Context: an optimization exercise on an open-source flow, tuned for small area. The choices shown serve that exercise and are no tape-out recipe.
Where RTL was checked, it was by simulation tests only, not by an equivalence proof against the original.
Not every run is shown, and edits may drop behaviour that the tests do not exercise.
No functional check of the RTL was part of runs 2 to 4.

===== flow/design.v =====
`timescale 1ns / 1ps
module uart_tx #(
    parameter   CLK_FREQ      = 125_000_000,
    parameter   BAUD_RATE     = 115_200,
    parameter   CLKS_PER_BIT  = CLK_FREQ / BAUD_RATE
  )
  (
   input wire       iClk, iRst,
   input wire       iTxStart,
   input wire [7:0] iTxByte, 
   output wire      oTxSerial,
   output wire      oTxBusy,
   output wire      oTxDone
   );
  localparam sIDLE         = 3'b000;
  localparam sTX_START     = 3'b001;
  localparam sTX_DATA      = 3'b010;
  localparam sTX_STOP      = 3'b011;
  localparam sDONE         = 3'b100;
  reg [2:0] rFSM_Current, wFSM_Next; 
  reg [$clog2(CLKS_PER_BIT):0]   rCnt_Current, wCnt_Next;
  reg [2:0] rBit_Current, wBit_Next;
  reg [7:0] rTxData_Current, wTxData_Next;
  always @(posedge iClk)
  begin
    if (iRst==1)
      begin
        rFSM_Current <= sIDLE;
        rCnt_Current <= 0;
        rBit_Current <= 0;
        rTxData_Current <= 0;
      end
    else
      begin
        rFSM_Current <= wFSM_Next;
        rCnt_Current <= wCnt_Next;
        rBit_Current <= wBit_Next;
        rTxData_Current <= wTxData_Next;
      end
  end
  always @(*)
    begin
      case (rFSM_Current)
        sIDLE :
          begin
            wCnt_Next = 0;
            wBit_Next = 0;
            if (iTxStart == 1)
              begin
                wFSM_Next = sTX_START;
                wTxData_Next = iTxByte;    
              end
            else
             begin    
                wFSM_Next = sIDLE;
                wTxData_Next = rTxData_Current;
             end
          end 
        sTX_START :
            begin
              wTxData_Next = rTxData_Current;
              wBit_Next = 0;
              if (rCnt_Current < (CLKS_PER_BIT - 1) )
                begin
                  wFSM_Next = sTX_START;
                  wCnt_Next = rCnt_Current + 1;
                end
              else
                begin
                  wFSM_Next = sTX_DATA;
                  wCnt_Next = 0;
                end
            end 
          sTX_DATA :
            begin
              if (rCnt_Current < (CLKS_PER_BIT - 1) )
                begin
                  wFSM_Next = sTX_DATA;
                  wCnt_Next = rCnt_Current + 1;
                  wTxData_Next = rTxData_Current;
                  wBit_Next = rBit_Current;
                end
              else
                begin
                  wCnt_Next = 0;
                  if (rBit_Current != 7)
                    begin
                      wFSM_Next = sTX_DATA;
                      wBit_Next = rBit_Current + 1;
                      wTxData_Next = { 1'b0, rTxData_Current[7:1] };  
                    end
                  else
                    begin
                      wFSM_Next = sTX_STOP;
                      wBit_Next = 0;
                      wTxData_Next = rTxData_Current;
                    end
                end
            end  
          sTX_STOP :
            begin
              wTxData_Next = rTxData_Current;
              wBit_Next = 0;
              if (rCnt_Current < (CLKS_PER_BIT - 1) )
                begin
                  wFSM_Next = sTX_STOP;
                  wCnt_Next = rCnt_Current + 1;
                end
              else
                begin
                  wFSM_Next = sDONE;
                  wCnt_Next = 0;
                end
            end 
          sDONE :
            begin
              wTxData_Next = rTxData_Current;
              wBit_Next = 0;
              wCnt_Next = 0;
              wFSM_Next = sIDLE;
            end
          default :
            begin
              wFSM_Next = sIDLE;
              wCnt_Next = 0;
              wBit_Next = 0;
              wTxData_Next = 0;
            end 
        endcase
    end
  reg rTxSerial;
  always @(*)
  begin
    if (rFSM_Current == sTX_START)
      rTxSerial = 0;
    else if (rFSM_Current == sTX_DATA)
      rTxSerial = rTxData_Current[0];
    else
      rTxSerial = 1;
  end
  assign oTxSerial = rTxSerial;
  assign oTxBusy = ( (rFSM_Current == sIDLE) || (rFSM_Current == sDONE) ) ? 0 : 1;
  assign oTxDone = (rFSM_Current == sDONE) ? 1 : 0;
endmodule
`timescale 1ns / 1ps
module uart_rx #(
    parameter   CLK_FREQ      = 125_000_000,
    parameter   BAUD_RATE     = 115_200,
    parameter   CLKS_PER_BIT  = CLK_FREQ / BAUD_RATE
    )
    (
    input wire        iClk, iRst,
    input wire        iRxSerial,
    output wire [7:0] oRxByte, 
    output wire       oRxDone
    );
    localparam sIDLE         = 3'b000;
    localparam sSTART        = 3'b001;
    localparam sDATA         = 3'b010;
    localparam sSTOP         = 3'b011;
    localparam sDONE         = 3'b100;
    reg [2:0] rFSM_Current, wFSM_Next; 
    reg [$clog2(CLKS_PER_BIT):0]   rCnt_Current, wCnt_Next;
    reg [2:0] rBit_Current, wBit_Next;
    reg [7:0] rRxData_Current, rRxData_Next;
    reg rRxDone;
    reg rRx1, rRx2;
    always @(posedge iClk)
    begin
        rRx1 <= iRxSerial;
        rRx2 <= rRx1;
    end
    always @(posedge iClk)
    begin
        if (iRst==1)
        begin
            rFSM_Current <= sIDLE;
            rCnt_Current <= 0;
            rBit_Current <= 0;
            rRxData_Current <= 0;
            rRxDone <= 0;
        end
        else
        begin
            rFSM_Current <= wFSM_Next;
            rCnt_Current <= wCnt_Next;
            rBit_Current <= wBit_Next;
             rRxDone     <= (wFSM_Next == sDONE);
            rRxData_Current <= rRxData_Next;
        end
    end
  always @(*)
        begin
            wFSM_Next = rFSM_Current;
            wCnt_Next = rCnt_Current;
            wBit_Next = rBit_Current;
            rRxData_Next = rRxData_Current;
            case (rFSM_Current)
            sIDLE :
            begin
                wCnt_Next = 0;
                wBit_Next = 0;
                rRxData_Next = rRxData_Current;
                if (!rRx2)  
                begin
                    wFSM_Next = sSTART;
                end
                else
                begin    
                    wFSM_Next = sIDLE;
                end
            end 
            sSTART :
                begin
                    if (rCnt_Current < (CLKS_PER_BIT - 1) )
                    begin
                        wFSM_Next = sSTART;
                        wCnt_Next = rCnt_Current + 1;
                    end
                    else
                    begin
                        wFSM_Next = sDATA;
                        wCnt_Next = 0;
                    end
                end 
            sDATA :
                    begin
                    if (rCnt_Current < CLKS_PER_BIT - 1)
                    begin
                        wCnt_Next = rCnt_Current + 1; 
                        wFSM_Next = sDATA;
                        if (rCnt_Current == (CLKS_PER_BIT - 1) / 4)  
                        begin
                            rRxData_Next = { rRx2, rRxData_Current[7:1] };
                        end
                    end
                    else
                        if (rCnt_Current == CLKS_PER_BIT - 1)  
                        begin
                            wCnt_Next = 0;  
                            if (rBit_Current < 7)
                            begin
                                wFSM_Next = sDATA;
                                wBit_Next = rBit_Current + 1;
                            end
                            else 
                            begin
                                wFSM_Next = sSTOP;
                                wBit_Next = 0;
                            end
                        end
                end  
            sSTOP :
            begin
                if (rCnt_Current < (CLKS_PER_BIT - 1) )
                begin
                    wFSM_Next = sSTOP;
                    wCnt_Next = rCnt_Current + 1;
                end
              else
                begin
                  wFSM_Next = sDONE;
                  wCnt_Next = 0;
                end
            end 
          sDONE :
            begin
              rRxData_Next = rRxData_Current;
              wBit_Next = 0;
              wCnt_Next = 0;
              wFSM_Next = sIDLE;
            end
          default :
            begin
              wFSM_Next = sIDLE;
              wCnt_Next = 0;
              wBit_Next = 0;
              rRxData_Next = 0;
            end 
        endcase
    end
  assign oRxByte = rRxData_Current;
  assign oRxDone = rRxDone;
endmodule
`timescale 1ns / 1ps
module uart_top #(
    parameter   NBYTES        = 12,
    parameter   CLK_FREQ      = 125_000_000,
    parameter   BAUD_RATE     = 115_200
  )  
  (
    input   wire   iClk, iRst,
    input   wire   iRx,
    output  wire   oTx
  );
  reg [NBYTES*8-1:0] rBuffer;
  localparam s_IDLE         = 3'b000;
  localparam s_WAIT_RX      = 3'b001;
  localparam s_TX           = 3'b010;
  localparam s_WAIT_TX      = 3'b011;
  localparam s_DONE         = 3'b100;
  reg [2:0]   rFSM;
  reg         rTxStart;
  reg [7:0]   rTxByte;
  wire        wTxBusy, wTxDone;
  uart_tx #(.CLK_FREQ(CLK_FREQ), .BAUD_RATE(BAUD_RATE)) UART_TX_INST (
    .iClk(iClk), .iRst(iRst),
    .iTxStart(rTxStart), .iTxByte(rTxByte),
    .oTxSerial(oTx), .oTxBusy(wTxBusy), .oTxDone(wTxDone)
  );
  wire [7:0] wRxByte;
  wire       wRxDone;
  uart_rx #(.CLK_FREQ(CLK_FREQ), .BAUD_RATE(BAUD_RATE)) UART_RX_INST (
    .iClk(iClk), .iRst(iRst),
    .iRxSerial(iRx), .oRxByte(wRxByte), .oRxDone(wRxDone)
  );
  reg [$clog2(NBYTES):0] rCnt;
  always @(posedge iClk) begin
    if (iRst == 1) begin
      rFSM <= s_IDLE;
      rTxStart <= 0;
      rCnt <= 0;
      rTxByte <= 0;
      rBuffer <= 0;
    end else begin
      case (rFSM)
        s_IDLE: begin
          rFSM <= s_WAIT_RX;
          rCnt <= 0;
        end
        s_WAIT_RX: begin
          if (wRxDone && rCnt < NBYTES) begin
            rBuffer <= {rBuffer[NBYTES*8-9:0], wRxByte};  
            rCnt <= rCnt + 1;
          end
          else if (rCnt == NBYTES) begin
            rFSM <= s_TX;
            rCnt <= 0;
          end
        end
        s_TX: begin
          rTxStart <= 0;
          if (rCnt < NBYTES && !wTxBusy) begin
            rFSM <= s_WAIT_TX;
            rTxStart <= 1;
            rTxByte <= rBuffer[NBYTES*8-1:NBYTES*8-8];
            rBuffer <= {rBuffer[NBYTES*8-9:0], 8'b0};
            rCnt <= rCnt + 1;
          end else if (rCnt == NBYTES) begin
            rFSM <= s_DONE;
            rTxStart <= 0;
            rCnt <= 0;
          end
        end
        s_WAIT_TX: begin
         rTxStart <= 0;  
          if (wTxDone) begin
            rFSM <= s_TX;
            rTxStart <= 0;
          end
        end
        s_DONE: begin
          rFSM <= s_IDLE;  
        end
        default: rFSM <= s_IDLE;
      endcase
    end
  end
endmodule

===== flow/run.sh =====
#!/bin/bash
# synth_recipe.tcl (not shown) runs the flow's synth.tcl, then flattens the netlist and writes it again
# the make line also repeats each setting of config.mk as NAME=value (left out here)
make -C /OpenROAD-flow-scripts/flow DESIGN_CONFIG=/design/flow/config.mk WORK_HOME=/design/flow/orfs CLKGATE_MAP_FILE= SYNTH_SCRIPT=/design/flow/synth_recipe.tcl finish

===== flow/config.mk =====
export PLATFORM = sky130hd
export DESIGN_NAME = uart_top
export DESIGN_NICKNAME = uart_top
export VERILOG_FILES = /design/flow/design.v
export SDC_FILE = /design/flow/constraint.sdc
export NUM_CORES = 4
export LEC_CHECK = 0
export CAP_MARGIN = 20
export CORE_MARGIN = 2
export CORE_UTILIZATION = 40
export SLEW_MARGIN = 20

===== flow/constraint.sdc =====
create_clock -name core_clock -period 8.0 [get_ports {iClk}]
set_input_delay 1.6000 -clock core_clock [delete_from_list [all_inputs] [get_ports {iClk}]]
set_output_delay 1.6000 -clock core_clock [all_outputs]
set_load 0.01 [all_outputs]

==> impl_metrics.csv, run 1 <==
group,metric,value,unit
yosys,postSynth.asyncResetShare,0,
global_route,grt_util_met1,0.176,
layout,drive_gt1_frac,0.0702,
sta,fmax,264,MHz
sta,finalSetupViolCount,0,
global_route,grt_use_met2,0.233,
place,dp.cells,958,
clock_tree,cts_max_level,4,
yosys,synthesis.area,0.00675,mm²
global_route,busiest_layer,"met2",
layout,final_area,0.00743,mm²
critical_path,crit_required,6.40,ns
outcome,status,"timing/DRC/antenna clean",
global_route,grt-ovfl-total,0,
critical_path,rrSetupSlack,5.35,ns
sta,fin_tns_setup,0,ns
layout,multi_input_area,0.00309,mm²
critical_path,crit_type,"register to output port",
place,hpwl,7280,µm
critical_path,end_kind,"output port",
yosys,yosys-top-cells-count,"206 x nand2_1, 168 x dfxtp_1, 105 x a21oi_1",
floorplanning,coreArea,0.0165,mm²
routing,dr_wl_met2,5700,µm
yosys,seq_area_frac_synth,0.499,
place,gp_congestion,0.773,
global_route,grt_max_degree,113,
routing,maxUsedRoutingLayer,"met4",
place,placed_area,0.00684,mm²
routing,via_per_inst,5.15,
place,preCtsSetupSlack,4.67,ns
clock_tree,cts_tree,"done",
clock_tree,clk_pin_slew,0.06,ns
critical_path,start_kind,"register",
critical_path,critical-path-top-delay-family,"flip-flops",
sta,hold_violations,0,
sta,fin_crit_sh,0.474,
floorplanning,std_cell_rows,47,
clock_tree,cts_setup_buffers,0,
yosys,synth-edff-count,0,
routing,dr_wl_met3,323,µm
routing,ant_nets,0,
yosys,synth_cell_type_count,65,
clock_tree,ctsHoldBuffers,0,
critical_path,path_max_fanout,19,
global_route,grt_util_met3,0.0412,
routing,avgRoutedWirePerCell,12.2,µm
worst_hold_path,worstHoldPathType,"register to register",
yosys,synth-seq-cells,168,
routing,drc,0,
layout,final_common_cell,"nand2_1",
yosys,post-synth-top-count-cell,"nand2_1",
layout,ff_latch_area,0.00336,mm²
clock_tree,cts_resized,0,
routing,vias,5093,
critical_path,critical_path.slowest_cell,"dfxtp_1",
critical_path,cp_data_arrival_time,2.19,ns
clock_tree,clockBufferDepth,2,
sta,rsz0062_at_grt,"no",
routing,drt-initial-drc-count,407,
floorplanning,initial_core_util,0.408,
yosys,synth_area_per_cell,8.57,µm²
yosys,yosysWarnings,3,
yosys,synth_nets,798,
place,port_buffers,3,
global_route,grt_first_pass_wirelength,21000,µm
layout,n_antenna_cell,0,
global_route,antenna_found_initial,0,
yosys,yosysTopAreaCell,"dfxtp_1",
critical_path,critical_path_buf_inv_count,1,
routing,wl_met1,5870,µm
yosys,synthCells,787,
layout,area_delta_synth_final,10.2,%
layout,finish.utilization,0.450,
global_route,grt_pass1_vias,4679,
run,maxCapViolCount,0,
yosys,synth_top_cell_area_share,0.499,
sta,timing.hold.ws,0.331,ns
critical_path,path_cells,"nand2b_1 -> nor2_1 -> o21bai_1 -> clkdlybuf4s50_1",
routing,drt-pass1-iter-count,4,
clock_tree,clockRootBuffer,"clkbuf_16",
global_route,grt_usage,0.142,
run 1: final timing paths:
kind	start	end	depth (start not counted)
setup reg to reg	UART_TX_INST.rFSM_Current[1]	rBuffer[7]	5
setup / recovery	UART_TX_INST.rFSM_Current[1]	oTx	4
hold reg to reg	UART_RX_INST.rRx1	UART_RX_INST.rRx2	0
hold / removal	UART_RX_INST.rRx1	UART_RX_INST.rRx2	0
run 1: final cells by class:
type	count	share of cell area
clock buffer	23	0.0643
timing repair buffer	8	0.00875
multi-input combinational	550	0.415
tap	220	0.0370
inverter	12	0.00606
clock inverter	8	0.0162
sequential	168	0.452
run 1: kinds of logic (layout without fill, tap and decap cells):
logic type	after synthesis	after routing	share of synthesized area
adders and majority gates	8	8	0.0148
other	1	1	0.000556
and+or+nand+nor	327	327	0.218
DFF	168	168	0.499
buffers and inverters	69	51	0.0454
AOI/OAI and AO/OA	176	176	0.168
muxes	27	27	0.0403
xor gates and xnor gates	11	11	0.0143
run 1: sequential cells by signal (all words and copies together), names as in the netlist, 5 cells and up:
name and count:
rBuffer 96, rTxByte 8, UART_RX_INST.rCnt_Current 12, UART_RX_INST.rRxData_Current 8
UART_TX_INST.rTxData_Current 8, rCnt 5, UART_TX_INST.rCnt_Current 12
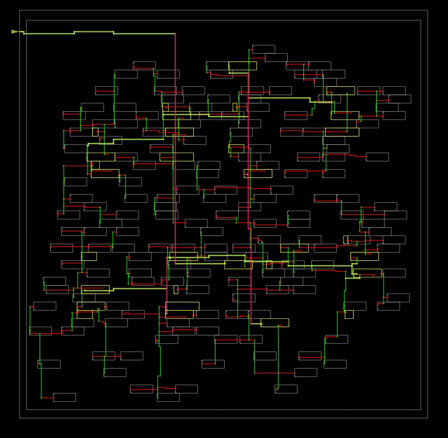
Fig. 1. Clock routing (run 1).
clk_skew: 0.00616 ns
Clk Latency, worst-skew pair: 0.42 ns
total CTS buffers: 17
Clock Sink Count: 168

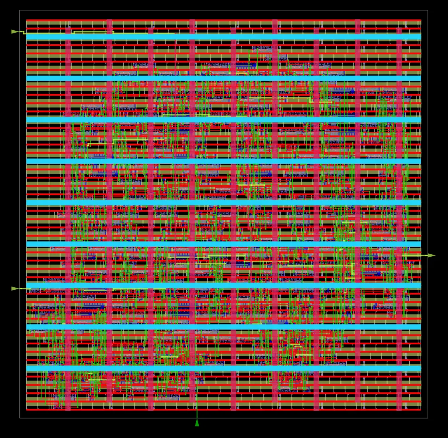
Fig. 2. Finished layout with every layer on (run 1).
Die W: 134 µm
Routed WL: 12,100 µm
Layout Cells excl Fill: 989
I/O pin total: 4
Die ar.: 0.0179 mm²

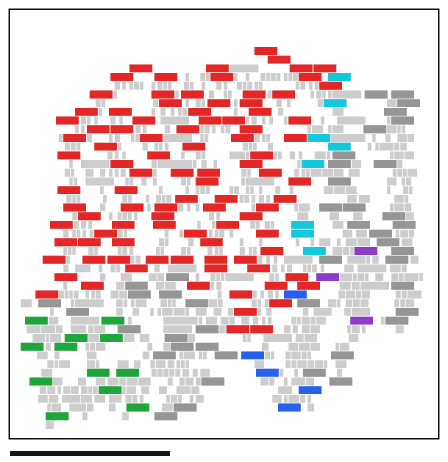
Fig. 3. Sequential cells colored by netlist name (run 1).
Bar = 50 µm. Other sequential cells in the stronger gray, the rest of the logic in the fainter gray.
Key: cyan = `rTxByte` [sequential cells 8]; green = `UART_RX_INST.rCnt_Current` [sequential cells 12, where lower left]; red = `rBuffer` [sequential cells 96]; purple = `UART_TX_INST.rFSM_Current` [sequential cells 3]; blue = `rCnt` [sequential cells 5]

Fig. 4: run 1, zoomed window
Region (47, 74) to (87, 114) µm. Cells in gray, sequential cells in the stronger gray; small squares are vias.
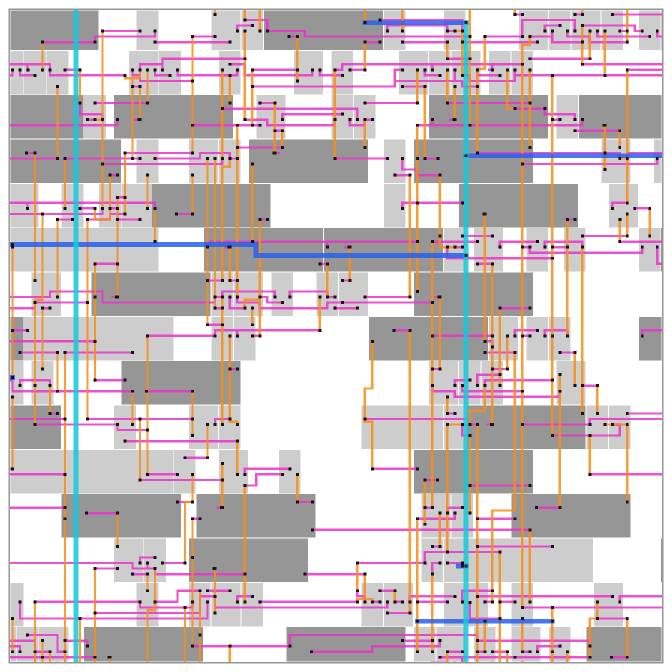

==> run 1 -> run 2 <==
==> flow/design.v (replaced) <==
`timescale 1ns / 1ps
module uart_tx (
    input  wire iTxMode,    
    input  wire iStart,     
    input  wire iData,      
    input  wire iBit,       
    output wire oTxSerial
  );
  assign oTxSerial = ~iTxMode | (~iStart & (~iData | iBit));
endmodule
`timescale 1ns / 1ps
module uart_rx (
    input  wire iClk,
    input  wire iRxSerial,
    output wire oRxSync
  );
  reg rRx1, rRx2;
  always @(posedge iClk) begin
    rRx1 <= iRxSerial;
    rRx2 <= rRx1;
  end
  assign oRxSync = rRx2;
endmodule
`timescale 1ns / 1ps
module uart_top (
    input  wire iClk, iRst,
    input  wire iRx,
    output wire oTx
  );
  localparam BIT = 1085;            
  localparam SMP = BIT - 1 - 271;   
  wire wRx;
  uart_rx UART_RX_INST (.iClk(iClk), .iRxSerial(iRx), .oRxSync(wRx));
  reg        rTx;       
  reg        rAct;      
  reg [3:0]  rFrm;      
  reg [3:0]  rPh;       
  reg [10:0] rCnt;      
  reg [95:0] rBuf;
  wire wIdle  = ~rTx & ~rAct;
  wire wTerm  = (rCnt == 0);
  wire wStart = (rPh == 0);
  wire wStop  = (rPh == 9);
  wire wData  = ~wStart & ~wStop;
  wire wLast  = (rFrm == 11);
  wire wShift = wData & (rTx ? wTerm : (rCnt == SMP));
  always @(posedge iClk) begin
    if (wShift)
      rBuf <= {wRx, rBuf[95:1]};
  end
  always @(posedge iClk) begin
    if (iRst) begin
      rTx  <= 1'b0;
      rAct <= 1'b0;
      rFrm <= 4'd0;
    end else if (wIdle) begin
      rCnt <= BIT - 1;
      rPh  <= 4'd0;
      if (!wRx)
        rAct <= 1'b1;
    end else if (wTerm) begin
      if (!wStop) begin
        rPh  <= rPh + 4'd1;
        rCnt <= (rPh == 8) ? (rTx ? BIT + 2 : BIT) : BIT - 1;
      end else begin
        rPh  <= 4'd0;
        rCnt <= BIT - 1;
        rFrm <= rFrm + 4'd1;
        if (!rTx)
          rAct <= 1'b0;
        if (wLast) begin
          rTx  <= ~rTx;
          rFrm <= {4{~rTx}};
          if (!rTx) begin
            rPh  <= 4'd9;
            rCnt <= 11'd2;
          end
        end
      end
    end else begin
      rCnt <= rCnt - 11'd1;
    end
  end
  uart_tx UART_TX_INST (.iTxMode(rTx), .iStart(wStart), .iData(wData),
                        .iBit(rBuf[0]), .oTxSerial(oTx));
endmodule
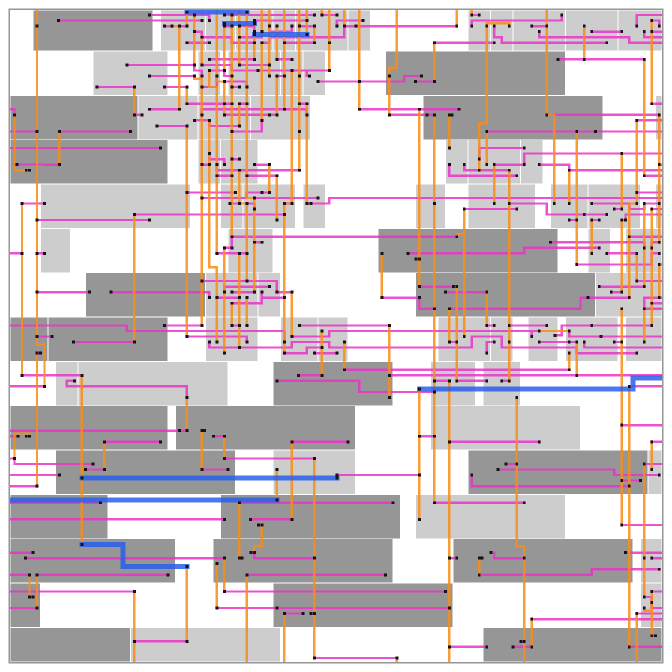
Fig. 5. Zoomed window (run 2).
Region (34, 55) to (74, 95) µm. Cells in gray, sequential cells in the stronger gray; small squares are vias.
Key: magenta = metal 1; orange = metal 2; blue = metal 3
Most frequent: edfxtp_1 (18), nor2_1 (7). Netlist names of flops here include `rBuf` (11), `rCnt` (4), `rPh` (3). 79 logic cells have their middle in the window. Sequential cells in the window: 22.

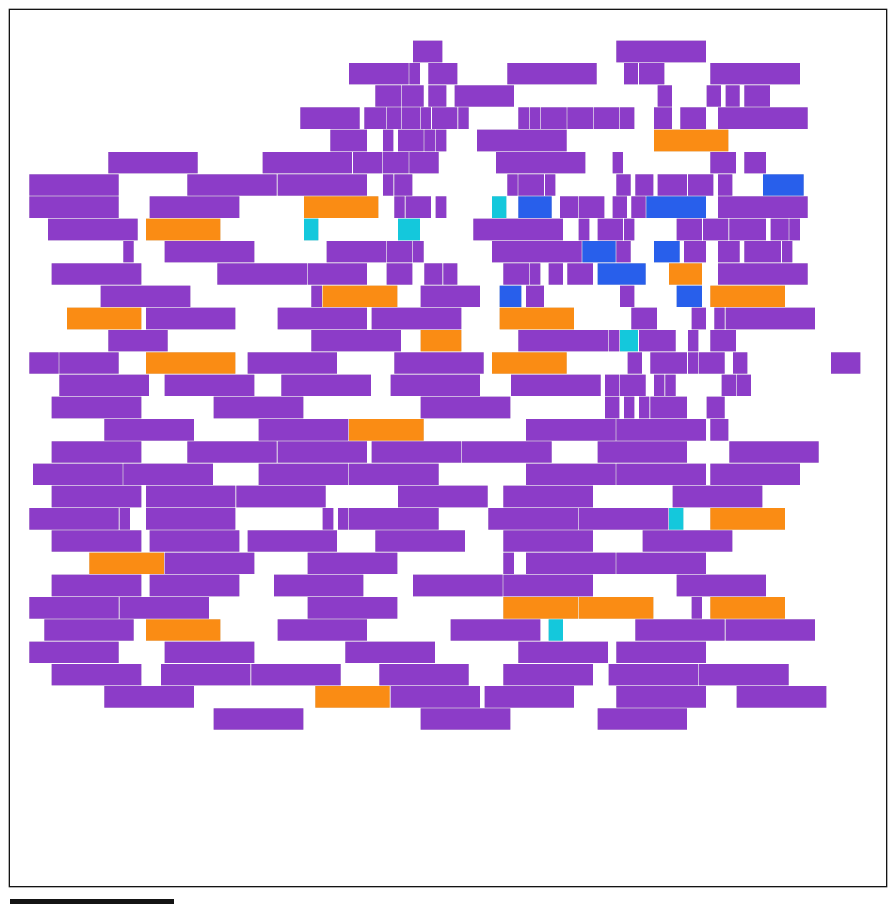
Fig. 6. Sizing map (run 2).
Bar = 20 µm.
Key: purple = _0 and _1 cells [cells 230, most used edfxtp_1]; orange = _6 and larger [cells 19, most used clkbuf_16]; blue = _3 and _4 cells [cells 8, most used clkinv_4]; cyan = _2 cells [cells 6, most used clkinv_2]

==> run 2 against run 1 <==
Against the previous run:
- synthesized area shrank 37%
- critical path depth grew 2
- sequential share of layout area grew 25 points
- clock skew grew 0.0052 ns
- worst setup slack gained 0.14 ns
- die area shrank 36%
- via count shrank 61%
- highest routed layer unchanged
==> impl_metrics.csv, run 2 <==
group,metric,value,unit
outcome,status,"timing/DRC/antenna clean",
place,placed_area,0.00445,mm²
critical_path,timing.rr.end,"rBuf[72]",
yosys,yosys.area_share.simple,0.0724,
layout,final_net_count,259,
sta,slew_headroom,0.444,
floorplanning,die_h,107,µm
sta,fin_ws,4.35,ns
yosys,synth_top_cell_area_share,0.784,
yosys,synthTopCellsByArea,"edfxtp_1 78%, dfxtp_1 3.8%, ha_1 1.8%",
place,gp_congestion,0.808,
floorplanning,io_pins,4,
sta,post-route-min-period,3.65,ns
sta,fmax,274,MHz
layout,drive_gt1_frac,0.125,
sta,fin_crit_sh,0.457,
floorplanning,std_cell_rows,37,
routing,drc,0,
routing,wl_met1,3200,µm
yosys,synth-edff-count,111,
routing,dr_wl_met3,201,µm
global_route,grt_usage,0.114,
clock_tree,clockRootBuffer,"clkbuf_8",
yosys,synthFlopType,"edfxtp_1",
routing,dr_wl_met2,2310,µm
place,hpwl,3030,µm
floorplanning,die_area,0.0115,mm²
floorplanning,initial_core_util,0.412,
yosys,post-synth-top-count-cell,"edfxtp_1",
yosys,synth_area_per_cell,18.4,µm²
global_route,grt_first_pass_wirelength,9430,µm
layout,final_common_cell,"edfxtp_1",
global_route,grt_util_met1,0.164,
layout,top_register,"rBuf",
yosys,synthesis.area,0.00425,mm²
layout,largest_register_ffs,96,
routing,vias,1963,
clock_tree,cts_resized,0,
worst_hold_path,hold_start,"UART_RX_INST.rRx1",
sta,timing.hold.ws,0.325,ns
routing,drt-pass1-iter-count,4,
layout,n_antenna_cell,0,
clock_tree,numCtsBuffers,17,
sta,finalMaxSlewViolations,0,
yosys,seq_area_frac_synth,0.822,
clock_tree,cts_tree,"done",
clock_tree,clk_pin_slew,0.05,ns
place,preCtsSetupSlack,4.75,ns
yosys,synth_fa_ha_area_frac,0.0177,
routing,wirelength,5840,µm
routing,ant_nets,0,
run,maxCapViolCount,0,
clock_tree,cts_setup_buffers,0,
global_route,antenna_found_initial,0,
global_route,grt_util_met3,0.0547,
sta,finalSetupViolCount,0,
layout,stdcell_count,399,
floorplanning,dieWidth,107,µm
routing,avgRoutedWirePerCell,14.6,µm
yosys,yosysTopAreaCell,"edfxtp_1",
yosys,synth_cell_type_count,40,
clock_tree,ctsHoldBuffers,0,
yosys,synth_top_family_by_area,"simple AND/OR/NAND/NOR gates",
routing,via_per_inst,4.92,
critical_path,crit_type,"register to output port",
routing,maxUsedRoutingLayer,"met4",
floorplanning,coreArea,0.0103,mm²
layout,fillerInstances,854,
critical_path,cp-endpoint,"oTx",
layout,finish.utilization,0.481,
critical_path,rrSetupSlack,5.27,ns
clock_tree,clockBufferDepth,2,
critical_path,end_kind,"output port",
worst_hold_path,worstHoldPathType,"register to register",
place,port_buffers,3,
clock_tree,cts_max_level,4,
sta,hold_violations,0,
layout,area_delta_synth_final,16.9,%
sta,fin_tns_setup,0,ns
layout,final_area,0.00497,mm²
routing,drt-initial-drc-count,189,
critical_path,start_kind,"register",
critical_path,cp-startpoint,"rPh[0]",
yosys,synth_compound_area_frac,0.0498,
yosys,synth-seq-cells,119,
yosys,yosysWarnings,2,
global_route,grt_max_degree,97,
yosys,yosys-top-cells-count,"111 x edfxtp_1, 11 x inv_1, 10 x nor2_1",
sta,rsz0062_at_grt,"no",
critical_path,cp_data_arrival_time,2.05,ns
sta,tightestPinTransition,0.834,ns
critical_path,path_max_fanout,5,
global_route,grt-ovfl-total,0,
yosys,synthCells,231,
critical_path,ff2ff_path_depth,6,
critical_path,reg2reg_from,"rCnt[0]",
place,dp.cells,367,
global_route,busiest_layer,"met1",
yosys,postSynth.asyncResetShare,0,
yosys,synth_nets,240,
layout,largestRegisters,"rBuf (96), rCnt (11)",
yosys,synthXorXnorAreaFrac,0.0206,
global_route,grt_use_met2,0.134,
layout,final_cell_mix,"111 x edfxtp_1, 16 x clkbuf_16, 11 x inv_1",
global_route,grt_pass1_vias,1825,
critical_path,crit_required,6.40,ns
yosys,synth_mux_area_frac,0.00236,
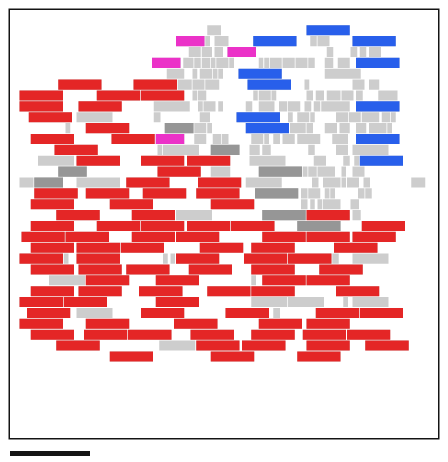
Fig. 7. Sequential cells colored by netlist name (run 2).
Bar = 20 µm. Other sequential cells in the stronger gray, the rest of the logic in the fainter gray.
Key: red = `rBuf` [sequential cells 96]; blue = `rCnt` [sequential cells 11, where upper right]; magenta = `rFrm` [sequential cells 4, where top center]

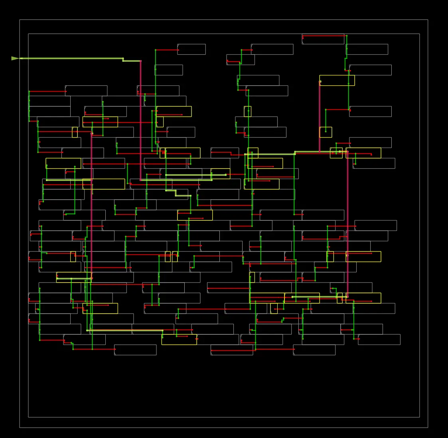
Fig. 8. Clock routing (run 2).
clk_skew: 0.0114 ns
Clk Latency, worst-skew pair: 0.51 ns
Clock Sink Count: 119
seq_cells: 119

## run 2: final cells by class
cell class / instances / area [µm²] / area share
clock buffer: 23 / 437 / 0.0879
clock inverter: 9 / 78.8 / 0.0159
inverter: 11 / 41.3 / 0.00831
multi-input combinational: 97 / 704 / 0.142
sequential: 119 / 3490 / 0.703
tap: 136 / 170 / 0.0343
timing repair buffer: 4 / 41.3 / 0.00831
## run 2: worst min path at each step
stage	endpoint	slack [ns]	cells past startpoint
2_1_floorplan	UART_RX_INST.rRx2	0.31	0
3_3_place_gp	UART_RX_INST.rRx2	0.31	0
6_report	UART_RX_INST.rRx2	0.32	0
4_1_cts	UART_RX_INST.rRx2	0.33	0
5_1_grt	UART_RX_INST.rRx2	0.34	0
3_5_place_dp	UART_RX_INST.rRx2	0.31	0
## run 2: critical path: stages (launching register included)
cell and delay [ns]:
edfxtp_1 0.41, inv_1 0.06, ha_1 0.21, nand2b_1 0.09, a21oi_1 0.07, o21ai_0 0.16
clkdlybuf4s50_1 0.55
## run 2: kinds of logic after synthesis
| kind of cell | after synthesis |
|---|---|
| compound gates | 31 |
| xor+xnor | 10 |
| fa+ha+maj | 6 |
| buf+inv | 15 |
| flops | 119 |
| mux | 1 |
| simple gates | 49 |
Fig. 9: run 2, M1 wires
Bar = 20 µm. Cells faint in the background.
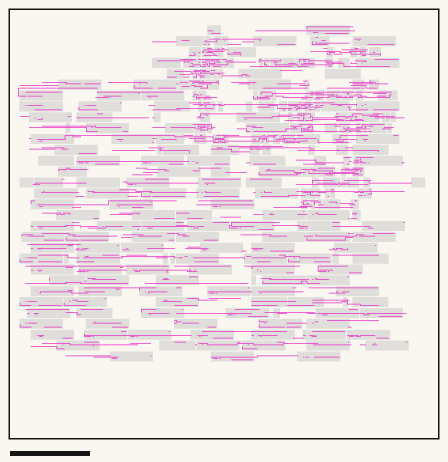

==> run 2 -> run 3 <==
--- a/flow/config.mk
+++ b/flow/config.mk
@@ -7,5 +7,7 @@
 export LEC_CHECK = 0
 export CAP_MARGIN = 20
 export CORE_MARGIN = 2
-export CORE_UTILIZATION = 40
+export CORE_UTILIZATION = 60
+export CTS_BUF_LIST = sky130_fd_sc_hd__clkbuf_4
+export CTS_CLUSTER_SIZE = 30
 export SLEW_MARGIN = 20
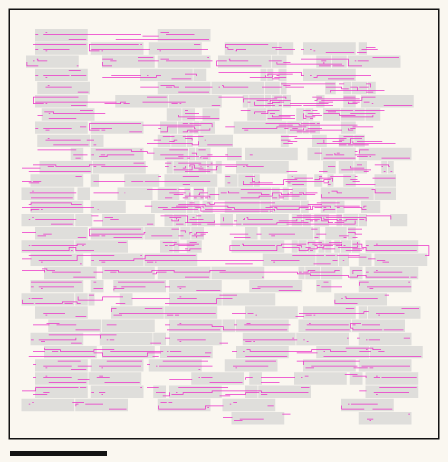
Fig. 10. M1 wires (run 3).
Bar = 20 µm. Cells faint in the background.
The wires run mostly horizontal. The layer holds 50% of the routed length. The layer carries 2,860 µm of wire. 245 nets have wire on it. The longest straight run is 24.4 µm.

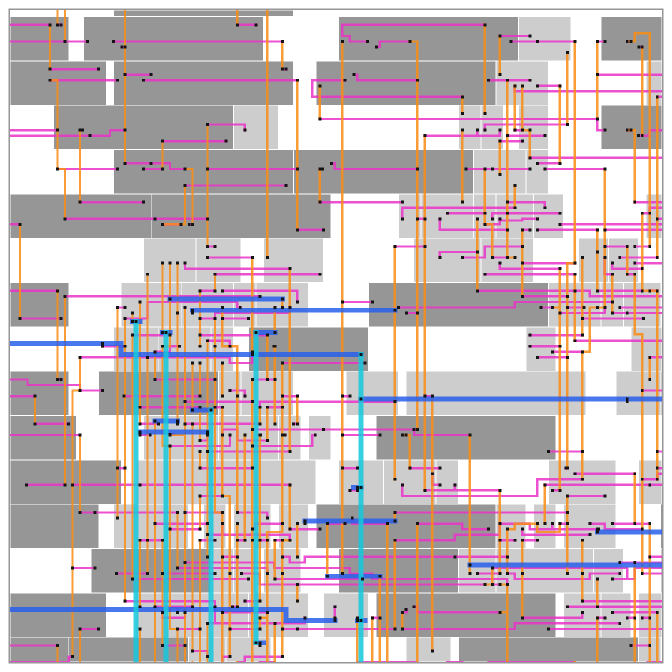
Fig. 11. Zoomed window (run 3).
Region (24, 42) to (64, 82) µm. Cells in gray, sequential cells in the stronger gray; small squares are vias.
Key: blue = metal 3; magenta = metal 1; orange = metal 2; cyan = metal 4
Netlist names of flops here include `rBuf` (9), `rCnt` (5), `rFrm` (4). 96 logic cells have their middle in the window. Most frequent: edfxtp_1 (16). Sequential cells in the window: 23.

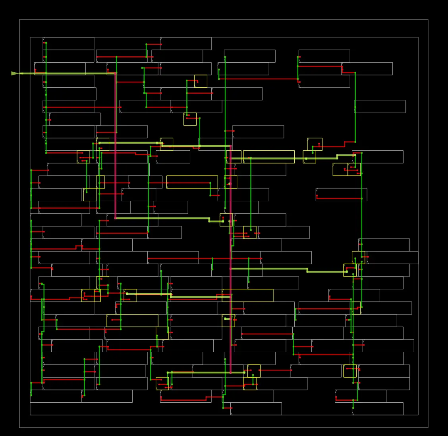
Fig. 12. Clock routing (run 3).
clk_skew: 0.0136 ns
Clk Latency, worst-skew pair: 0.48 ns

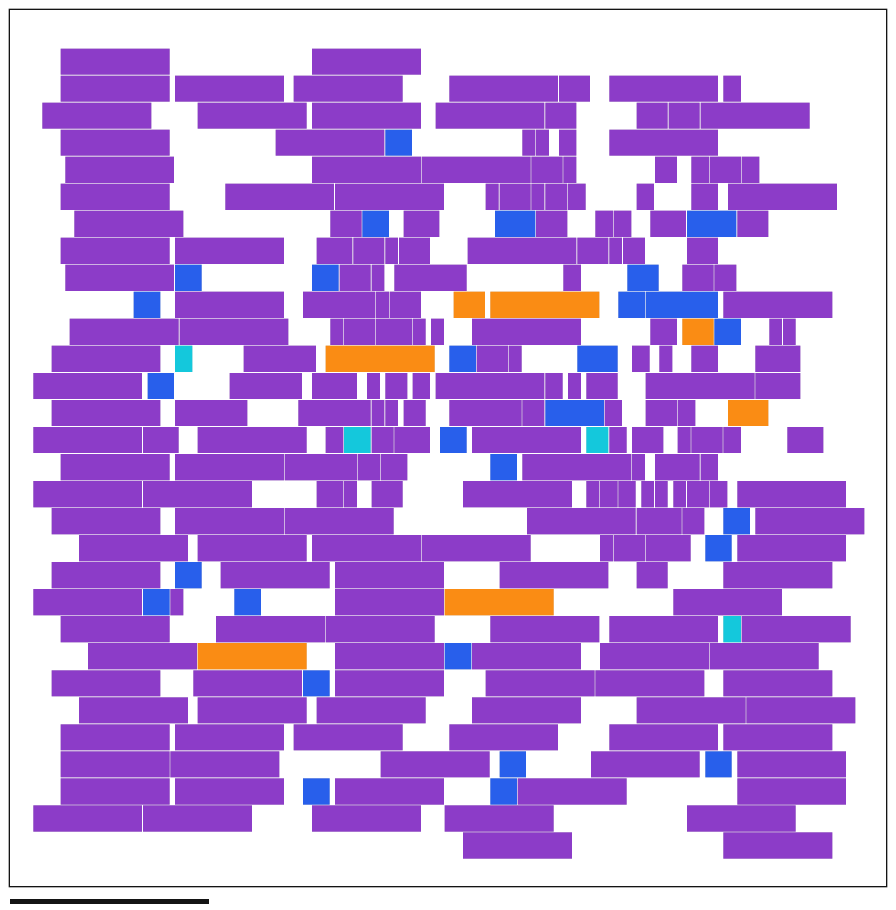
Fig. 13. Sizing map (run 3).
Bar = 20 µm.
Key: purple = _0 and _1 cells [cells 224, most used edfxtp_1]; cyan = _2 cells [cells 4, most used clkinv_2]; orange = _6 and larger [cells 7, most used bufinv_16]; blue = _3 and _4 cells [cells 28, most used clkbuf_4]

==> run 3 against run 2 <==
Against the previous run:
- critical endpoint unchanged
- cell count is 10% lower
- worst setup slack improved by 0.015 ns
- utilization increased by 21 points
- still clean
- flip-flop and latch count did not move
- non-clock buffer count is the same
==> impl_metrics.csv, run 3 <==
group,metric,value,unit
outcome,status,"timing/DRC/antenna clean",
global_route,antenna_found_initial,0,
yosys,post-synth-top-count-cell,"edfxtp_1",
critical_path,cp-startpoint,"rPh[0]",
critical_path,start_kind,"register",
sta,rsz0062_at_grt,"no",
routing,vias,1966,
critical_path,timing.rr.end,"rBuf[71]",
global_route,grt_pass1_vias,1900,
place,port_buffers,3,
floorplanning,io_pins,4,
routing,dr_wl_met2,2460,µm
sta,timing.hold.ws,0.334,ns
routing,dr_wl_met3,238,µm
clock_tree,clk_pin_slew,0.10,ns
layout,final_common_cell,"edfxtp_1",
global_route,busiest_layer,"met1",
layout,drive_gt1_frac,0.148,
yosys,postSynth.asyncResetShare,0,
critical_path,path_max_fanout,5,
layout,top_register,"rBuf",
yosys,yosysTopAreaCell,"edfxtp_1",
yosys,yosys-top-cells-count,"111 x edfxtp_1, 11 x inv_1, 10 x nor2_1",
worst_hold_path,worstHoldPathType,"register to register",
routing,ant_nets,0,
clock_tree,cts_tree,"done",
sta,slew_headroom,0.479,
sta,post-route-min-period,3.64,ns
global_route,grt-ovfl-total,0,
global_route,grt_util_met3,0.0763,
worst_hold_path,hold_end,"UART_RX_INST.rRx2",
routing,avgRoutedWirePerCell,15.9,µm
floorplanning,initial_core_util,0.622,
floorplanning,dieWidth,88.2,µm
floorplanning,coreArea,0.00683,mm²
clock_tree,numCtsBuffers,17,
routing,via_per_inst,5.48,
clock_tree,clockRootBuffer,"clkbuf_4",
yosys,synth-edff-count,111,
critical_path,crit_type,"register to output port",
place,preCtsSetupSlack,4.74,ns
yosys,synthesis.area,0.00425,mm²
floorplanning,die_h,88.2,µm
clock_tree,ctsHoldBuffers,0,
sta,finalMaxSlewViolations,0,
run,maxCapViolCount,0,
layout,final_area,0.00473,mm²
yosys,seq_area_frac_synth,0.822,
layout,fillerInstances,453,
clock_tree,cts_setup_buffers,0,
place,hpwl,3220,µm
critical_path,ff2ff_path_depth,6,
critical_path,reg2reg_from,"rCnt[0]",
routing,wl_met1,2860,µm
place,gp_congestion,0.800,
critical_path,crit_required,6.40,ns
critical_path,end_kind,"output port",
yosys,synth_cell_type_count,40,
clock_tree,cts_sinks,119,
sta,fmax,275,MHz
global_route,grt_util_met1,0.246,
layout,area_delta_synth_final,11.2,%
global_route,grt_use_met2,0.227,
critical_path,cp_data_arrival_time,2.04,ns
sta,tightestPinTransition,0.782,ns
yosys,synthFlopType,"edfxtp_1",
sta,fin_crit_sh,0.455,
worst_hold_path,hold_start,"UART_RX_INST.rRx1",
layout,largestRegisters,"rBuf (96), rCnt (11)",
sta,fin_tns_setup,0,ns
critical_path,cp-endpoint,"oTx",
yosys,synth_top_cell_area_share,0.784,
routing,wirelength,5720,µm
sta,fin_ws,4.36,ns
worst_hold_path,hold_depth,0,
clock_tree,clockBufferDepth,2,
yosys,yosysWarnings,2,
routing,drt-pass1-iter-count,4,
layout,n_antenna_cell,0,
sta,hold_violations,0,
layout,finish.utilization,0.692,
place,dp.cells,327,
layout,stdcell_count,359,
layout,final_cell_mix,"111 x edfxtp_1, 20 x clkbuf_4, 11 x inv_1",
yosys,synth-seq-cells,119,
critical_path,rrSetupSlack,5.26,ns
floorplanning,die_area,0.00777,mm²
layout,largest_register_ffs,96,
global_route,grt_first_pass_wirelength,9370,µm
yosys,synth_nets,240,
global_route,grt_max_degree,97,
yosys,synth_area_per_cell,18.4,µm²
run 3: cell counts after synthesis:
No cell type changed its count.
run 3: cell type report:
| cell class | count | area (µm²) | area share |
|---|---|---|---|
| Sequential cell | 119 | 3490 | 0.739 |
| Timing Repair Buffer | 4 | 41.3 | 0.00874 |
| Clock inverter | 12 | 175 | 0.0371 |
| Inverter | 11 | 41.3 | 0.00874 |
| Tap cell | 96 | 120 | 0.0254 |
| Multi-Input combinational cell | 97 | 704 | 0.149 |
| Clock buffer | 20 | 150 | 0.0318 |
run 3: worst max-delay path, cell delays in order, from the launching register on:
cell,delay [ns]
edfxtp_1,0.42
inv_1,0.06
ha_1,0.20
nand2b_1,0.10
a21oi_1,0.07
o21ai_0,0.15
clkdlybuf4s50_1,0.56
run 3: cell families (layout without fill, tap and decap cells):
group,count (synthesis),after routing,synth area share
flops,119,119,0.822
buf+inv,15,47,0.0150
fa+ha+maj,6,6,0.0177
compound gates,31,31,0.0498
simple gates,49,49,0.0724
xor+xnor,10,10,0.0206
mux,1,1,0.00236
==> run 3 -> run 4 <==
--- a/flow/config.mk
+++ b/flow/config.mk
@@ -8,6 +8,6 @@
 export CAP_MARGIN = 20
 export CORE_MARGIN = 2
 export CORE_UTILIZATION = 60
-export CTS_BUF_LIST = sky130_fd_sc_hd__clkbuf_4
-export CTS_CLUSTER_SIZE = 30
+export CTS_BUF_LIST = sky130_fd_sc_hd__clkbuf_2 sky130_fd_sc_hd__clkbuf_4
+export CTS_CLUSTER_SIZE = 20
 export SLEW_MARGIN = 20
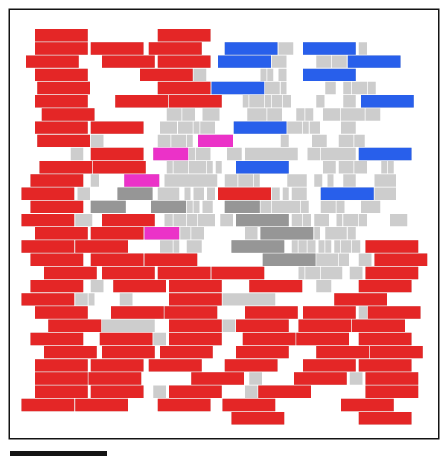
Fig. 14. Sequential cells colored by netlist name (run 4).
Bar = 20 µm. Other sequential cells in the stronger gray, the rest of the logic in the fainter gray.
Key: blue = `rCnt` [sequential cells 11]; magenta = `rFrm` [sequential cells 4]; red = `rBuf` [sequential cells 96, where widely spread]

==> run 4 against run 3 <==
Against the previous run:
- critical path depth unchanged
- non-clock buffer count stayed put
- design area unchanged
==> impl_metrics.csv, run 4 <==
group,metric,value,unit
routing,avgRoutedWirePerCell,15.9,µm
global_route,grt-ovfl-total,0,
floorplanning,io_pins,4,
yosys,synth_cell_type_count,40,
sta,rsz0062_at_grt,"no",
place,port_buffers,3,
yosys,seq_area_frac_synth,0.822,
clock_tree,clockRootBuffer,"clkbuf_4",
yosys,synthTopCellsByArea,"edfxtp_1 78%, dfxtp_1 3.8%, ha_1 1.8%",
critical_path,cp_data_arrival_time,2.04,ns
yosys,synth_nets,240,
sta,fin_crit_sh,0.455,
critical_path,crit_type,"register to output port",
place,preCtsSetupSlack,4.74,ns
yosys,synth-edff-count,111,
place,gp_congestion,0.800,
clock_tree,cts_sinks,119,
global_route,grt_usage,0.171,
yosys,synthCells,231,
sta,fmax,275,MHz
clock_tree,cts_tree,"done",
layout,n_antenna_cell,0,
sta,tightestPinTransition,0.782,ns
yosys,synth-seq-cells,119,
routing,vias,1966,
critical_path,cpPeakStageDelay,0.56,ns
floorplanning,std_cell_rows,30,
floorplanning,die_h,88.2,µm
yosys,synth_area_per_cell,18.4,µm²
global_route,grt_max_degree,97,
layout,largestRegisters,"rBuf (96), rCnt (11)",
yosys,synth_top_cell_area_share,0.784,
place,hpwl,3220,µm
clock_tree,clk_pin_slew,0.10,ns
yosys,post-synth-top-count-cell,"edfxtp_1",
floorplanning,initial_core_util,0.622,
critical_path,critical-path-top-delay-family,"buffers and inverters",
yosys,yosysWarnings,2,
global_route,antenna_found_initial,0,
routing,drt-initial-drc-count,157,
sta,fin_tns_setup,0,ns
critical_path,crit_required,6.40,ns
layout,area_delta_synth_final,11.2,%
sta,post-route-min-period,3.64,ns
yosys,yosys-top-cells-count,"111 x edfxtp_1, 11 x inv_1, 10 x nor2_1",
place,dp.cells,327,
sta,finalSetupViolCount,0,
outcome,status,"timing/DRC/antenna clean",
run,maxCapViolCount,0,
layout,final_area,0.00473,mm²
routing,via_per_inst,5.48,
routing,drc,0,
layout,drive_gt1_frac,0.148,
layout,top_register,"rBuf",
layout,final_net_count,259,
yosys,synthFlopType,"edfxtp_1",
clock_tree,cts_resized,0,
layout,finish.utilization,0.692,
critical_path,path_max_fanout,5,
routing,drt-pass1-iter-count,4,
floorplanning,dieWidth,88.2,µm
floorplanning,coreArea,0.00683,mm²
clock_tree,clock_latency,0.48,ns
sta,hold_violations,0,
critical_path,path_cells,"inv_1 -> ha_1 -> nand2b_1 -> a21oi_1 -> o21ai_0 -> clkdlybuf4s50_1",
clock_tree,cts_setup_buffers,0,
clock_tree,clockBufferDepth,2,
yosys,postSynth.asyncResetShare,0,
routing,wirelength,5720,µm
layout,largest_register_ffs,96,
clock_tree,cts_max_level,4,
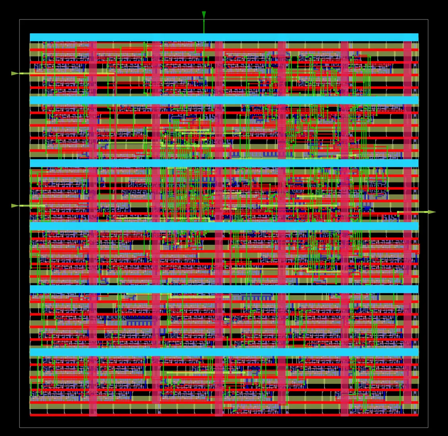
Fig. 15. Finished layout with every layer on (run 4).
Layout Cells excl Fill: 359
Die ar.: 0.00777 mm²

-- run 4: path summary, 6_finish.rpt --
path	start	endpoint	slack [ns]	cells after the start
max	rPh[0]	oTx	4.36	6
min reg2reg	UART_RX_INST.rRx1	UART_RX_INST.rRx2	0.33	0
max reg2reg	rCnt[0]	rBuf[71]	5.26	6
min	UART_RX_INST.rRx1	UART_RX_INST.rRx2	0.33	0
-- run 4: logic make-up after synthesis --
group,after synthesis,synth area share
compound gates,31,0.0498
simple gates,49,0.0724
xor+xnor,10,0.0206
flops,119,0.822
fa+ha+maj,6,0.0177
buf+inv,15,0.0150
mux,1,0.00236
-- run 4: final cells by class --
| class | count | area (µm²) |
|---|---|---|
| clock inverter | 12 | 175 |
| inverter | 11 | 41.3 |
| clock buffer | 20 | 150 |
| tap | 96 | 120 |
| timing repair buffer | 4 | 41.3 |
| fill | 453 | 2110 |
| multi-input combinational | 97 | 704 |
| sequential | 119 | 3490 |
-- run 4: layer usage --
layer  up-vias  GRT usage  wire [µm]
met3        18     0.0763        238
met5         -          0          0
met4         0     0.0771        159
li1        948          -          -
met1       961      0.246       2860
met2        39      0.227       2460
==> run 4 -> run 5 <==
==> flow/design.v (replaced) <==
`timescale 1ns / 1ps
module uart_tx (
    input  wire iTxMode,    
    input  wire iStart,     
    input  wire iStop,      
    input  wire iBit,       
    output wire oTxSerial
  );
  assign oTxSerial = ~iTxMode | (~iStart & (iStop | iBit));
endmodule
`timescale 1ns / 1ps
module uart_rx (
    input  wire iClk,
    input  wire iRxSerial,
    output wire oRxSync
  );
  reg rRx1, rRx2;
  always @(posedge iClk) begin
    rRx1 <= iRxSerial;
    rRx2 <= rRx1;
  end
  assign oRxSync = rRx2;
endmodule
`timescale 1ns / 1ps
module uart_top (
    input  wire iClk, iRst,
    input  wire iRx,
    output wire oTx
  );
  localparam BIT = 1085;                  
  localparam [10:0] TERM = 11'b11001011101;   
  function [10:0] lfsr_next(input [10:0] s);
    lfsr_next = {s[9:0], s[10] ^ s[8]};
  endfunction
  function [10:0] lfsr_before(input integer k);
    integer i;
    reg [10:0] s;
    begin
      s = TERM;
      for (i = 0; i < k; i = i + 1)
        s = {s[0] ^ s[9], s[10:1]};
      lfsr_before = s;
    end
  endfunction
  localparam [10:0] L_IDLE = lfsr_before(BIT + 271);              
  localparam [10:0] L_BIT  = lfsr_before(BIT - 1);
  localparam [10:0] L_TXST = lfsr_before(BIT + 2);                
  localparam [10:0] L_RXST = lfsr_before((BIT - 272) + BIT);      
  localparam [10:0] L_RXLS = lfsr_before((BIT - 272) + BIT + 3);  
  wire wRx;
  uart_rx UART_RX_INST (.iClk(iClk), .iRxSerial(iRx), .oRxSync(wRx));
  reg        rTx;       
  reg [3:0]  rFrm;      
  reg [3:0]  rPh;       
  reg [10:0] rCnt;      
  reg [95:0] rBuf;
  wire wTerm = (rCnt == TERM);
  wire wPh0  = (rPh == 0);
  wire wPh9  = (rPh == 9);
  wire wPh8  = (rPh == 8);
  wire wIdle = ~rTx & wPh0;
  wire wLast = (rFrm == 11);
  wire wShift = wTerm & ~wPh0 & ~wPh9;
  reg [10:0] wLoad;
  always @(*) begin
    if (wIdle)
      wLoad = L_IDLE;
    else if (wPh8)
      wLoad = rTx ? L_TXST : wLast ? L_RXLS : L_RXST;
    else
      wLoad = L_BIT;
  end
  always @(posedge iClk) begin
    if (wShift)
      rBuf <= {wRx, rBuf[95:1]};
  end
  always @(posedge iClk) begin
    if (wIdle | wTerm)
      rCnt <= wLoad;
    else
      rCnt <= lfsr_next(rCnt);
  end
  always @(posedge iClk) begin
    if (iRst) begin
      rTx  <= 1'b0;
      rFrm <= 4'd0;
      rPh  <= 4'd0;
    end else if (wIdle ? ~wRx : wTerm) begin
      rPh <= wPh9 ? 4'd0 : rPh + 4'd1;
      if (wPh9) begin
        rFrm <= wLast ? 4'd0 : rFrm + 4'd1;
        if (wLast)
          rTx <= ~rTx;
      end
    end
  end
  uart_tx UART_TX_INST (.iTxMode(rTx), .iStart(wPh0), .iStop(wPh9),
                        .iBit(rBuf[0]), .oTxSerial(oTx));
endmodule
--- a/flow/config.mk
+++ b/flow/config.mk
@@ -7,7 +7,8 @@
 export LEC_CHECK = 0
 export CAP_MARGIN = 20
 export CORE_MARGIN = 2
-export CORE_UTILIZATION = 60
-export CTS_BUF_LIST = sky130_fd_sc_hd__clkbuf_2 sky130_fd_sc_hd__clkbuf_4
-export CTS_CLUSTER_SIZE = 20
+export CORE_UTILIZATION = 70
+export CTS_BUF_LIST = sky130_fd_sc_hd__clkbuf_8
+export CTS_CLUSTER_DIAMETER = 500
+export CTS_CLUSTER_SIZE = 60
 export SLEW_MARGIN = 20
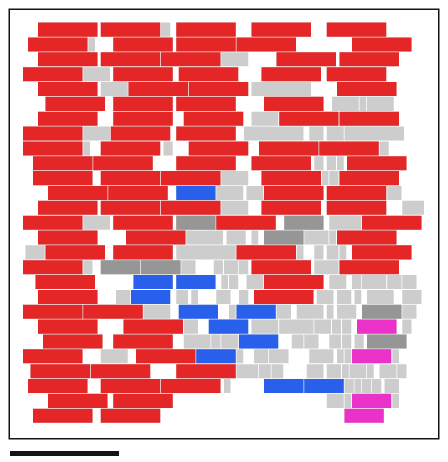
Fig. 16. Sequential cells colored by netlist name (run 5).
Bar = 20 µm. Other sequential cells in the stronger gray, the rest of the logic in the fainter gray.
Key: red = `rBuf` [sequential cells 96, where widely spread]; magenta = `rFrm` [sequential cells 4, where lower right]; blue = `rCnt` [sequential cells 11]
Another 7 sequential cells are not colored.

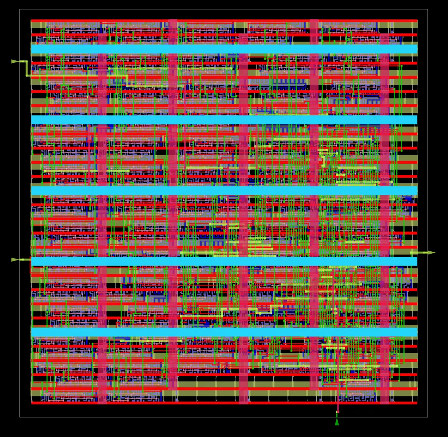
Fig. 17. Finished layout with every layer on (run 5).
Final Instance Area: 0.00440 mm²
Die Span Y: 78.4 µm
Die ar.: 0.00614 mm²
Die W: 78.4 µm
Layout Cells excl Fill: 305

==> run 5 against run 4 <==
Against the previous run:
- clock skew is 0.0049 ns lower
- still clean
- critical endpoint unchanged
- design area is 6.9% lower
- worst setup slack worse by 0.082 ns
- utilization is 12 points higher
==> impl_metrics.csv, run 5 <==
group,metric,value,unit
layout,inverters,4,
global_route,grt_util_met3,0.0770,
clock_tree,clockBufferDepth,2,
floorplanning,initial_core_util,0.712,
routing,dr_wl_met2,2960,µm
yosys,synth-edff-count,96,
routing,via_per_inst,6.08,
yosys,synth_cell_type_count,39,
layout,nNonClkBuffers,4,
critical_path,cp-endpoint,"oTx",
worst_hold_path,worstHoldPathType,"register to register",
worst_hold_path,hold_depth,0,
layout,multi_input_area_share,0.116,
layout,area_delta_synth_final,13.6,%
sta,finalSetupViolCount,0,
place,preCtsSetupSlack,4.79,ns
sta,fmax,269,MHz
place,placed_area,0.00398,mm²
layout,layout.comb_gates.multi_input,75,
worst_hold_path,hold_start,"UART_RX_INST.rRx1",
global_route,grt_max_degree,97,
yosys,synth-seq-cells,118,
outcome,status,"timing/DRC/antenna clean",
yosys,seq_area_frac_synth,0.858,
routing,drt-initial-drc-count,159,
sta,finalMaxSlewViolations,0,
global_route,antenna_found_initial,0,
clock_tree,clk_pin_slew,0.06,ns
critical_path,ff2ff_path_depth,4,
clock_tree,clock_latency,0.41,ns
yosys,yosysTopAreaCell,"edfxtp_1",
critical_path,crit_required,6.40,ns
sta,fin_skew,0.00870,ns
critical_path,cp_data_arrival_time,2.12,ns
routing,drt-pass1-iter-count,5,
global_route,busiest_layer,"met2",
place,gp_congestion,0.898,
sta,fin_tns_setup,0,ns
layout,drive_gt1_frac,0.163,
clock_tree,cts_sinks,118,
clock_tree,cts_tree,"done",
clock_tree,cts_resized,0,
yosys,synthCells,202,
clock_tree,ctsHoldBuffers,0,
clock_tree,clockRootBuffer,"clkbuf_8",
layout,final_common_cell,"edfxtp_1",
routing,drc,0,
routing,ant_nets,0,
yosys,postSynth.asyncResetShare,0,
sta,rsz0062_at_grt,"no",
layout,n_antenna_cell,0,
layout,final_net_count,224,
yosys,synth_top_cell_area_share,0.744,
floorplanning,coreArea,0.00544,mm²
yosys,yosys-top-cells-count,"96 x edfxtp_1, 22 x dfxtp_1, 12 x a21oi_1, 12 x nand2_1, 6 x o21ai_0",
sta,tightestPinTransition,0.819,ns
yosys,synth_nets,206,
layout,seqAreaFraction,0.755,
global_route,grt_first_pass_wirelength,9600,µm
clock_tree,numCtsBuffers,17,
critical_path,crit_type,"register to output port",
critical_path,reg2reg_from,"rCnt[4]",
critical_path,end_kind,"output port",
place,hpwl,3130,µm
sta,fin_ws,4.28,ns
critical_path,cp-startpoint,"rPh[0]",
critical_path,timing.rr.end,"rBuf[70]",
global_route,grt_use_met2,0.337,
layout,finish.utilization,0.809,
layout,top_register,"rBuf",
yosys,synth_area_per_cell,19.2,µm²
layout,clock_buffers,17,
routing,avgRoutedWirePerCell,20.2,µm
sta,slew_headroom,0.454,
yosys,synthFlopType,"edfxtp_1",
sta,post-route-min-period,3.72,ns
layout,fillerInstances,254,
routing,wirelength,6170,µm
worst_hold_path,hold_end,"UART_RX_INST.rRx2",
place,port_buffers,3,
sta,fin_crit_sh,0.465,
layout,largest_class,"registers",
global_route,grt_usage,0.228,
routing,dr_wl_met3,357,µm
floorplanning,std_cell_rows,27,
yosys,synthTopCellsByArea,"edfxtp_1 74%, dfxtp_1 11%, a21oi_1 1.6%",
floorplanning,io_pins,4,
place,dp.cells,273,
routing,wl_met1,2750,µm
critical_path,path_cells,"inv_1 -> nand2_1 -> a21oi_1 -> o21ai_0 -> clkdlybuf4s50_1",
layout,largestRegisters,"rBuf (96), rCnt (11)",
yosys,post-synth-top-count-cell,"edfxtp_1",
global_route,grt-ovfl-total,0,
sta,hold_violations,0,
yosys,synthesis.area,0.00387,mm²
yosys,yosysWarnings,2,
layout,flops_and_latches,118,
run,maxCapViolCount,0,
global_route,grt_pass1_vias,1742,
clock_tree,cts_setup_buffers,0,
critical_path,path_max_fanout,11,
layout,ff_latch_area,0.00332,mm²
critical_path,critical_path.slowest_cell,"dfxtp_1",
layout,multi_input_area,512,µm²
global_route,grt_util_met1,0.321,
layout,area_share_nonclk_buffers,0.00938,
layout,clk_share,0.0955,
critical_path,rrSetupSlack,5.82,ns
layout,largest_register_ffs,96,
sta,timing.hold.ws,0.328,ns
critical_path,cpPeakStageDelay,0.57,ns
routing,maxUsedRoutingLayer,"met4",
clock_tree,cts_max_level,4,
floorplanning,num_tap_cells,72,
routing,vias,1853,
layout,final_cell_mix,"96 x edfxtp_1, 22 x dfxtp_1, 17 x clkbuf_8",
critical_path,start_kind,"register",
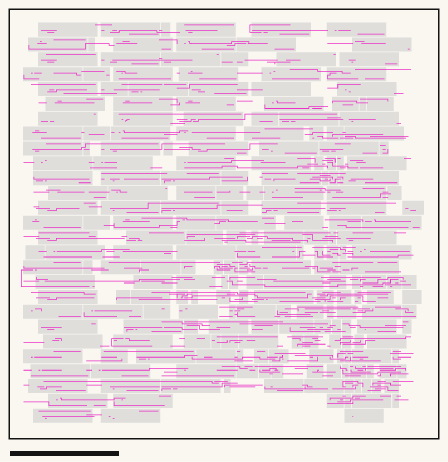
Fig. 18. M1 wires (run 5).
Bar = 20 µm. Cells faint in the background.
The longest straight run is 30.8 µm. The wires run mostly horizontal. The layer carries 2,750 µm of wire. 215 nets have wire on it. The layer holds 45% of the routed length.

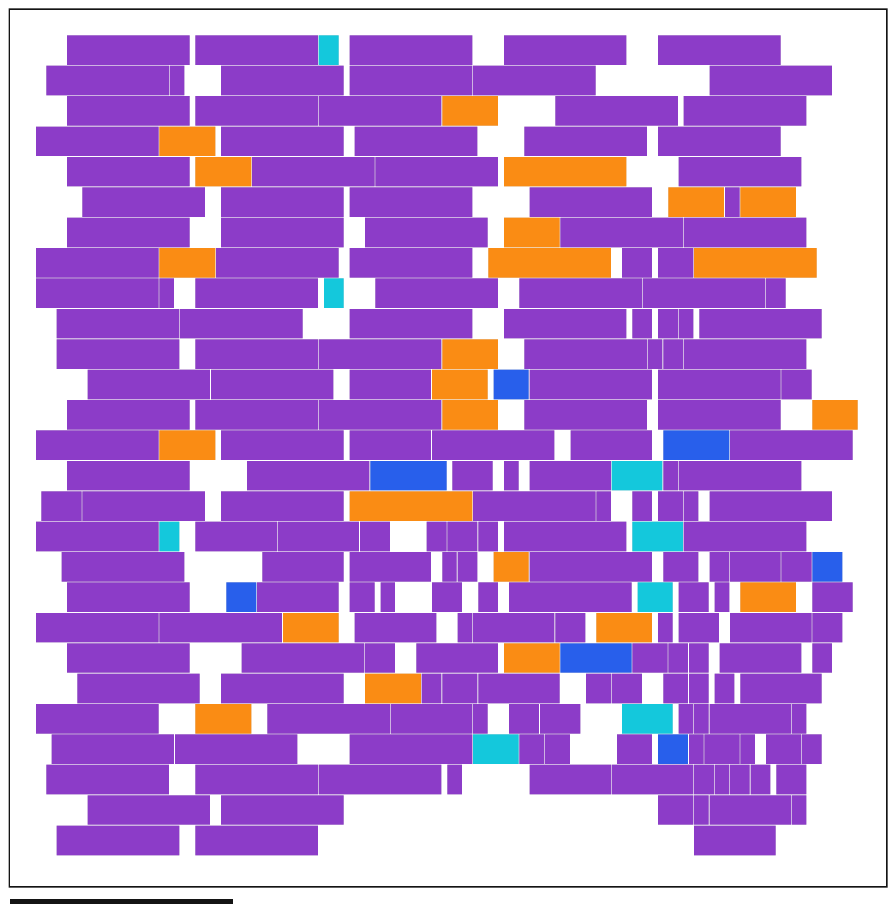
Fig. 19. Sizing map (run 5).
Bar = 20 µm.
Key: cyan = _2 cells [cells 8, most used clkinv_2]; orange = _6 and larger [cells 23, most used clkbuf_8]; blue = _3 and _4 cells [cells 7, most used clkinvlp_4]; purple = _0 and _1 cells [cells 195, most used edfxtp_1]

-- run 5: cell types whose count changed in the layout (fill, tap and decap cells not counted), sizes merged, moves of 6 or more --
cell | before | now
nor2 | 11 | 5
edfxtp | 111 | 96
dfxtp | 8 | 22
xnor2 | 8 | 2
a21oi | 5 | 12
inv | 13 | 6
-- run 5: logic make-up (layout without fill, tap and decap cells) --
family / after synthesis / in the layout / synth area share
XOR/XNOR: 2 / 2 / 0.00452
buffers and inverters: 9 / 40 / 0.0129
flip-flops: 118 / 118 / 0.858
adder cells (fa/ha/maj): 1 / 1 / 0.00323
AND/OR/NAND/NOR: 42 / 42 / 0.0733
AO/OA/AOI/OAI: 30 / 30 / 0.0481
-- run 5: worst max-delay path: cells and delay by family, from the launching register on --
family	cells	cell delay, ns
buffers and inverters	2	0.76
flip-flops	1	0.57
AND/OR/NAND/NOR	1	0.14
AO/OA/AOI/OAI	2	0.26
Fig. 20: run 5, zoomed window
Region (19, 35) to (59, 75) µm. Cells in gray, sequential cells in the stronger gray; small squares are vias.
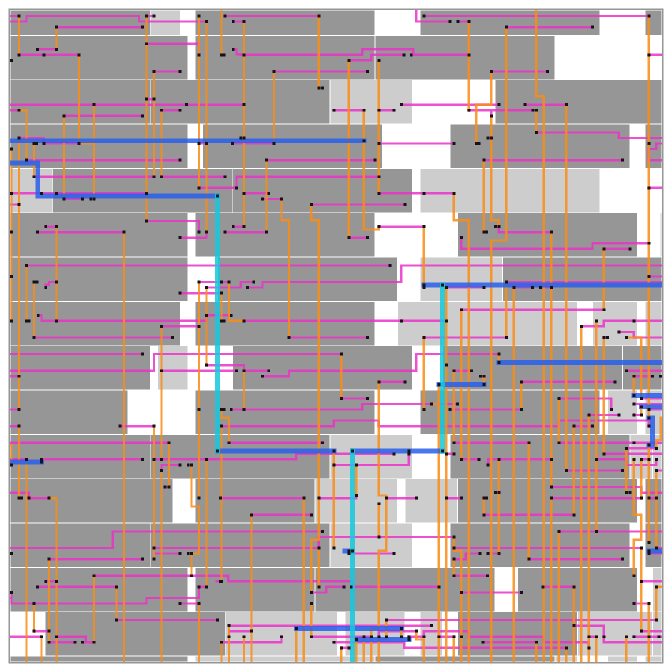

==> run 5 -> run 6 <==
--- a/flow/config.mk
+++ b/flow/config.mk
@@ -8,7 +8,7 @@
 export CAP_MARGIN = 20
 export CORE_MARGIN = 2
 export CORE_UTILIZATION = 70
-export CTS_BUF_LIST = sky130_fd_sc_hd__clkbuf_8
+export CTS_BUF_LIST = sky130_fd_sc_hd__clkbuf_4
 export CTS_CLUSTER_DIAMETER = 500
-export CTS_CLUSTER_SIZE = 60
+export CTS_CLUSTER_SIZE = 40
 export SLEW_MARGIN = 20
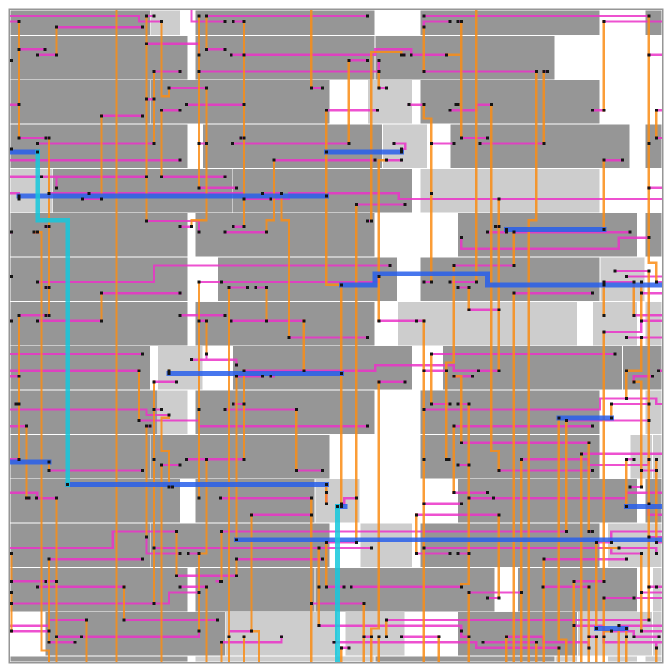
Fig. 21. Zoomed window (run 6).
Region (19, 35) to (59, 75) µm. Cells in gray, sequential cells in the stronger gray; small squares are vias.
Key: magenta = metal 1; blue = metal 3; cyan = metal 4; orange = metal 2
Netlist names of flops here include `rBuf` (39), `rPh` (3). Sequential cells in the window: 43. 61 logic cells have their middle in the window. Most frequent: edfxtp_1 (39), clkbuf_4 (6), dfxtp_1 (4).

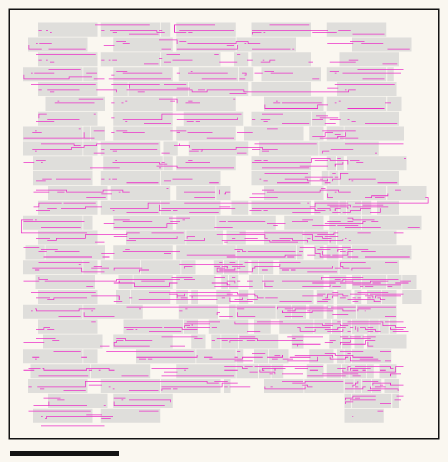
Fig. 22. M1 wires (run 6).
Bar = 20 µm. Cells faint in the background.
216 nets have wire on it. The wires run mostly horizontal. The longest straight run is 27.1 µm.

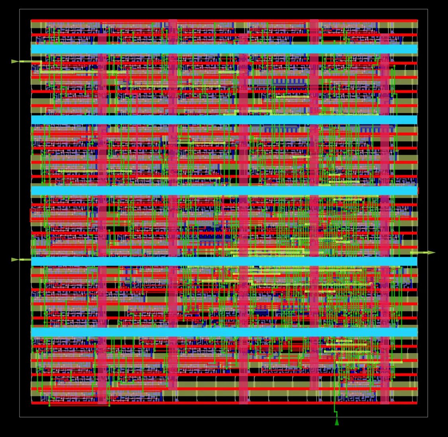
Fig. 23. Finished layout with every layer on (run 6).
Final Util: 0.790
Final Instance Area: 0.00430 mm²
Routed WL: 5910 µm

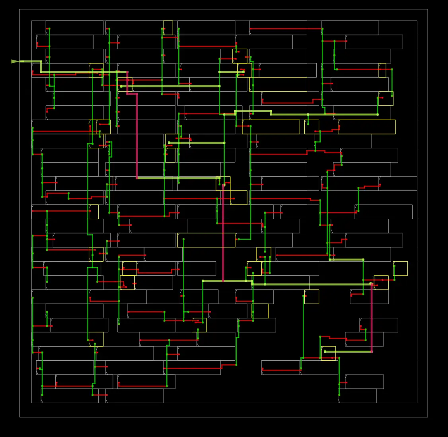
Fig. 24. Clock routing (run 6).
seq_cells: 118
clk_skew: 0.0143 ns

==> run 6 against run 5 <==
Against the previous run:
- critical endpoint unchanged
- die area stayed put
- global-route usage is 0.83 points lower
- register-to-register slack better by 0.03 ns
- wire length is 4.1% lower
- critical path type unchanged
- largest cell class unchanged
- synthesized cell count stayed put
- first-iteration DRC count is 35% higher
- synthesized area stayed put
==> impl_metrics.csv, run 6 <==
group,metric,value,unit
outcome,status,"timing/DRC/antenna clean",
floorplanning,std_cell_rows,27,
routing,vias,1801,
clock_tree,clockBufferDepth,2,
critical_path,reg2reg_from,"rCnt[4]",
clock_tree,ctsHoldBuffers,0,
routing,dr_wl_met3,398,µm
layout,final_common_cell,"edfxtp_1",
global_route,antenna_found_initial,0,
layout,top_register,"rBuf",
critical_path,cp_num_cells,5,
sta,post-route-min-period,3.77,ns
yosys,seq_area_frac_synth,0.858,
floorplanning,die_area,0.00614,mm²
worst_hold_path,hold_start,"UART_RX_INST.rRx1",
yosys,synth_cell_type_count,39,
sta,rsz0062_at_grt,"no",
yosys,synth_top_cell_area_share,0.744,
yosys,synthTopCellsByArea,"edfxtp_1 74%, dfxtp_1 11%, a21oi_1 1.6%",
critical_path,critical-path-top-delay-family,"buffers and inverters",
clock_tree,clock_latency,0.49,ns
sta,fin_tns_setup,0,ns
clock_tree,cts_resized,0,
floorplanning,initial_core_util,0.712,
layout,largest_register_ffs,96,
global_route,grt_pass1_vias,1723,
global_route,grt_util_met3,0.0678,
sta,slew_headroom,0.474,
floorplanning,coreArea,0.00544,mm²
critical_path,cpPeakStageDelay,0.56,ns
place,port_buffers,3,
place,hpwl,3130,µm
critical_path,rrSetupSlack,5.85,ns
yosys,synth_compound_area_frac,0.0481,
layout,stdcell_count,305,
sta,fin_crit_sh,0.471,
sta,finalMaxSlewViolations,0,
yosys,synthXorXnorAreaFrac,0.00452,
routing,dr_wl_met2,2840,µm
layout,largestRegisters,"rBuf (96), rCnt (11)",
critical_path,crit_type,"register to output port",
critical_path,ff2ff_path_depth,4,
yosys,synthCells,202,
routing,drt-pass1-iter-count,5,
critical_path,end_kind,"output port",
yosys,synthesis.area,0.00387,mm²
global_route,grt_use_met2,0.326,
critical_path,start_kind,"register",
yosys,yosys.area_share.simple,0.0733,
layout,final_cell_mix,"96 x edfxtp_1, 22 x dfxtp_1, 18 x clkbuf_4",
clock_tree,cts_tree,"done",
global_route,busiest_layer,"met2",
routing,maxUsedRoutingLayer,"met4",
yosys,postSynth.asyncResetShare,0,
yosys,synth_fa_ha_area_frac,0.00323,
routing,avgRoutedWirePerCell,19.4,µm
worst_hold_path,worstHoldPathType,"register to register",
yosys,yosysWarnings,2,
place,placed_area,0.00398,mm²
critical_path,cp-endpoint,"oTx",
sta,finalSetupViolCount,0,
floorplanning,dieWidth,78.4,µm
critical_path,path_cells,"inv_1 -> nand2_1 -> a21oi_1 -> o21ai_0 -> clkdlybuf4s50_1",
critical_path,cp_data_arrival_time,2.17,ns
floorplanning,die_h,78.4,µm
critical_path,critical_path_buf_inv_count,2,
yosys,synth-edff-count,96,
place,dp.cells,273,
routing,wl_met1,2620,µm
clock_tree,cts_setup_buffers,0,
yosys,synth_nets,206,
global_route,grt_usage,0.220,
run,maxCapViolCount,0,
[run 6: cell counts after synthesis]
No cell type changed its count.
[run 6: area by class of cell]
type | count | area [µm²]
Clock buffer | 18 | 135
Clock inverter | 14 | 183
Fill cell | 268 | 1140
Inverter | 4 | 15.0
Multi-Input combinational cell | 75 | 512
Sequential cell | 118 | 3320
Tap cell | 72 | 90.1
Timing Repair Buffer | 4 | 41.3
[run 6: logic make-up (layout without fill, tap and decap cells)]
kind of cell / after synthesis / count (layout)
buffers and inverters: 9 / 40
DFF: 118 / 118
adders and majority gates: 1 / 1
and+or+nand+nor: 42 / 42
xor gates and xnor gates: 2 / 2
AOI/OAI and AO/OA: 30 / 30
[run 6: metrics by stage]
step,hold WS [ns],util
3_3_place_gp,0.310,0.731
3_5_place_dp,0.312,0.731
2_1_floorplan,0.310,-
6_report,0.338,0.790
4_1_cts,0.339,0.790
5_1_grt,0.335,0.790
Fig. 25: run 6, sizing map
Bar = 20 µm.
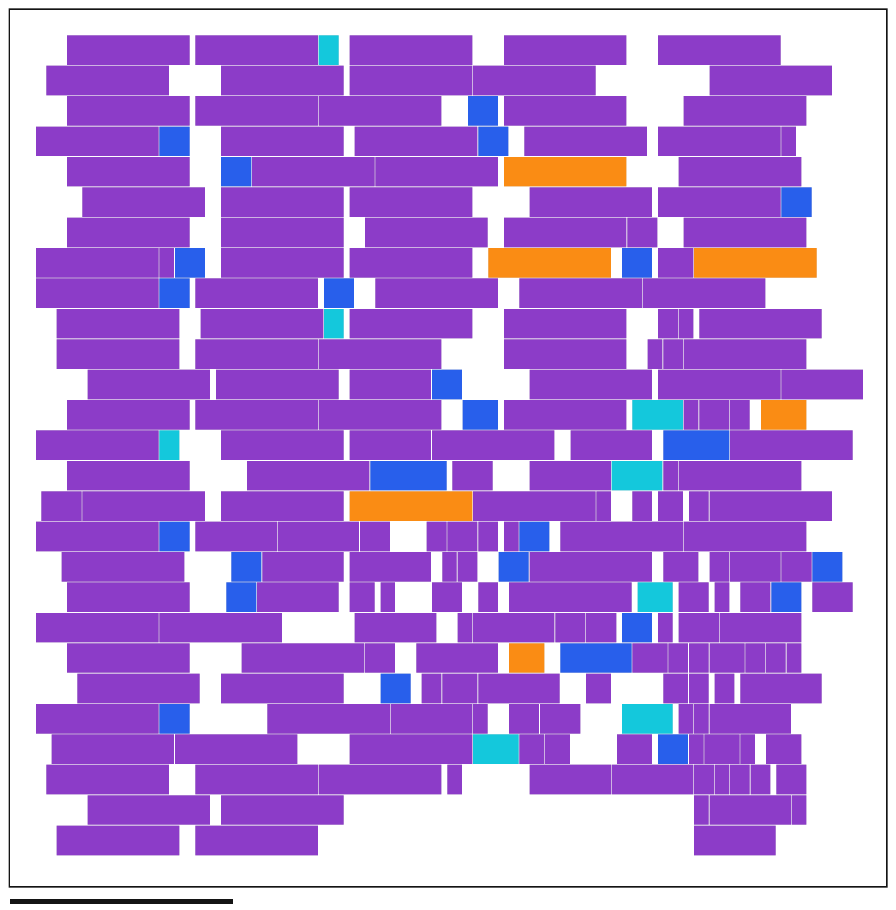

==> run 6 -> run 7 <==
==> flow/flow/run.sh (new file) <==
#!/bin/bash
# Standard ORFS layout, with clock tree synthesis told not to add dummy
# loads (cells that only balance the tree) and to use clkbuf_4 buffers,
# and with the smallest buffer on the ports.
set -euo pipefail
bash standard.sh \
  "CTS_ARGS=-sink_clustering_enable -repair_clock_nets -dont_use_dummy_load -buf_list sky130_fd_sc_hd__clkbuf_4" \
  "BUFFER_PORTS_ARGS=-buffer_cell sky130_fd_sc_hd__buf_1" \
  finish > standard.log 2>&1
==> flow/standard.sh (new file) <==
#!/bin/bash
# synth_recipe.tcl (not shown) runs the flow's synth.tcl, then flattens the netlist and writes it again
# the make line also repeats each setting of config.mk as NAME=value (left out here)
make -C /OpenROAD-flow-scripts/flow DESIGN_CONFIG=/design/flow/config.mk WORK_HOME=/design/flow/orfs CLKGATE_MAP_FILE= SYNTH_SCRIPT=/design/flow/synth_recipe.tcl "${@:-finish}"
--- a/flow/config.mk
+++ b/flow/config.mk
@@ -8,7 +8,4 @@
 export CAP_MARGIN = 20
 export CORE_MARGIN = 2
 export CORE_UTILIZATION = 70
-export CTS_BUF_LIST = sky130_fd_sc_hd__clkbuf_4
-export CTS_CLUSTER_DIAMETER = 500
-export CTS_CLUSTER_SIZE = 40
 export SLEW_MARGIN = 20
removed: flow/run.sh
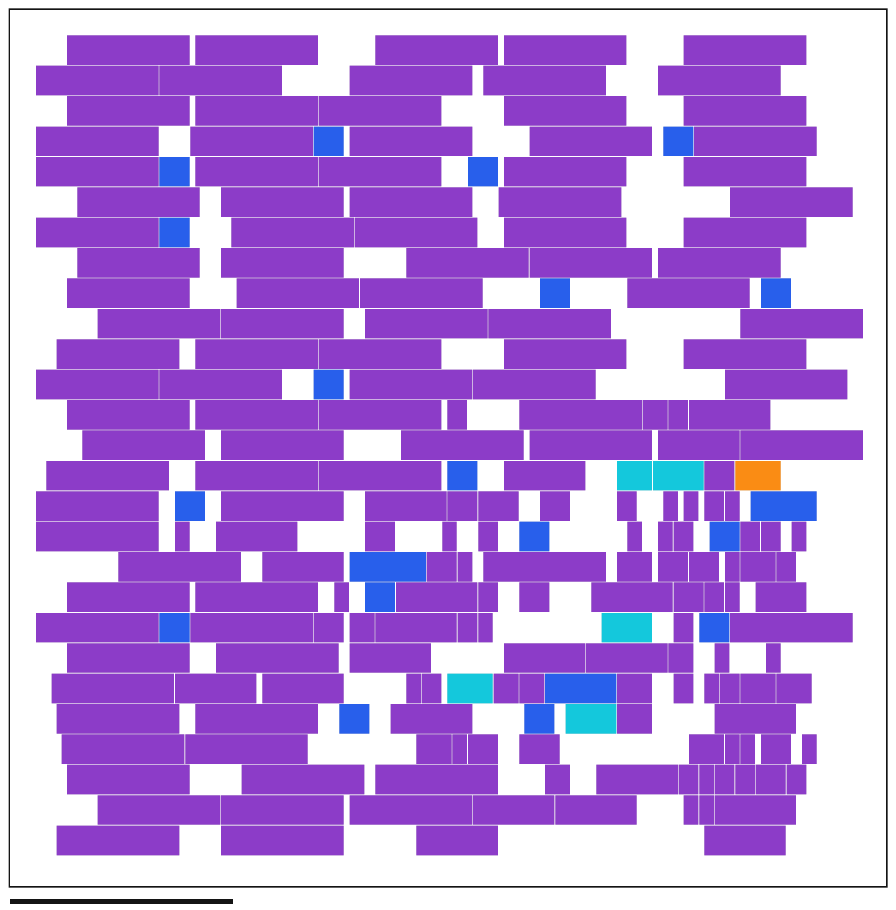
Fig. 26. Sizing map (run 7).
Bar = 20 µm.
Key: orange = _6 and larger [cells 1, most used buf_6]; cyan = _2 cells [cells 5]; blue = _3 and _4 cells [cells 20, most used clkbuf_4]; purple = _0 and _1 cells [cells 192, most used edfxtp_1]

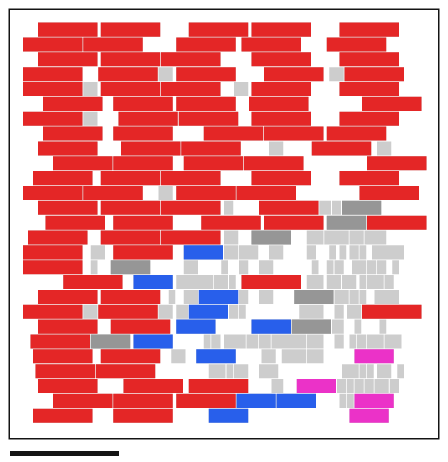
Fig. 27. Sequential cells colored by netlist name (run 7).
Bar = 20 µm. Other sequential cells in the stronger gray, the rest of the logic in the fainter gray.
Key: red = `rBuf` [sequential cells 96, where widely spread]; blue = `rCnt` [sequential cells 11, where bottom center]; magenta = `rFrm` [sequential cells 4, where lower right]
Another 7 sequential cells are not colored.

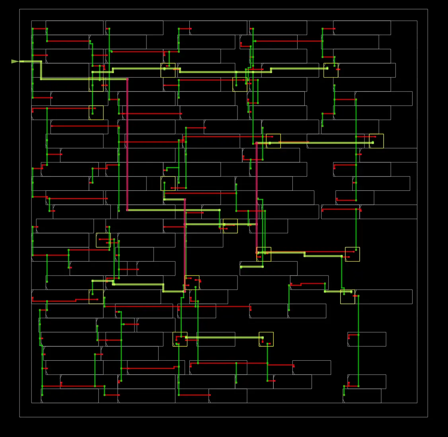
Fig. 28. Clock routing (run 7).
Clock Sink Count: 118

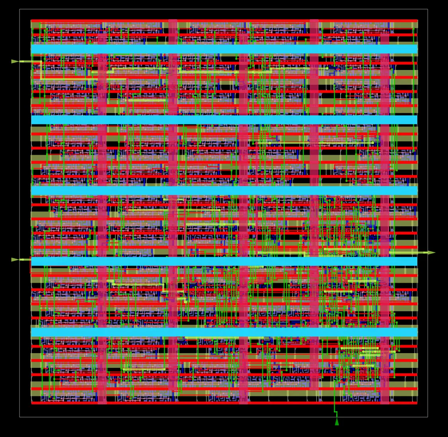
Fig. 29. Finished layout with every layer on (run 7).
Final Instance Area: 0.00409 mm²
Routed WL: 5190 µm

==> run 7 against run 6 <==
Against the previous run:
- critical endpoint unchanged
- synthesized area unchanged
- die area unchanged
==> impl_metrics.csv, run 7 <==
group,metric,value,unit
critical_path,critical-path-top-delay-family,"simple AND/OR/NAND/NOR gates",
sta,fin_skew,0.0304,ns
sta,finalSetupViolCount,0,
routing,maxUsedRoutingLayer,"met4",
clock_tree,clockBufferDepth,2,
critical_path,critical_path.slowest_cell,"dfxtp_1",
yosys,synthFlopType,"edfxtp_1",
critical_path,critical_path_buf_inv_count,1,
layout,top_register,"rBuf",
routing,drt-initial-drc-count,156,
yosys,yosysWarnings,2,
yosys,yosys-top-cells-count,"96 x edfxtp_1, 22 x dfxtp_1, 12 x a21oi_1, 12 x nand2_1, 6 x o21ai_0",
sta,rsz0062_at_grt,"no",
outcome,status,"timing/DRC/antenna clean",
critical_path,start_kind,"register",
run,maxCapViolCount,0,
place,port_buffers,3,
sta,fin_crit_sh,0.407,
floorplanning,die_area,0.00614,mm²
sta,hold_violations,0,
routing,drc,0,
clock_tree,cts_tree,"done",
layout,n_antenna_cell,0,
clock_tree,cts_max_level,4,
clock_tree,clk_pin_slew,0.09,ns
worst_hold_path,worstHoldPathType,"register to register",
layout,final_net_count,224,
yosys,synthesis.area,0.00387,mm²
sta,slew_headroom,0.469,
global_route,busiest_layer,"met1",
yosys,post-synth-top-count-cell,"edfxtp_1",
yosys,synth_area_per_cell,19.2,µm²
global_route,grt_util_met1,0.282,
critical_path,cp_data_arrival_time,1.66,ns
yosys,yosysTopAreaCell,"edfxtp_1",
yosys,postSynth.asyncResetShare,0,
yosys,synthCells,202,
layout,area_delta_synth_final,5.59,%
sta,finalMaxSlewViolations,0,
floorplanning,io_pins,4,
routing,ant_nets,0,
floorplanning,std_cell_rows,27,
routing,via_per_inst,5.91,
layout,final_cell_mix,"96 x edfxtp_1, 22 x dfxtp_1, 17 x clkbuf_4",
floorplanning,initial_core_util,0.712,
clock_tree,cts_resized,0,
sta,fmax,307,MHz
yosys,synth_cell_type_count,39,
clock_tree,numCtsBuffers,17,
layout,fillerInstances,305,
yosys,synth-seq-cells,118,
critical_path,cpPeakStageDelay,0.39,ns
routing,vias,1714,
sta,tightestPinTransition,0.796,ns
floorplanning,coreArea,0.00544,mm²
sta,fin_ws,4.74,ns
clock_tree,clock_latency,0.48,ns
clock_tree,clockRootBuffer,"clkbuf_4",
sta,fin_tns_setup,0,ns
yosys,synth-edff-count,96,
routing,wl_met1,2470,µm
global_route,grt_first_pass_wirelength,8220,µm
global_route,grt_use_met2,0.264,
global_route,grt_util_met3,0.0816,
floorplanning,dieWidth,78.4,µm
place,preCtsSetupSlack,5.26,ns
critical_path,path_cells,"nor2_1 -> nand2_1 -> a21oi_1 -> o21ai_0 -> buf_1",
global_route,grt_usage,0.194,
place,hpwl,2860,µm
clock_tree,cts_setup_buffers,0,
critical_path,end_kind,"output port",
global_route,grt_pass1_vias,1644,
yosys,synthTopCellsByArea,"edfxtp_1 74%, dfxtp_1 11%, a21oi_1 1.6%",
place,dp.cells,273,
critical_path,path_max_fanout,10,
global_route,grt-ovfl-total,0,
clock_tree,ctsHoldBuffers,0,
global_route,antenna_found_initial,0,
place,placed_area,0.00396,mm²
floorplanning,die_h,78.4,µm
layout,stdcell_count,290,
sta,timing.hold.ws,0.361,ns
layout,final_common_cell,"edfxtp_1",
critical_path,crit_type,"register to output port",
layout,largestRegisters,"rBuf (96), rCnt (11)",
place,gp_congestion,0.885,
yosys,synth_nets,206,
critical_path,crit_required,6.40,ns
sta,post-route-min-period,3.26,ns
yosys,seq_area_frac_synth,0.858,
routing,dr_wl_met2,2370,µm
layout,largest_register_ffs,96,
routing,avgRoutedWirePerCell,17.9,µm
routing,dr_wl_met3,283,µm
global_route,grt_max_degree,97,
yosys,synth_top_cell_area_share,0.744,
layout,drive_gt1_frac,0.119,
routing,drt-pass1-iter-count,5,
layout,finish.utilization,0.752,
-- run 7: logic make-up (layout without fill, tap and decap cells) --
kind of cell               count (synthesis)  in the layout  share of synthesized area
DFF                                      118            118                      0.858
xor gates and xnor gates                   2              2                    0.00452
adders and majority gates                  1              1                    0.00323
buffers and inverters                      9             25                     0.0129
AOI/OAI and AO/OA                         30             30                     0.0481
and+or+nand+nor                           42             42                     0.0733
-- run 7: final timing paths --
check,from,endpoint,slack [ns],cells after the start
setup / recovery,rPh[1],oTx,4.74,5
hold / removal,UART_RX_INST.rRx1,UART_RX_INST.rRx2,0.36,0
setup reg to reg,rCnt[5],rBuf[60],5.90,4
hold reg to reg,UART_RX_INST.rRx1,UART_RX_INST.rRx2,0.36,0
-- run 7: layout make-up --
cell class	count	area, µm²	share of cell area
flip-flops and latches	118	3320	0.812
repair buffers	4	22.5	0.00551
multi-input cells	75	512	0.125
inverters	4	15.0	0.00367
clock buffers	17	128	0.0312
well taps	72	90.1	0.0220
-- run 7: worst reg2reg max path: cells and delay by family (launching register included) --
kind	cells	cell delay, ns
buf+inv	1	0.60
simple gates	2	0.53
compound gates	1	0.16
flops	1	0.34
Fig. 30: run 7, zoomed window
Region (19, 35) to (59, 75) µm. Cells in gray, sequential cells in the stronger gray; small squares are vias.
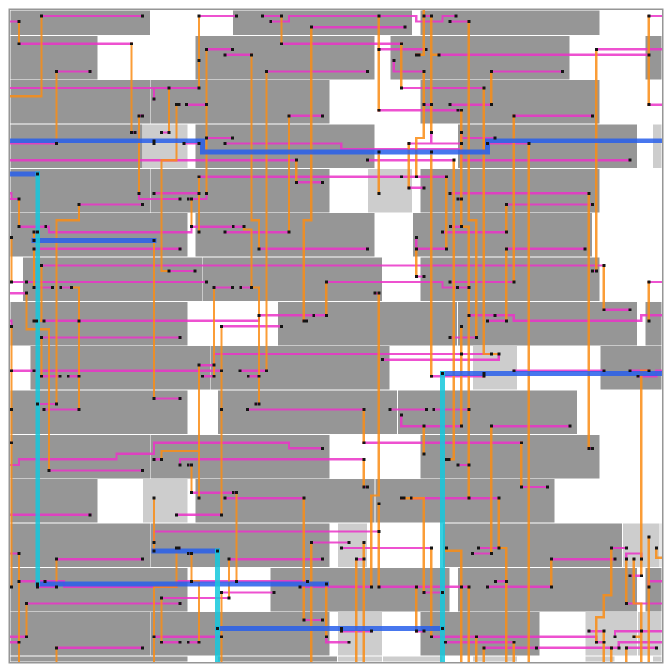

==> run 7 -> run 8 <==
--- a/flow/design.v
+++ b/flow/design.v
@@ -27,8 +27,8 @@
     input  wire iRx,
     output wire oTx
   );
-  localparam BIT = 1085;                  
-  localparam [10:0] TERM = 11'b11001011101;   
+  localparam BIT = 1085;                       
+  localparam [10:0] TERM = 11'b11001011101;    
   function [10:0] lfsr_next(input [10:0] s);
     lfsr_next = {s[9:0], s[10] ^ s[8]};
   endfunction
@@ -50,17 +50,23 @@
   wire wRx;
   uart_rx UART_RX_INST (.iClk(iClk), .iRxSerial(iRx), .oRxSync(wRx));
   reg        rTx;       
-  reg [3:0]  rFrm;      
   reg [3:0]  rPh;       
   reg [10:0] rCnt;      
-  reg [95:0] rBuf;
-  wire wTerm = (rCnt == TERM);
-  wire wPh0  = (rPh == 0);
-  wire wPh9  = (rPh == 9);
-  wire wPh8  = (rPh == 8);
-  wire wIdle = ~rTx & wPh0;
-  wire wLast = (rFrm == 11);
-  wire wShift = wTerm & ~wPh0 & ~wPh9;
+  reg [3:0]  rFrm;      
+  reg [4:0]  rDistA;    
+  reg [1:0]  rDistB;    
+  reg [95:0] rRing;
+  reg        rHold;     
+  reg        rOut;      
+  wire wTerm  = (rCnt == TERM);
+  wire wPh0   = (rPh == 0);
+  wire wPh9   = (rPh == 9);
+  wire wPh8   = (rPh == 8);
+  wire wData  = ~wPh0 & ~wPh9;
+  wire wIdle  = ~rTx & wPh0;
+  wire wBump  = wTerm & wData;                
+  wire wMatch = ~|rDistA & ~|rDistB;
+  wire wLast  = (rFrm == 11);
   reg [10:0] wLoad;
   always @(*) begin
     if (wIdle)
@@ -71,10 +77,6 @@
       wLoad = L_BIT;
   end
   always @(posedge iClk) begin
-    if (wShift)
-      rBuf <= {wRx, rBuf[95:1]};
-  end
-  always @(posedge iClk) begin
     if (wIdle | wTerm)
       rCnt <= wLoad;
     else
@@ -83,8 +85,8 @@
   always @(posedge iClk) begin
     if (iRst) begin
       rTx  <= 1'b0;
+      rPh  <= 4'd0;
       rFrm <= 4'd0;
-      rPh  <= 4'd0;
     end else if (wIdle ? ~wRx : wTerm) begin
       rPh <= wPh9 ? 4'd0 : rPh + 4'd1;
       if (wPh9) begin
@@ -94,6 +96,30 @@
       end
     end
   end
+  always @(posedge iClk) begin
+    if (iRst) begin
+      rDistA <= 5'd0;
+      rDistB <= 2'd0;
+    end else if (!wBump) begin
+      rDistA <= {rDistA[3:0], rDistA[4] ^ rDistA[2] ^ ~|rDistA[3:0]};
+      rDistB <= {rDistB[0], ~|rDistB};
+    end
+  end
+  always @(posedge iClk) begin
+    rRing <= {(~rTx & wMatch) ? rHold : rRing[0], rRing[95:1]};
+  end
+  always @(posedge iClk) begin
+    if (~rTx) begin
+      if (wBump)
+        rHold <= wRx;                         
+    end else if (wMatch) begin
+      rHold <= wData ? rRing[2] : rRing[1];
+    end
+  end
+  always @(posedge iClk) begin
+    if (wTerm)
+      rOut <= rHold;
+  end
   uart_tx UART_TX_INST (.iTxMode(rTx), .iStart(wPh0), .iStop(wPh9),
-                        .iBit(rBuf[0]), .oTxSerial(oTx));
+                        .iBit(rOut), .oTxSerial(oTx));
 endmodule
--- a/flow/flow/run.sh
+++ b/flow/flow/run.sh
@@ -6,4 +6,5 @@
 bash standard.sh \
   "CTS_ARGS=-sink_clustering_enable -repair_clock_nets -dont_use_dummy_load -buf_list sky130_fd_sc_hd__clkbuf_4" \
   "BUFFER_PORTS_ARGS=-buffer_cell sky130_fd_sc_hd__buf_1" \
+  RECOVER_POWER=100 \
   finish > standard.log 2>&1
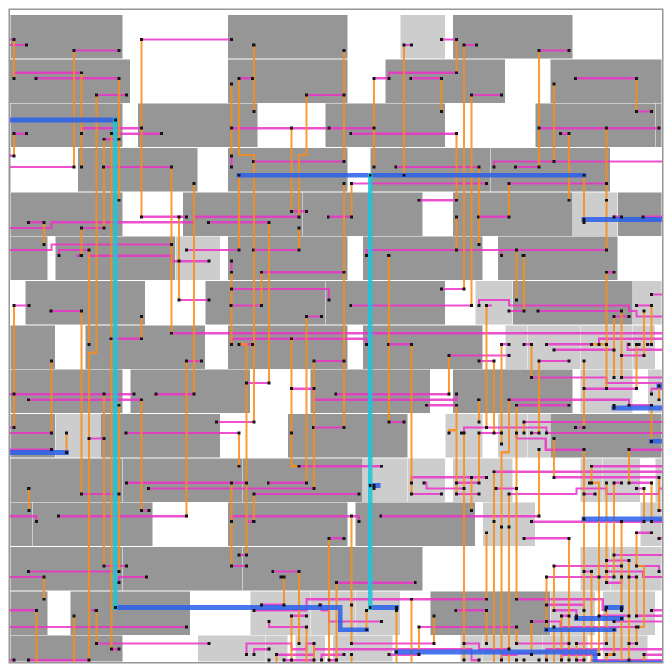
Fig. 31. Zoomed window (run 8).
Region (17, 31) to (57, 71) µm. Cells in gray, sequential cells in the stronger gray; small squares are vias.
Key: orange = metal 2; cyan = metal 4; blue = metal 3; magenta = metal 1
Most frequent: dfxtp_1 (48), clkbuf_4 (7), nor2_1 (5). 86 logic cells have their middle in the window. Sequential cells in the window: 49. Netlist names of flops here include `rRing` (40), `rCnt` (7).

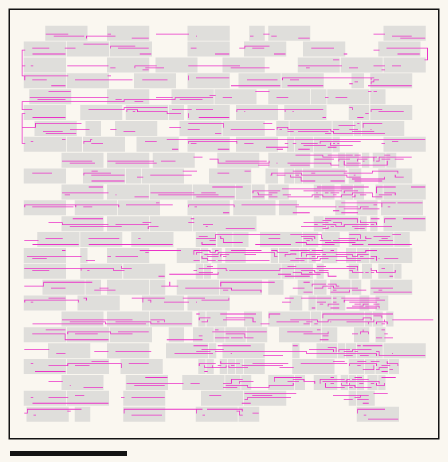
Fig. 32. M1 wires (run 8).
Bar = 20 µm. Cells faint in the background.
The layer carries 2,160 µm of wire. The wires run mostly horizontal. 255 nets have wire on it. The layer holds 46% of the routed length.

==> run 8 against run 7 <==
Against the previous run:
- cell count rose by 6.6%
- die area fell by 12%
- clock skew rose by 0.0041 ns
- hold slack got worse by 0.053 ns
- largest cell class unchanged
- wire length fell by 9.8%
- design area fell by 15%
- synthesized area fell by 13%
- synthesized cell count rose by 20%
- highest routed layer unchanged
- sequential share of layout area fell by 7.6 points
- flip-flop and latch count rose by 9
==> impl_metrics.csv, run 8 <==
group,metric,value,unit
routing,vias,1715,
place,port_buffers,3,
floorplanning,die_area,0.00538,mm²
routing,drc,0,
routing,maxUsedRoutingLayer,"met4",
layout,finish.utilization,0.742,
layout,stdcell_count,309,
routing,dr_wl_met2,2220,µm
outcome,status,"timing/DRC/antenna clean",
sta,hold_violations,0,
clock_tree,cts_sinks,127,
layout,area_delta_synth_final,3.42,%
clock_tree,cts_max_level,4,
layout,final_common_cell,"dfxtp_1",
global_route,antenna_found_initial,0,
critical_path,cp-endpoint,"oTx",
clock_tree,cts_resized,0,
layout,final_cell_mix,"125 x dfxtp_1, 17 x nor2_1, 17 x clkbuf_4",
yosys,synth_cell_type_count,46,
global_route,grt_pass1_vias,1741,
yosys,postSynth.asyncResetShare,0,
routing,via_per_inst,5.55,
sta,fmax,307,MHz
layout,final_net_count,261,
yosys,synthesis.area,0.00336,mm²
clock_tree,clock_latency,0.48,ns
clock_tree,clk_pin_slew,0.09,ns
place,hpwl,3070,µm
routing,dr_wl_met3,202,µm
run,maxCapViolCount,0,
critical_path,rrSetupSlack,5.89,ns
worst_hold_path,hold_start,"rRing[59]",
global_route,grt_max_degree,17,
floorplanning,initial_core_util,0.717,
sta,finalMaxSlewViolations,0,
clock_tree,numCtsBuffers,17,
routing,wirelength,4680,µm
worst_hold_path,hold_end,"rRing[58]",
critical_path,crit_required,6.40,ns
critical_path,crit_type,"register to output port",
yosys,synthTopCellsByArea,"dfxtp_1 74%, mux2i_1 3.6%, nor2_1 1.9%",
global_route,grt-ovfl-total,0,
layout,top_register,"rRing",
sta,fin_tns_setup,0,ns
critical_path,cp_data_arrival_time,1.66,ns
place,preCtsSetupSlack,5.25,ns
floorplanning,coreArea,0.00469,mm²
sta,tightestPinTransition,1.04,ns
clock_tree,cts_tree,"done",
yosys,synthFlopType,"dfxtp_1",
global_route,grt_first_pass_wirelength,8070,µm
routing,avgRoutedWirePerCell,15.1,µm
layout,largest_register_ffs,96,
yosys,yosysTopAreaCell,"dfxtp_1",
routing,drt-initial-drc-count,86,
yosys,seq_area_frac_synth,0.762,
place,dp.cells,292,
critical_path,path_max_fanout,10,
place,placed_area,0.00338,mm²
clock_tree,ctsHoldBuffers,0,
yosys,synth_nets,246,
global_route,grt_usage,0.210,
critical_path,cp-startpoint,"rPh[1]",
floorplanning,std_cell_rows,25,
layout,final_area,0.00348,mm²
clock_tree,clockBufferDepth,2,
sta,fin_crit_sh,0.408,
yosys,synth_top_cell_area_share,0.744,
floorplanning,die_h,73.3,µm
yosys,synth-seq-cells,127,
routing,ant_nets,0,
global_route,grt_use_met2,0.311,
global_route,busiest_layer,"met2",
sta,finalSetupViolCount,0,
yosys,synthCells,242,
floorplanning,io_pins,4,
yosys,yosys-top-cells-count,"125 x dfxtp_1, 17 x nor2_1, 12 x mux2i_1",
routing,drt-pass1-iter-count,4,
global_route,grt_util_met1,0.261,
place,gp_congestion,0.876,
yosys,post-synth-top-count-cell,"dfxtp_1",
worst_hold_path,worstHoldPathType,"register to register",
worst_hold_path,hold_depth,0,
sta,slew_headroom,0.307,
sta,fin_skew,0.0345,ns
critical_path,reg2reg_from,"rPh[1]",
critical_path,start_kind,"register",
critical_path,end_kind,"output port",
layout,largestRegisters,"rRing (96), rCnt (11), rDistA (5)",
floorplanning,dieWidth,73.3,µm
routing,wl_met1,2160,µm
layout,drive_gt1_frac,0.110,
clock_tree,clockRootBuffer,"clkbuf_4",
layout,n_antenna_cell,0,
sta,fin_ws,4.74,ns
global_route,grt_util_met3,0.0837,
critical_path,ff2ff_path_depth,4,
yosys,synth_area_per_cell,13.9,µm²
sta,post-route-min-period,3.26,ns
critical_path,timing.rr.end,"rDistA[0]",
clock_tree,cts_setup_buffers,0,
yosys,yosysWarnings,2,
yosys,synth-edff-count,2,
sta,timing.hold.ws,0.308,ns
sta,rsz0062_at_grt,"no",
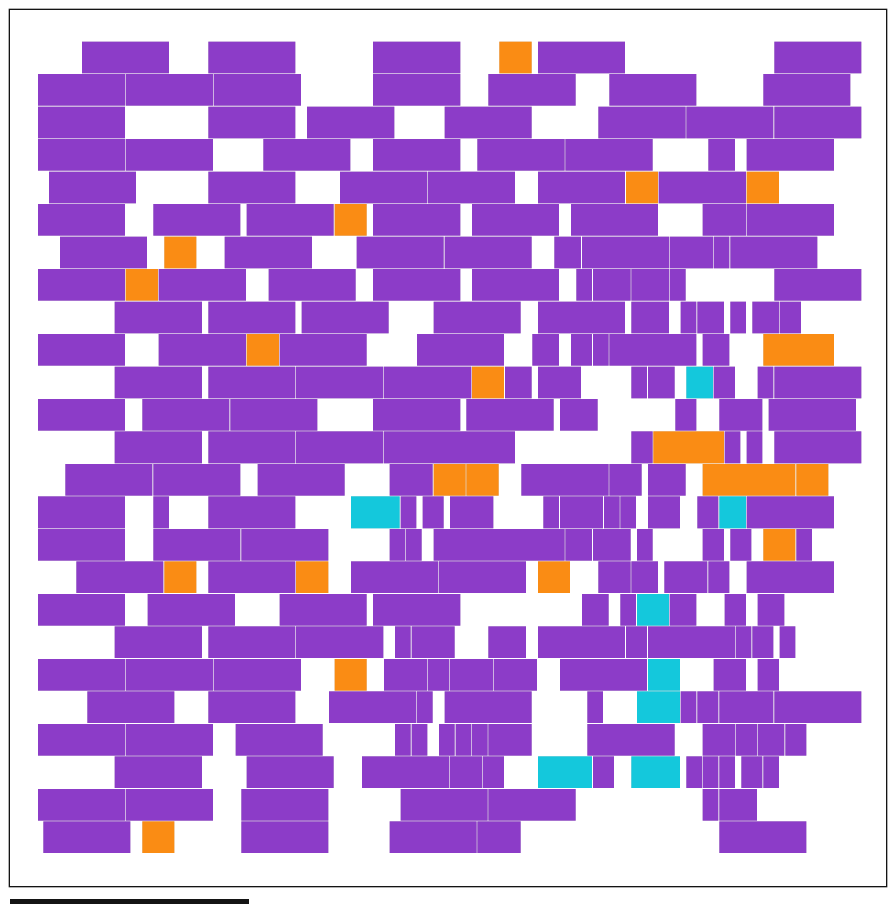
Fig. 33. Sizing map (run 8).
Bar = 20 µm.
Key: orange = _3 and _4 cells [cells 20, most used clkbuf_4]; cyan = _2 cells [cells 8, most used nor2_2]; purple = _0 and _1 cells [cells 227, most used dfxtp_1]

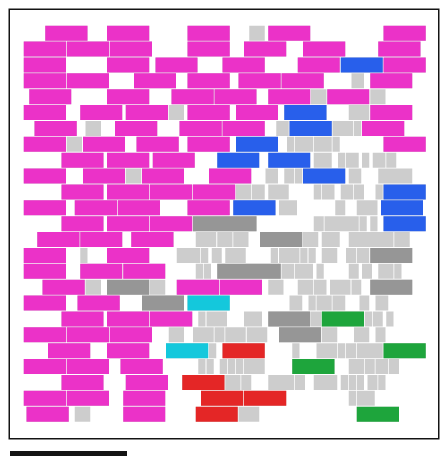
Fig. 34. Sequential cells colored by netlist name (run 8).
Bar = 20 µm. Other sequential cells in the stronger gray, the rest of the logic in the fainter gray.
Key: red = `rDistA` [sequential cells 5, where bottom center]; green = `rFrm` [sequential cells 4, where lower right]; magenta = `rRing` [sequential cells 96, where widely spread]; cyan = `rDistB` [sequential cells 2]; blue = `rCnt` [sequential cells 11]

## run 8: changes by cell type in the layout (fill, tap and decap cells not counted), moves of 3 or more
cell / previous run / this run
a21oi_1: 11 / 8
a211oi_1: 3 / 0
inv_1: 4 / 8
nand2_1: 12 / 8
dfxtp_1: 22 / 125
edfxtp_1: 96 / 2
nor2_1: 5 / 17
nand3_1: 1 / 5
mux2i_1: 0 / 12
## run 8: cells by family (layout without fill, tap and decap cells)
| family | count (synthesis) | in the layout | share of synthesized area |
|---|---|---|---|
| fa+ha+maj | 1 | 1 | 0.00372 |
| mux | 13 | 13 | 0.0390 |
| compound gates | 27 | 27 | 0.0588 |
| xor+xnor | 2 | 2 | 0.00521 |
| flops | 127 | 127 | 0.762 |
| buf+inv | 15 | 28 | 0.0268 |
| simple gates | 57 | 57 | 0.105 |
## run 8: worst max-delay path, stage by stage, from the launching register on
cell	delay, ns
dfxtp_1	0.38
or2_0	0.31
nor3_1	0.24
o21ai_0	0.13
buf_1	0.15
## run 8: layout make-up
type	instances	area, µm²
Tap cell	54	67.6
Fill cell	301	1210
Inverter	8	30.0
Clock buffer	17	128
Sequential cell	127	2560
Multi-Input combinational cell	100	681
Timing Repair Buffer	3	11.3
==> run 8 -> run 9 <==
--- a/flow/flow/run.sh
+++ b/flow/flow/run.sh
@@ -6,5 +6,4 @@
 bash standard.sh \
   "CTS_ARGS=-sink_clustering_enable -repair_clock_nets -dont_use_dummy_load -buf_list sky130_fd_sc_hd__clkbuf_4" \
   "BUFFER_PORTS_ARGS=-buffer_cell sky130_fd_sc_hd__buf_1" \
-  RECOVER_POWER=100 \
   finish > standard.log 2>&1
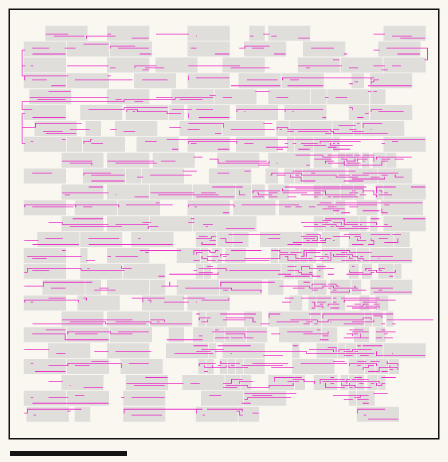
Fig. 35. M1 wires (run 9).
Bar = 20 µm. Cells faint in the background.
The layer carries 2,150 µm of wire. 256 nets have wire on it. The longest straight run is 44.2 µm.

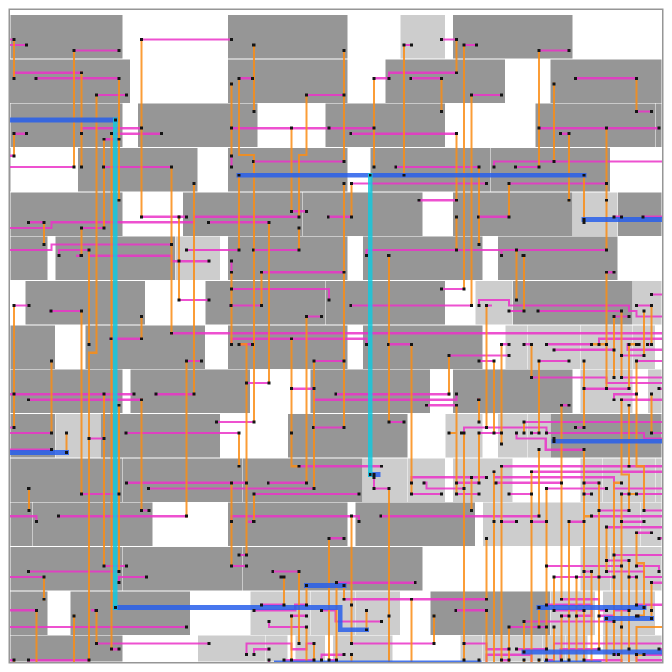
Fig. 36. Zoomed window (run 9).
Region (17, 31) to (57, 71) µm. Cells in gray, sequential cells in the stronger gray; small squares are vias.
Key: cyan = metal 4; magenta = metal 1; orange = metal 2; blue = metal 3
Sequential cells in the window: 49. Most frequent: dfxtp_1 (48), clkbuf_4 (7), nor2_1 (5). Netlist names of flops here include `rRing` (40), `rCnt` (7). 86 logic cells have their middle in the window.

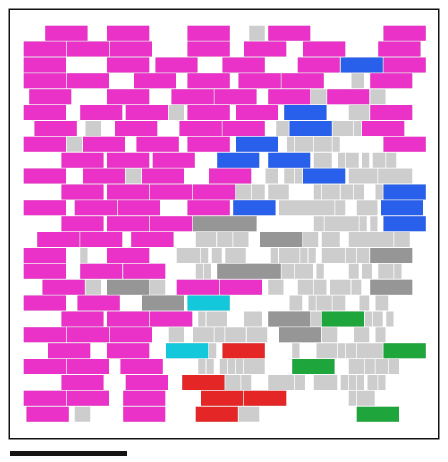
Fig. 37. Sequential cells colored by netlist name (run 9).
Bar = 20 µm. Other sequential cells in the stronger gray, the rest of the logic in the fainter gray.
Key: red = `rDistA` [sequential cells 5, where bottom center]; magenta = `rRing` [sequential cells 96, where widely spread]; green = `rFrm` [sequential cells 4, where lower right]; blue = `rCnt` [sequential cells 11]; cyan = `rDistB` [sequential cells 2]
Another 9 sequential cells are not colored.

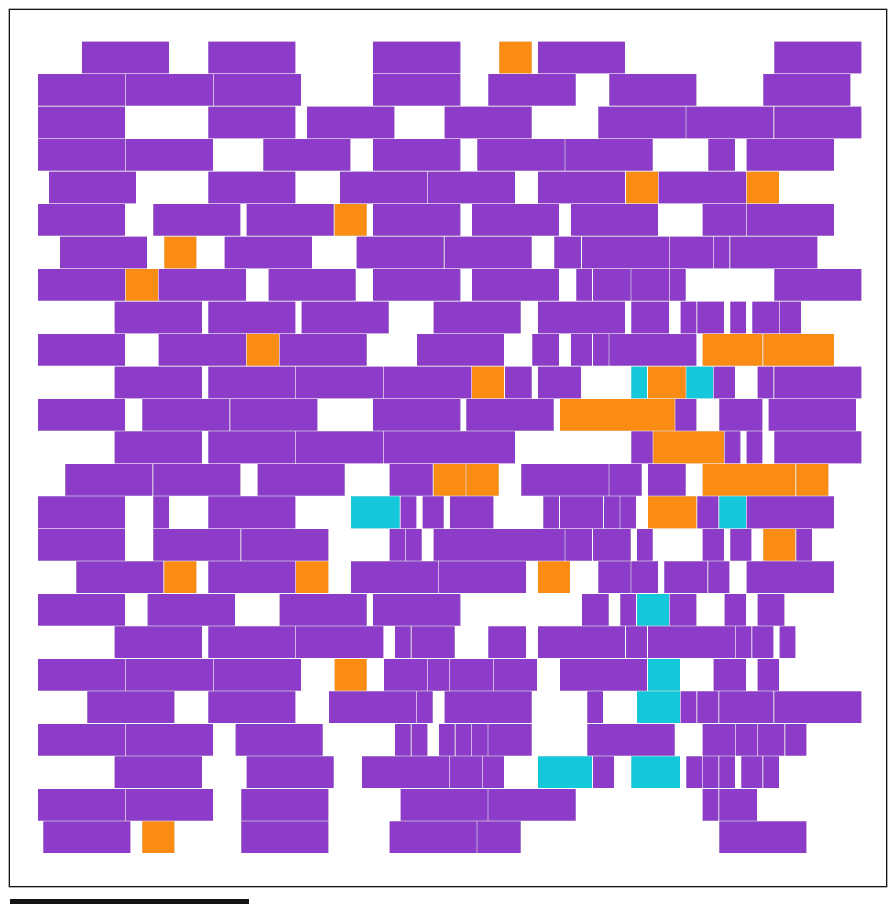
Fig. 38. Sizing map (run 9).
Bar = 20 µm.
Key: purple = _0 and _1 cells [cells 222, most used dfxtp_1]; orange = _3 and _4 cells [cells 24, most used clkbuf_4]; cyan = _2 cells [cells 9, most used nor2_2]

==> run 9 against run 8 <==
Against the previous run:
- die area unchanged
- highest routed layer unchanged
- critical path depth unchanged
- global-route usage did not move
- still clean on timing, DRC and antenna
==> impl_metrics.csv, run 9 <==
group,metric,value,unit
critical_path,path_cells,"and4bb_4 -> nor2_1 -> o21ai_0 -> buf_1",
clock_tree,clk_pin_slew,0.09,ns
clock_tree,numCtsBuffers,17,
yosys,synth-edff-count,2,
yosys,seq_area_frac_synth,0.762,
layout,area_delta_synth_final,4.35,%
sta,timing.hold.ws,0.307,ns
routing,maxUsedRoutingLayer,"met4",
clock_tree,clock_latency,0.48,ns
yosys,synth_cell_type_count,46,
layout,final_cell_mix,"125 x dfxtp_1, 17 x nor2_1, 17 x clkbuf_4",
critical_path,critical_path.slowest_cell,"dfxtp_1",
clock_tree,ctsHoldBuffers,0,
yosys,synthFlopType,"dfxtp_1",
sta,tightestPinTransition,0.525,ns
routing,drt-initial-drc-count,115,
floorplanning,coreArea,0.00469,mm²
global_route,grt_util_met3,0.0837,
layout,final_common_cell,"dfxtp_1",
global_route,busiest_layer,"met2",
clock_tree,cts_setup_buffers,0,
clock_tree,cts_max_level,4,
sta,fin_tns_setup,0,ns
layout,n_antenna_cell,0,
routing,ant_nets,0,
global_route,grt-ovfl-total,0,
sta,finalMaxSlewViolations,0,
run,maxCapViolCount,0,
routing,dr_wl_met3,211,µm
layout,largest_register_ffs,96,
routing,vias,1702,
yosys,synth_area_per_cell,13.9,µm²
sta,fin_crit_sh,0.406,
place,gp_congestion,0.876,
worst_hold_path,worstHoldPathType,"register to register",
yosys,yosysWarnings,2,
sta,slew_headroom,0.650,
yosys,synthCells,242,
routing,avgRoutedWirePerCell,15.2,µm
layout,drive_gt1_frac,0.129,
critical_path,path_max_fanout,8,
routing,dr_wl_met2,2230,µm
critical_path,cp_data_arrival_time,1.65,ns
yosys,synth_top_cell_area_share,0.744,
floorplanning,die_area,0.00538,mm²
sta,fin_ws,4.75,ns
floorplanning,std_cell_rows,25,
floorplanning,die_h,73.3,µm
place,preCtsSetupSlack,5.25,ns
place,port_buffers,3,
routing,wl_met1,2150,µm
global_route,grt_use_met2,0.311,
place,hpwl,3070,µm
yosys,synthTopCellsByArea,"dfxtp_1 74%, mux2i_1 3.6%, nor2_1 1.9%",
outcome,status,"timing/DRC/antenna clean",
yosys,synthesis.area,0.00336,mm²
routing,wirelength,4690,µm
yosys,yosysTopAreaCell,"dfxtp_1",
critical_path,critical-path-top-delay-family,"flip-flops",
yosys,synth_nets,246,
routing,drt-pass1-iter-count,6,
global_route,grt_pass1_vias,1741,
global_route,grt_first_pass_wirelength,8070,µm
floorplanning,dieWidth,73.3,µm
layout,top_register,"rRing",
layout,final_area,0.00351,mm²
global_route,antenna_found_initial,0,
clock_tree,clockRootBuffer,"clkbuf_4",
sta,post-route-min-period,3.25,ns
critical_path,critical_path_buf_inv_count,1,
clock_tree,cts_resized,0,
clock_tree,clockBufferDepth,2,
layout,largestRegisters,"rRing (96), rCnt (11), rDistA (5)",
sta,fin_skew,0.0342,ns
layout,final_net_count,261,
yosys,yosys-top-cells-count,"125 x dfxtp_1, 17 x nor2_1, 12 x mux2i_1",
critical_path,start_kind,"register",
global_route,grt_max_degree,17,
layout,finish.utilization,0.748,
critical_path,crit_required,6.40,ns
critical_path,crit_type,"register to output port",
place,dp.cells,292,
routing,drc,0,
yosys,synth-seq-cells,127,
yosys,postSynth.asyncResetShare,0,
clock_tree,cts_tree,"done",
global_route,grt_util_met1,0.261,
sta,fmax,308,MHz
floorplanning,io_pins,4,
sta,rsz0062_at_grt,"no",
clock_tree,cts_sinks,127,
floorplanning,initial_core_util,0.717,
sta,hold_violations,0,
sta,finalSetupViolCount,0,
critical_path,cpPeakStageDelay,0.52,ns
layout,stdcell_count,309,
yosys,post-synth-top-count-cell,"dfxtp_1",
routing,via_per_inst,5.51,
place,placed_area,0.00338,mm²
critical_path,end_kind,"output port",
global_route,grt_usage,0.210,
## run 9: cell count changes in the layout (fill, tap and decap cells not counted), sizes merged
cell / delta
buf: +1
clkbuf: -1
## run 9: final timing paths
| path | from | to | slack, ns | depth (start not counted) |
|---|---|---|---|---|
| min reg2reg | rRing[59] | rRing[58] | 0.31 | 0 |
| max | rPh[3] | oTx | 4.75 | 4 |
| max reg2reg | rCnt[8] | rCnt[4] | 6.23 | 4 |
| min | rRing[59] | rRing[58] | 0.31 | 0 |
## run 9: cell families (layout without fill, tap and decap cells)
kind of cell | Yosys count | in the layout | share of synthesized area
XOR/XNOR | 2 | 2 | 0.00521
AO/OA/AOI/OAI | 27 | 27 | 0.0588
adder cells (fa/ha/maj) | 1 | 1 | 0.00372
multiplexers | 13 | 13 | 0.0390
AND/OR/NAND/NOR | 57 | 57 | 0.105
buffers and inverters | 15 | 28 | 0.0268
flip-flops | 127 | 127 | 0.762
## run 9: cell type report
type / count / area (µm²)
multi-input cells: 100 / 712
repair buffers: 3 / 11.3
well taps: 54 / 67.6
fillers: 293 / 1180
inverters: 8 / 30.0
flip-flops and latches: 127 / 2560
clock buffers: 17 / 128

-- what the ideal ports hide --
The results above use ideal ports. As a check the final layouts listed here were re-extracted and re-timed, cells and wires unchanged.
Step 1 sets driving cells, clkbuf_16 on the clock port and buf_2 on the other inputs (assumed; they add their load-dependent delay and slew).
Step 2 also shifts input and output timing later by t, the mid clock arrival at the registers, as if the neighbouring blocks saw the same clock.
a / b / c = no drivers / after step 1 / after step 2; a / b = the first two.
run	t, ns	setup WS [ns]	cell pins on the clock port's net
run 1	0.462	4.210 / 4.166 / 4.628	1
run 2	0.538	4.346 / 4.316 / 4.756	1
run 3	0.500	4.361 / 4.334 / 4.742	1
run 4	0.500	4.361 / 4.334 / 4.742	1
run 5	0.435	4.280 / 4.252 / 4.687	1
run 6	0.512	4.231 / 4.206 / 4.719	1
run 7	0.494	4.742 / 4.714 / 5.208	1
run 8	0.490	4.738 / 4.711 / 5.201	1
run 9	0.487	4.754 / 4.727 / 5.214	1
After both steps setup and hold are still met in every run listed.
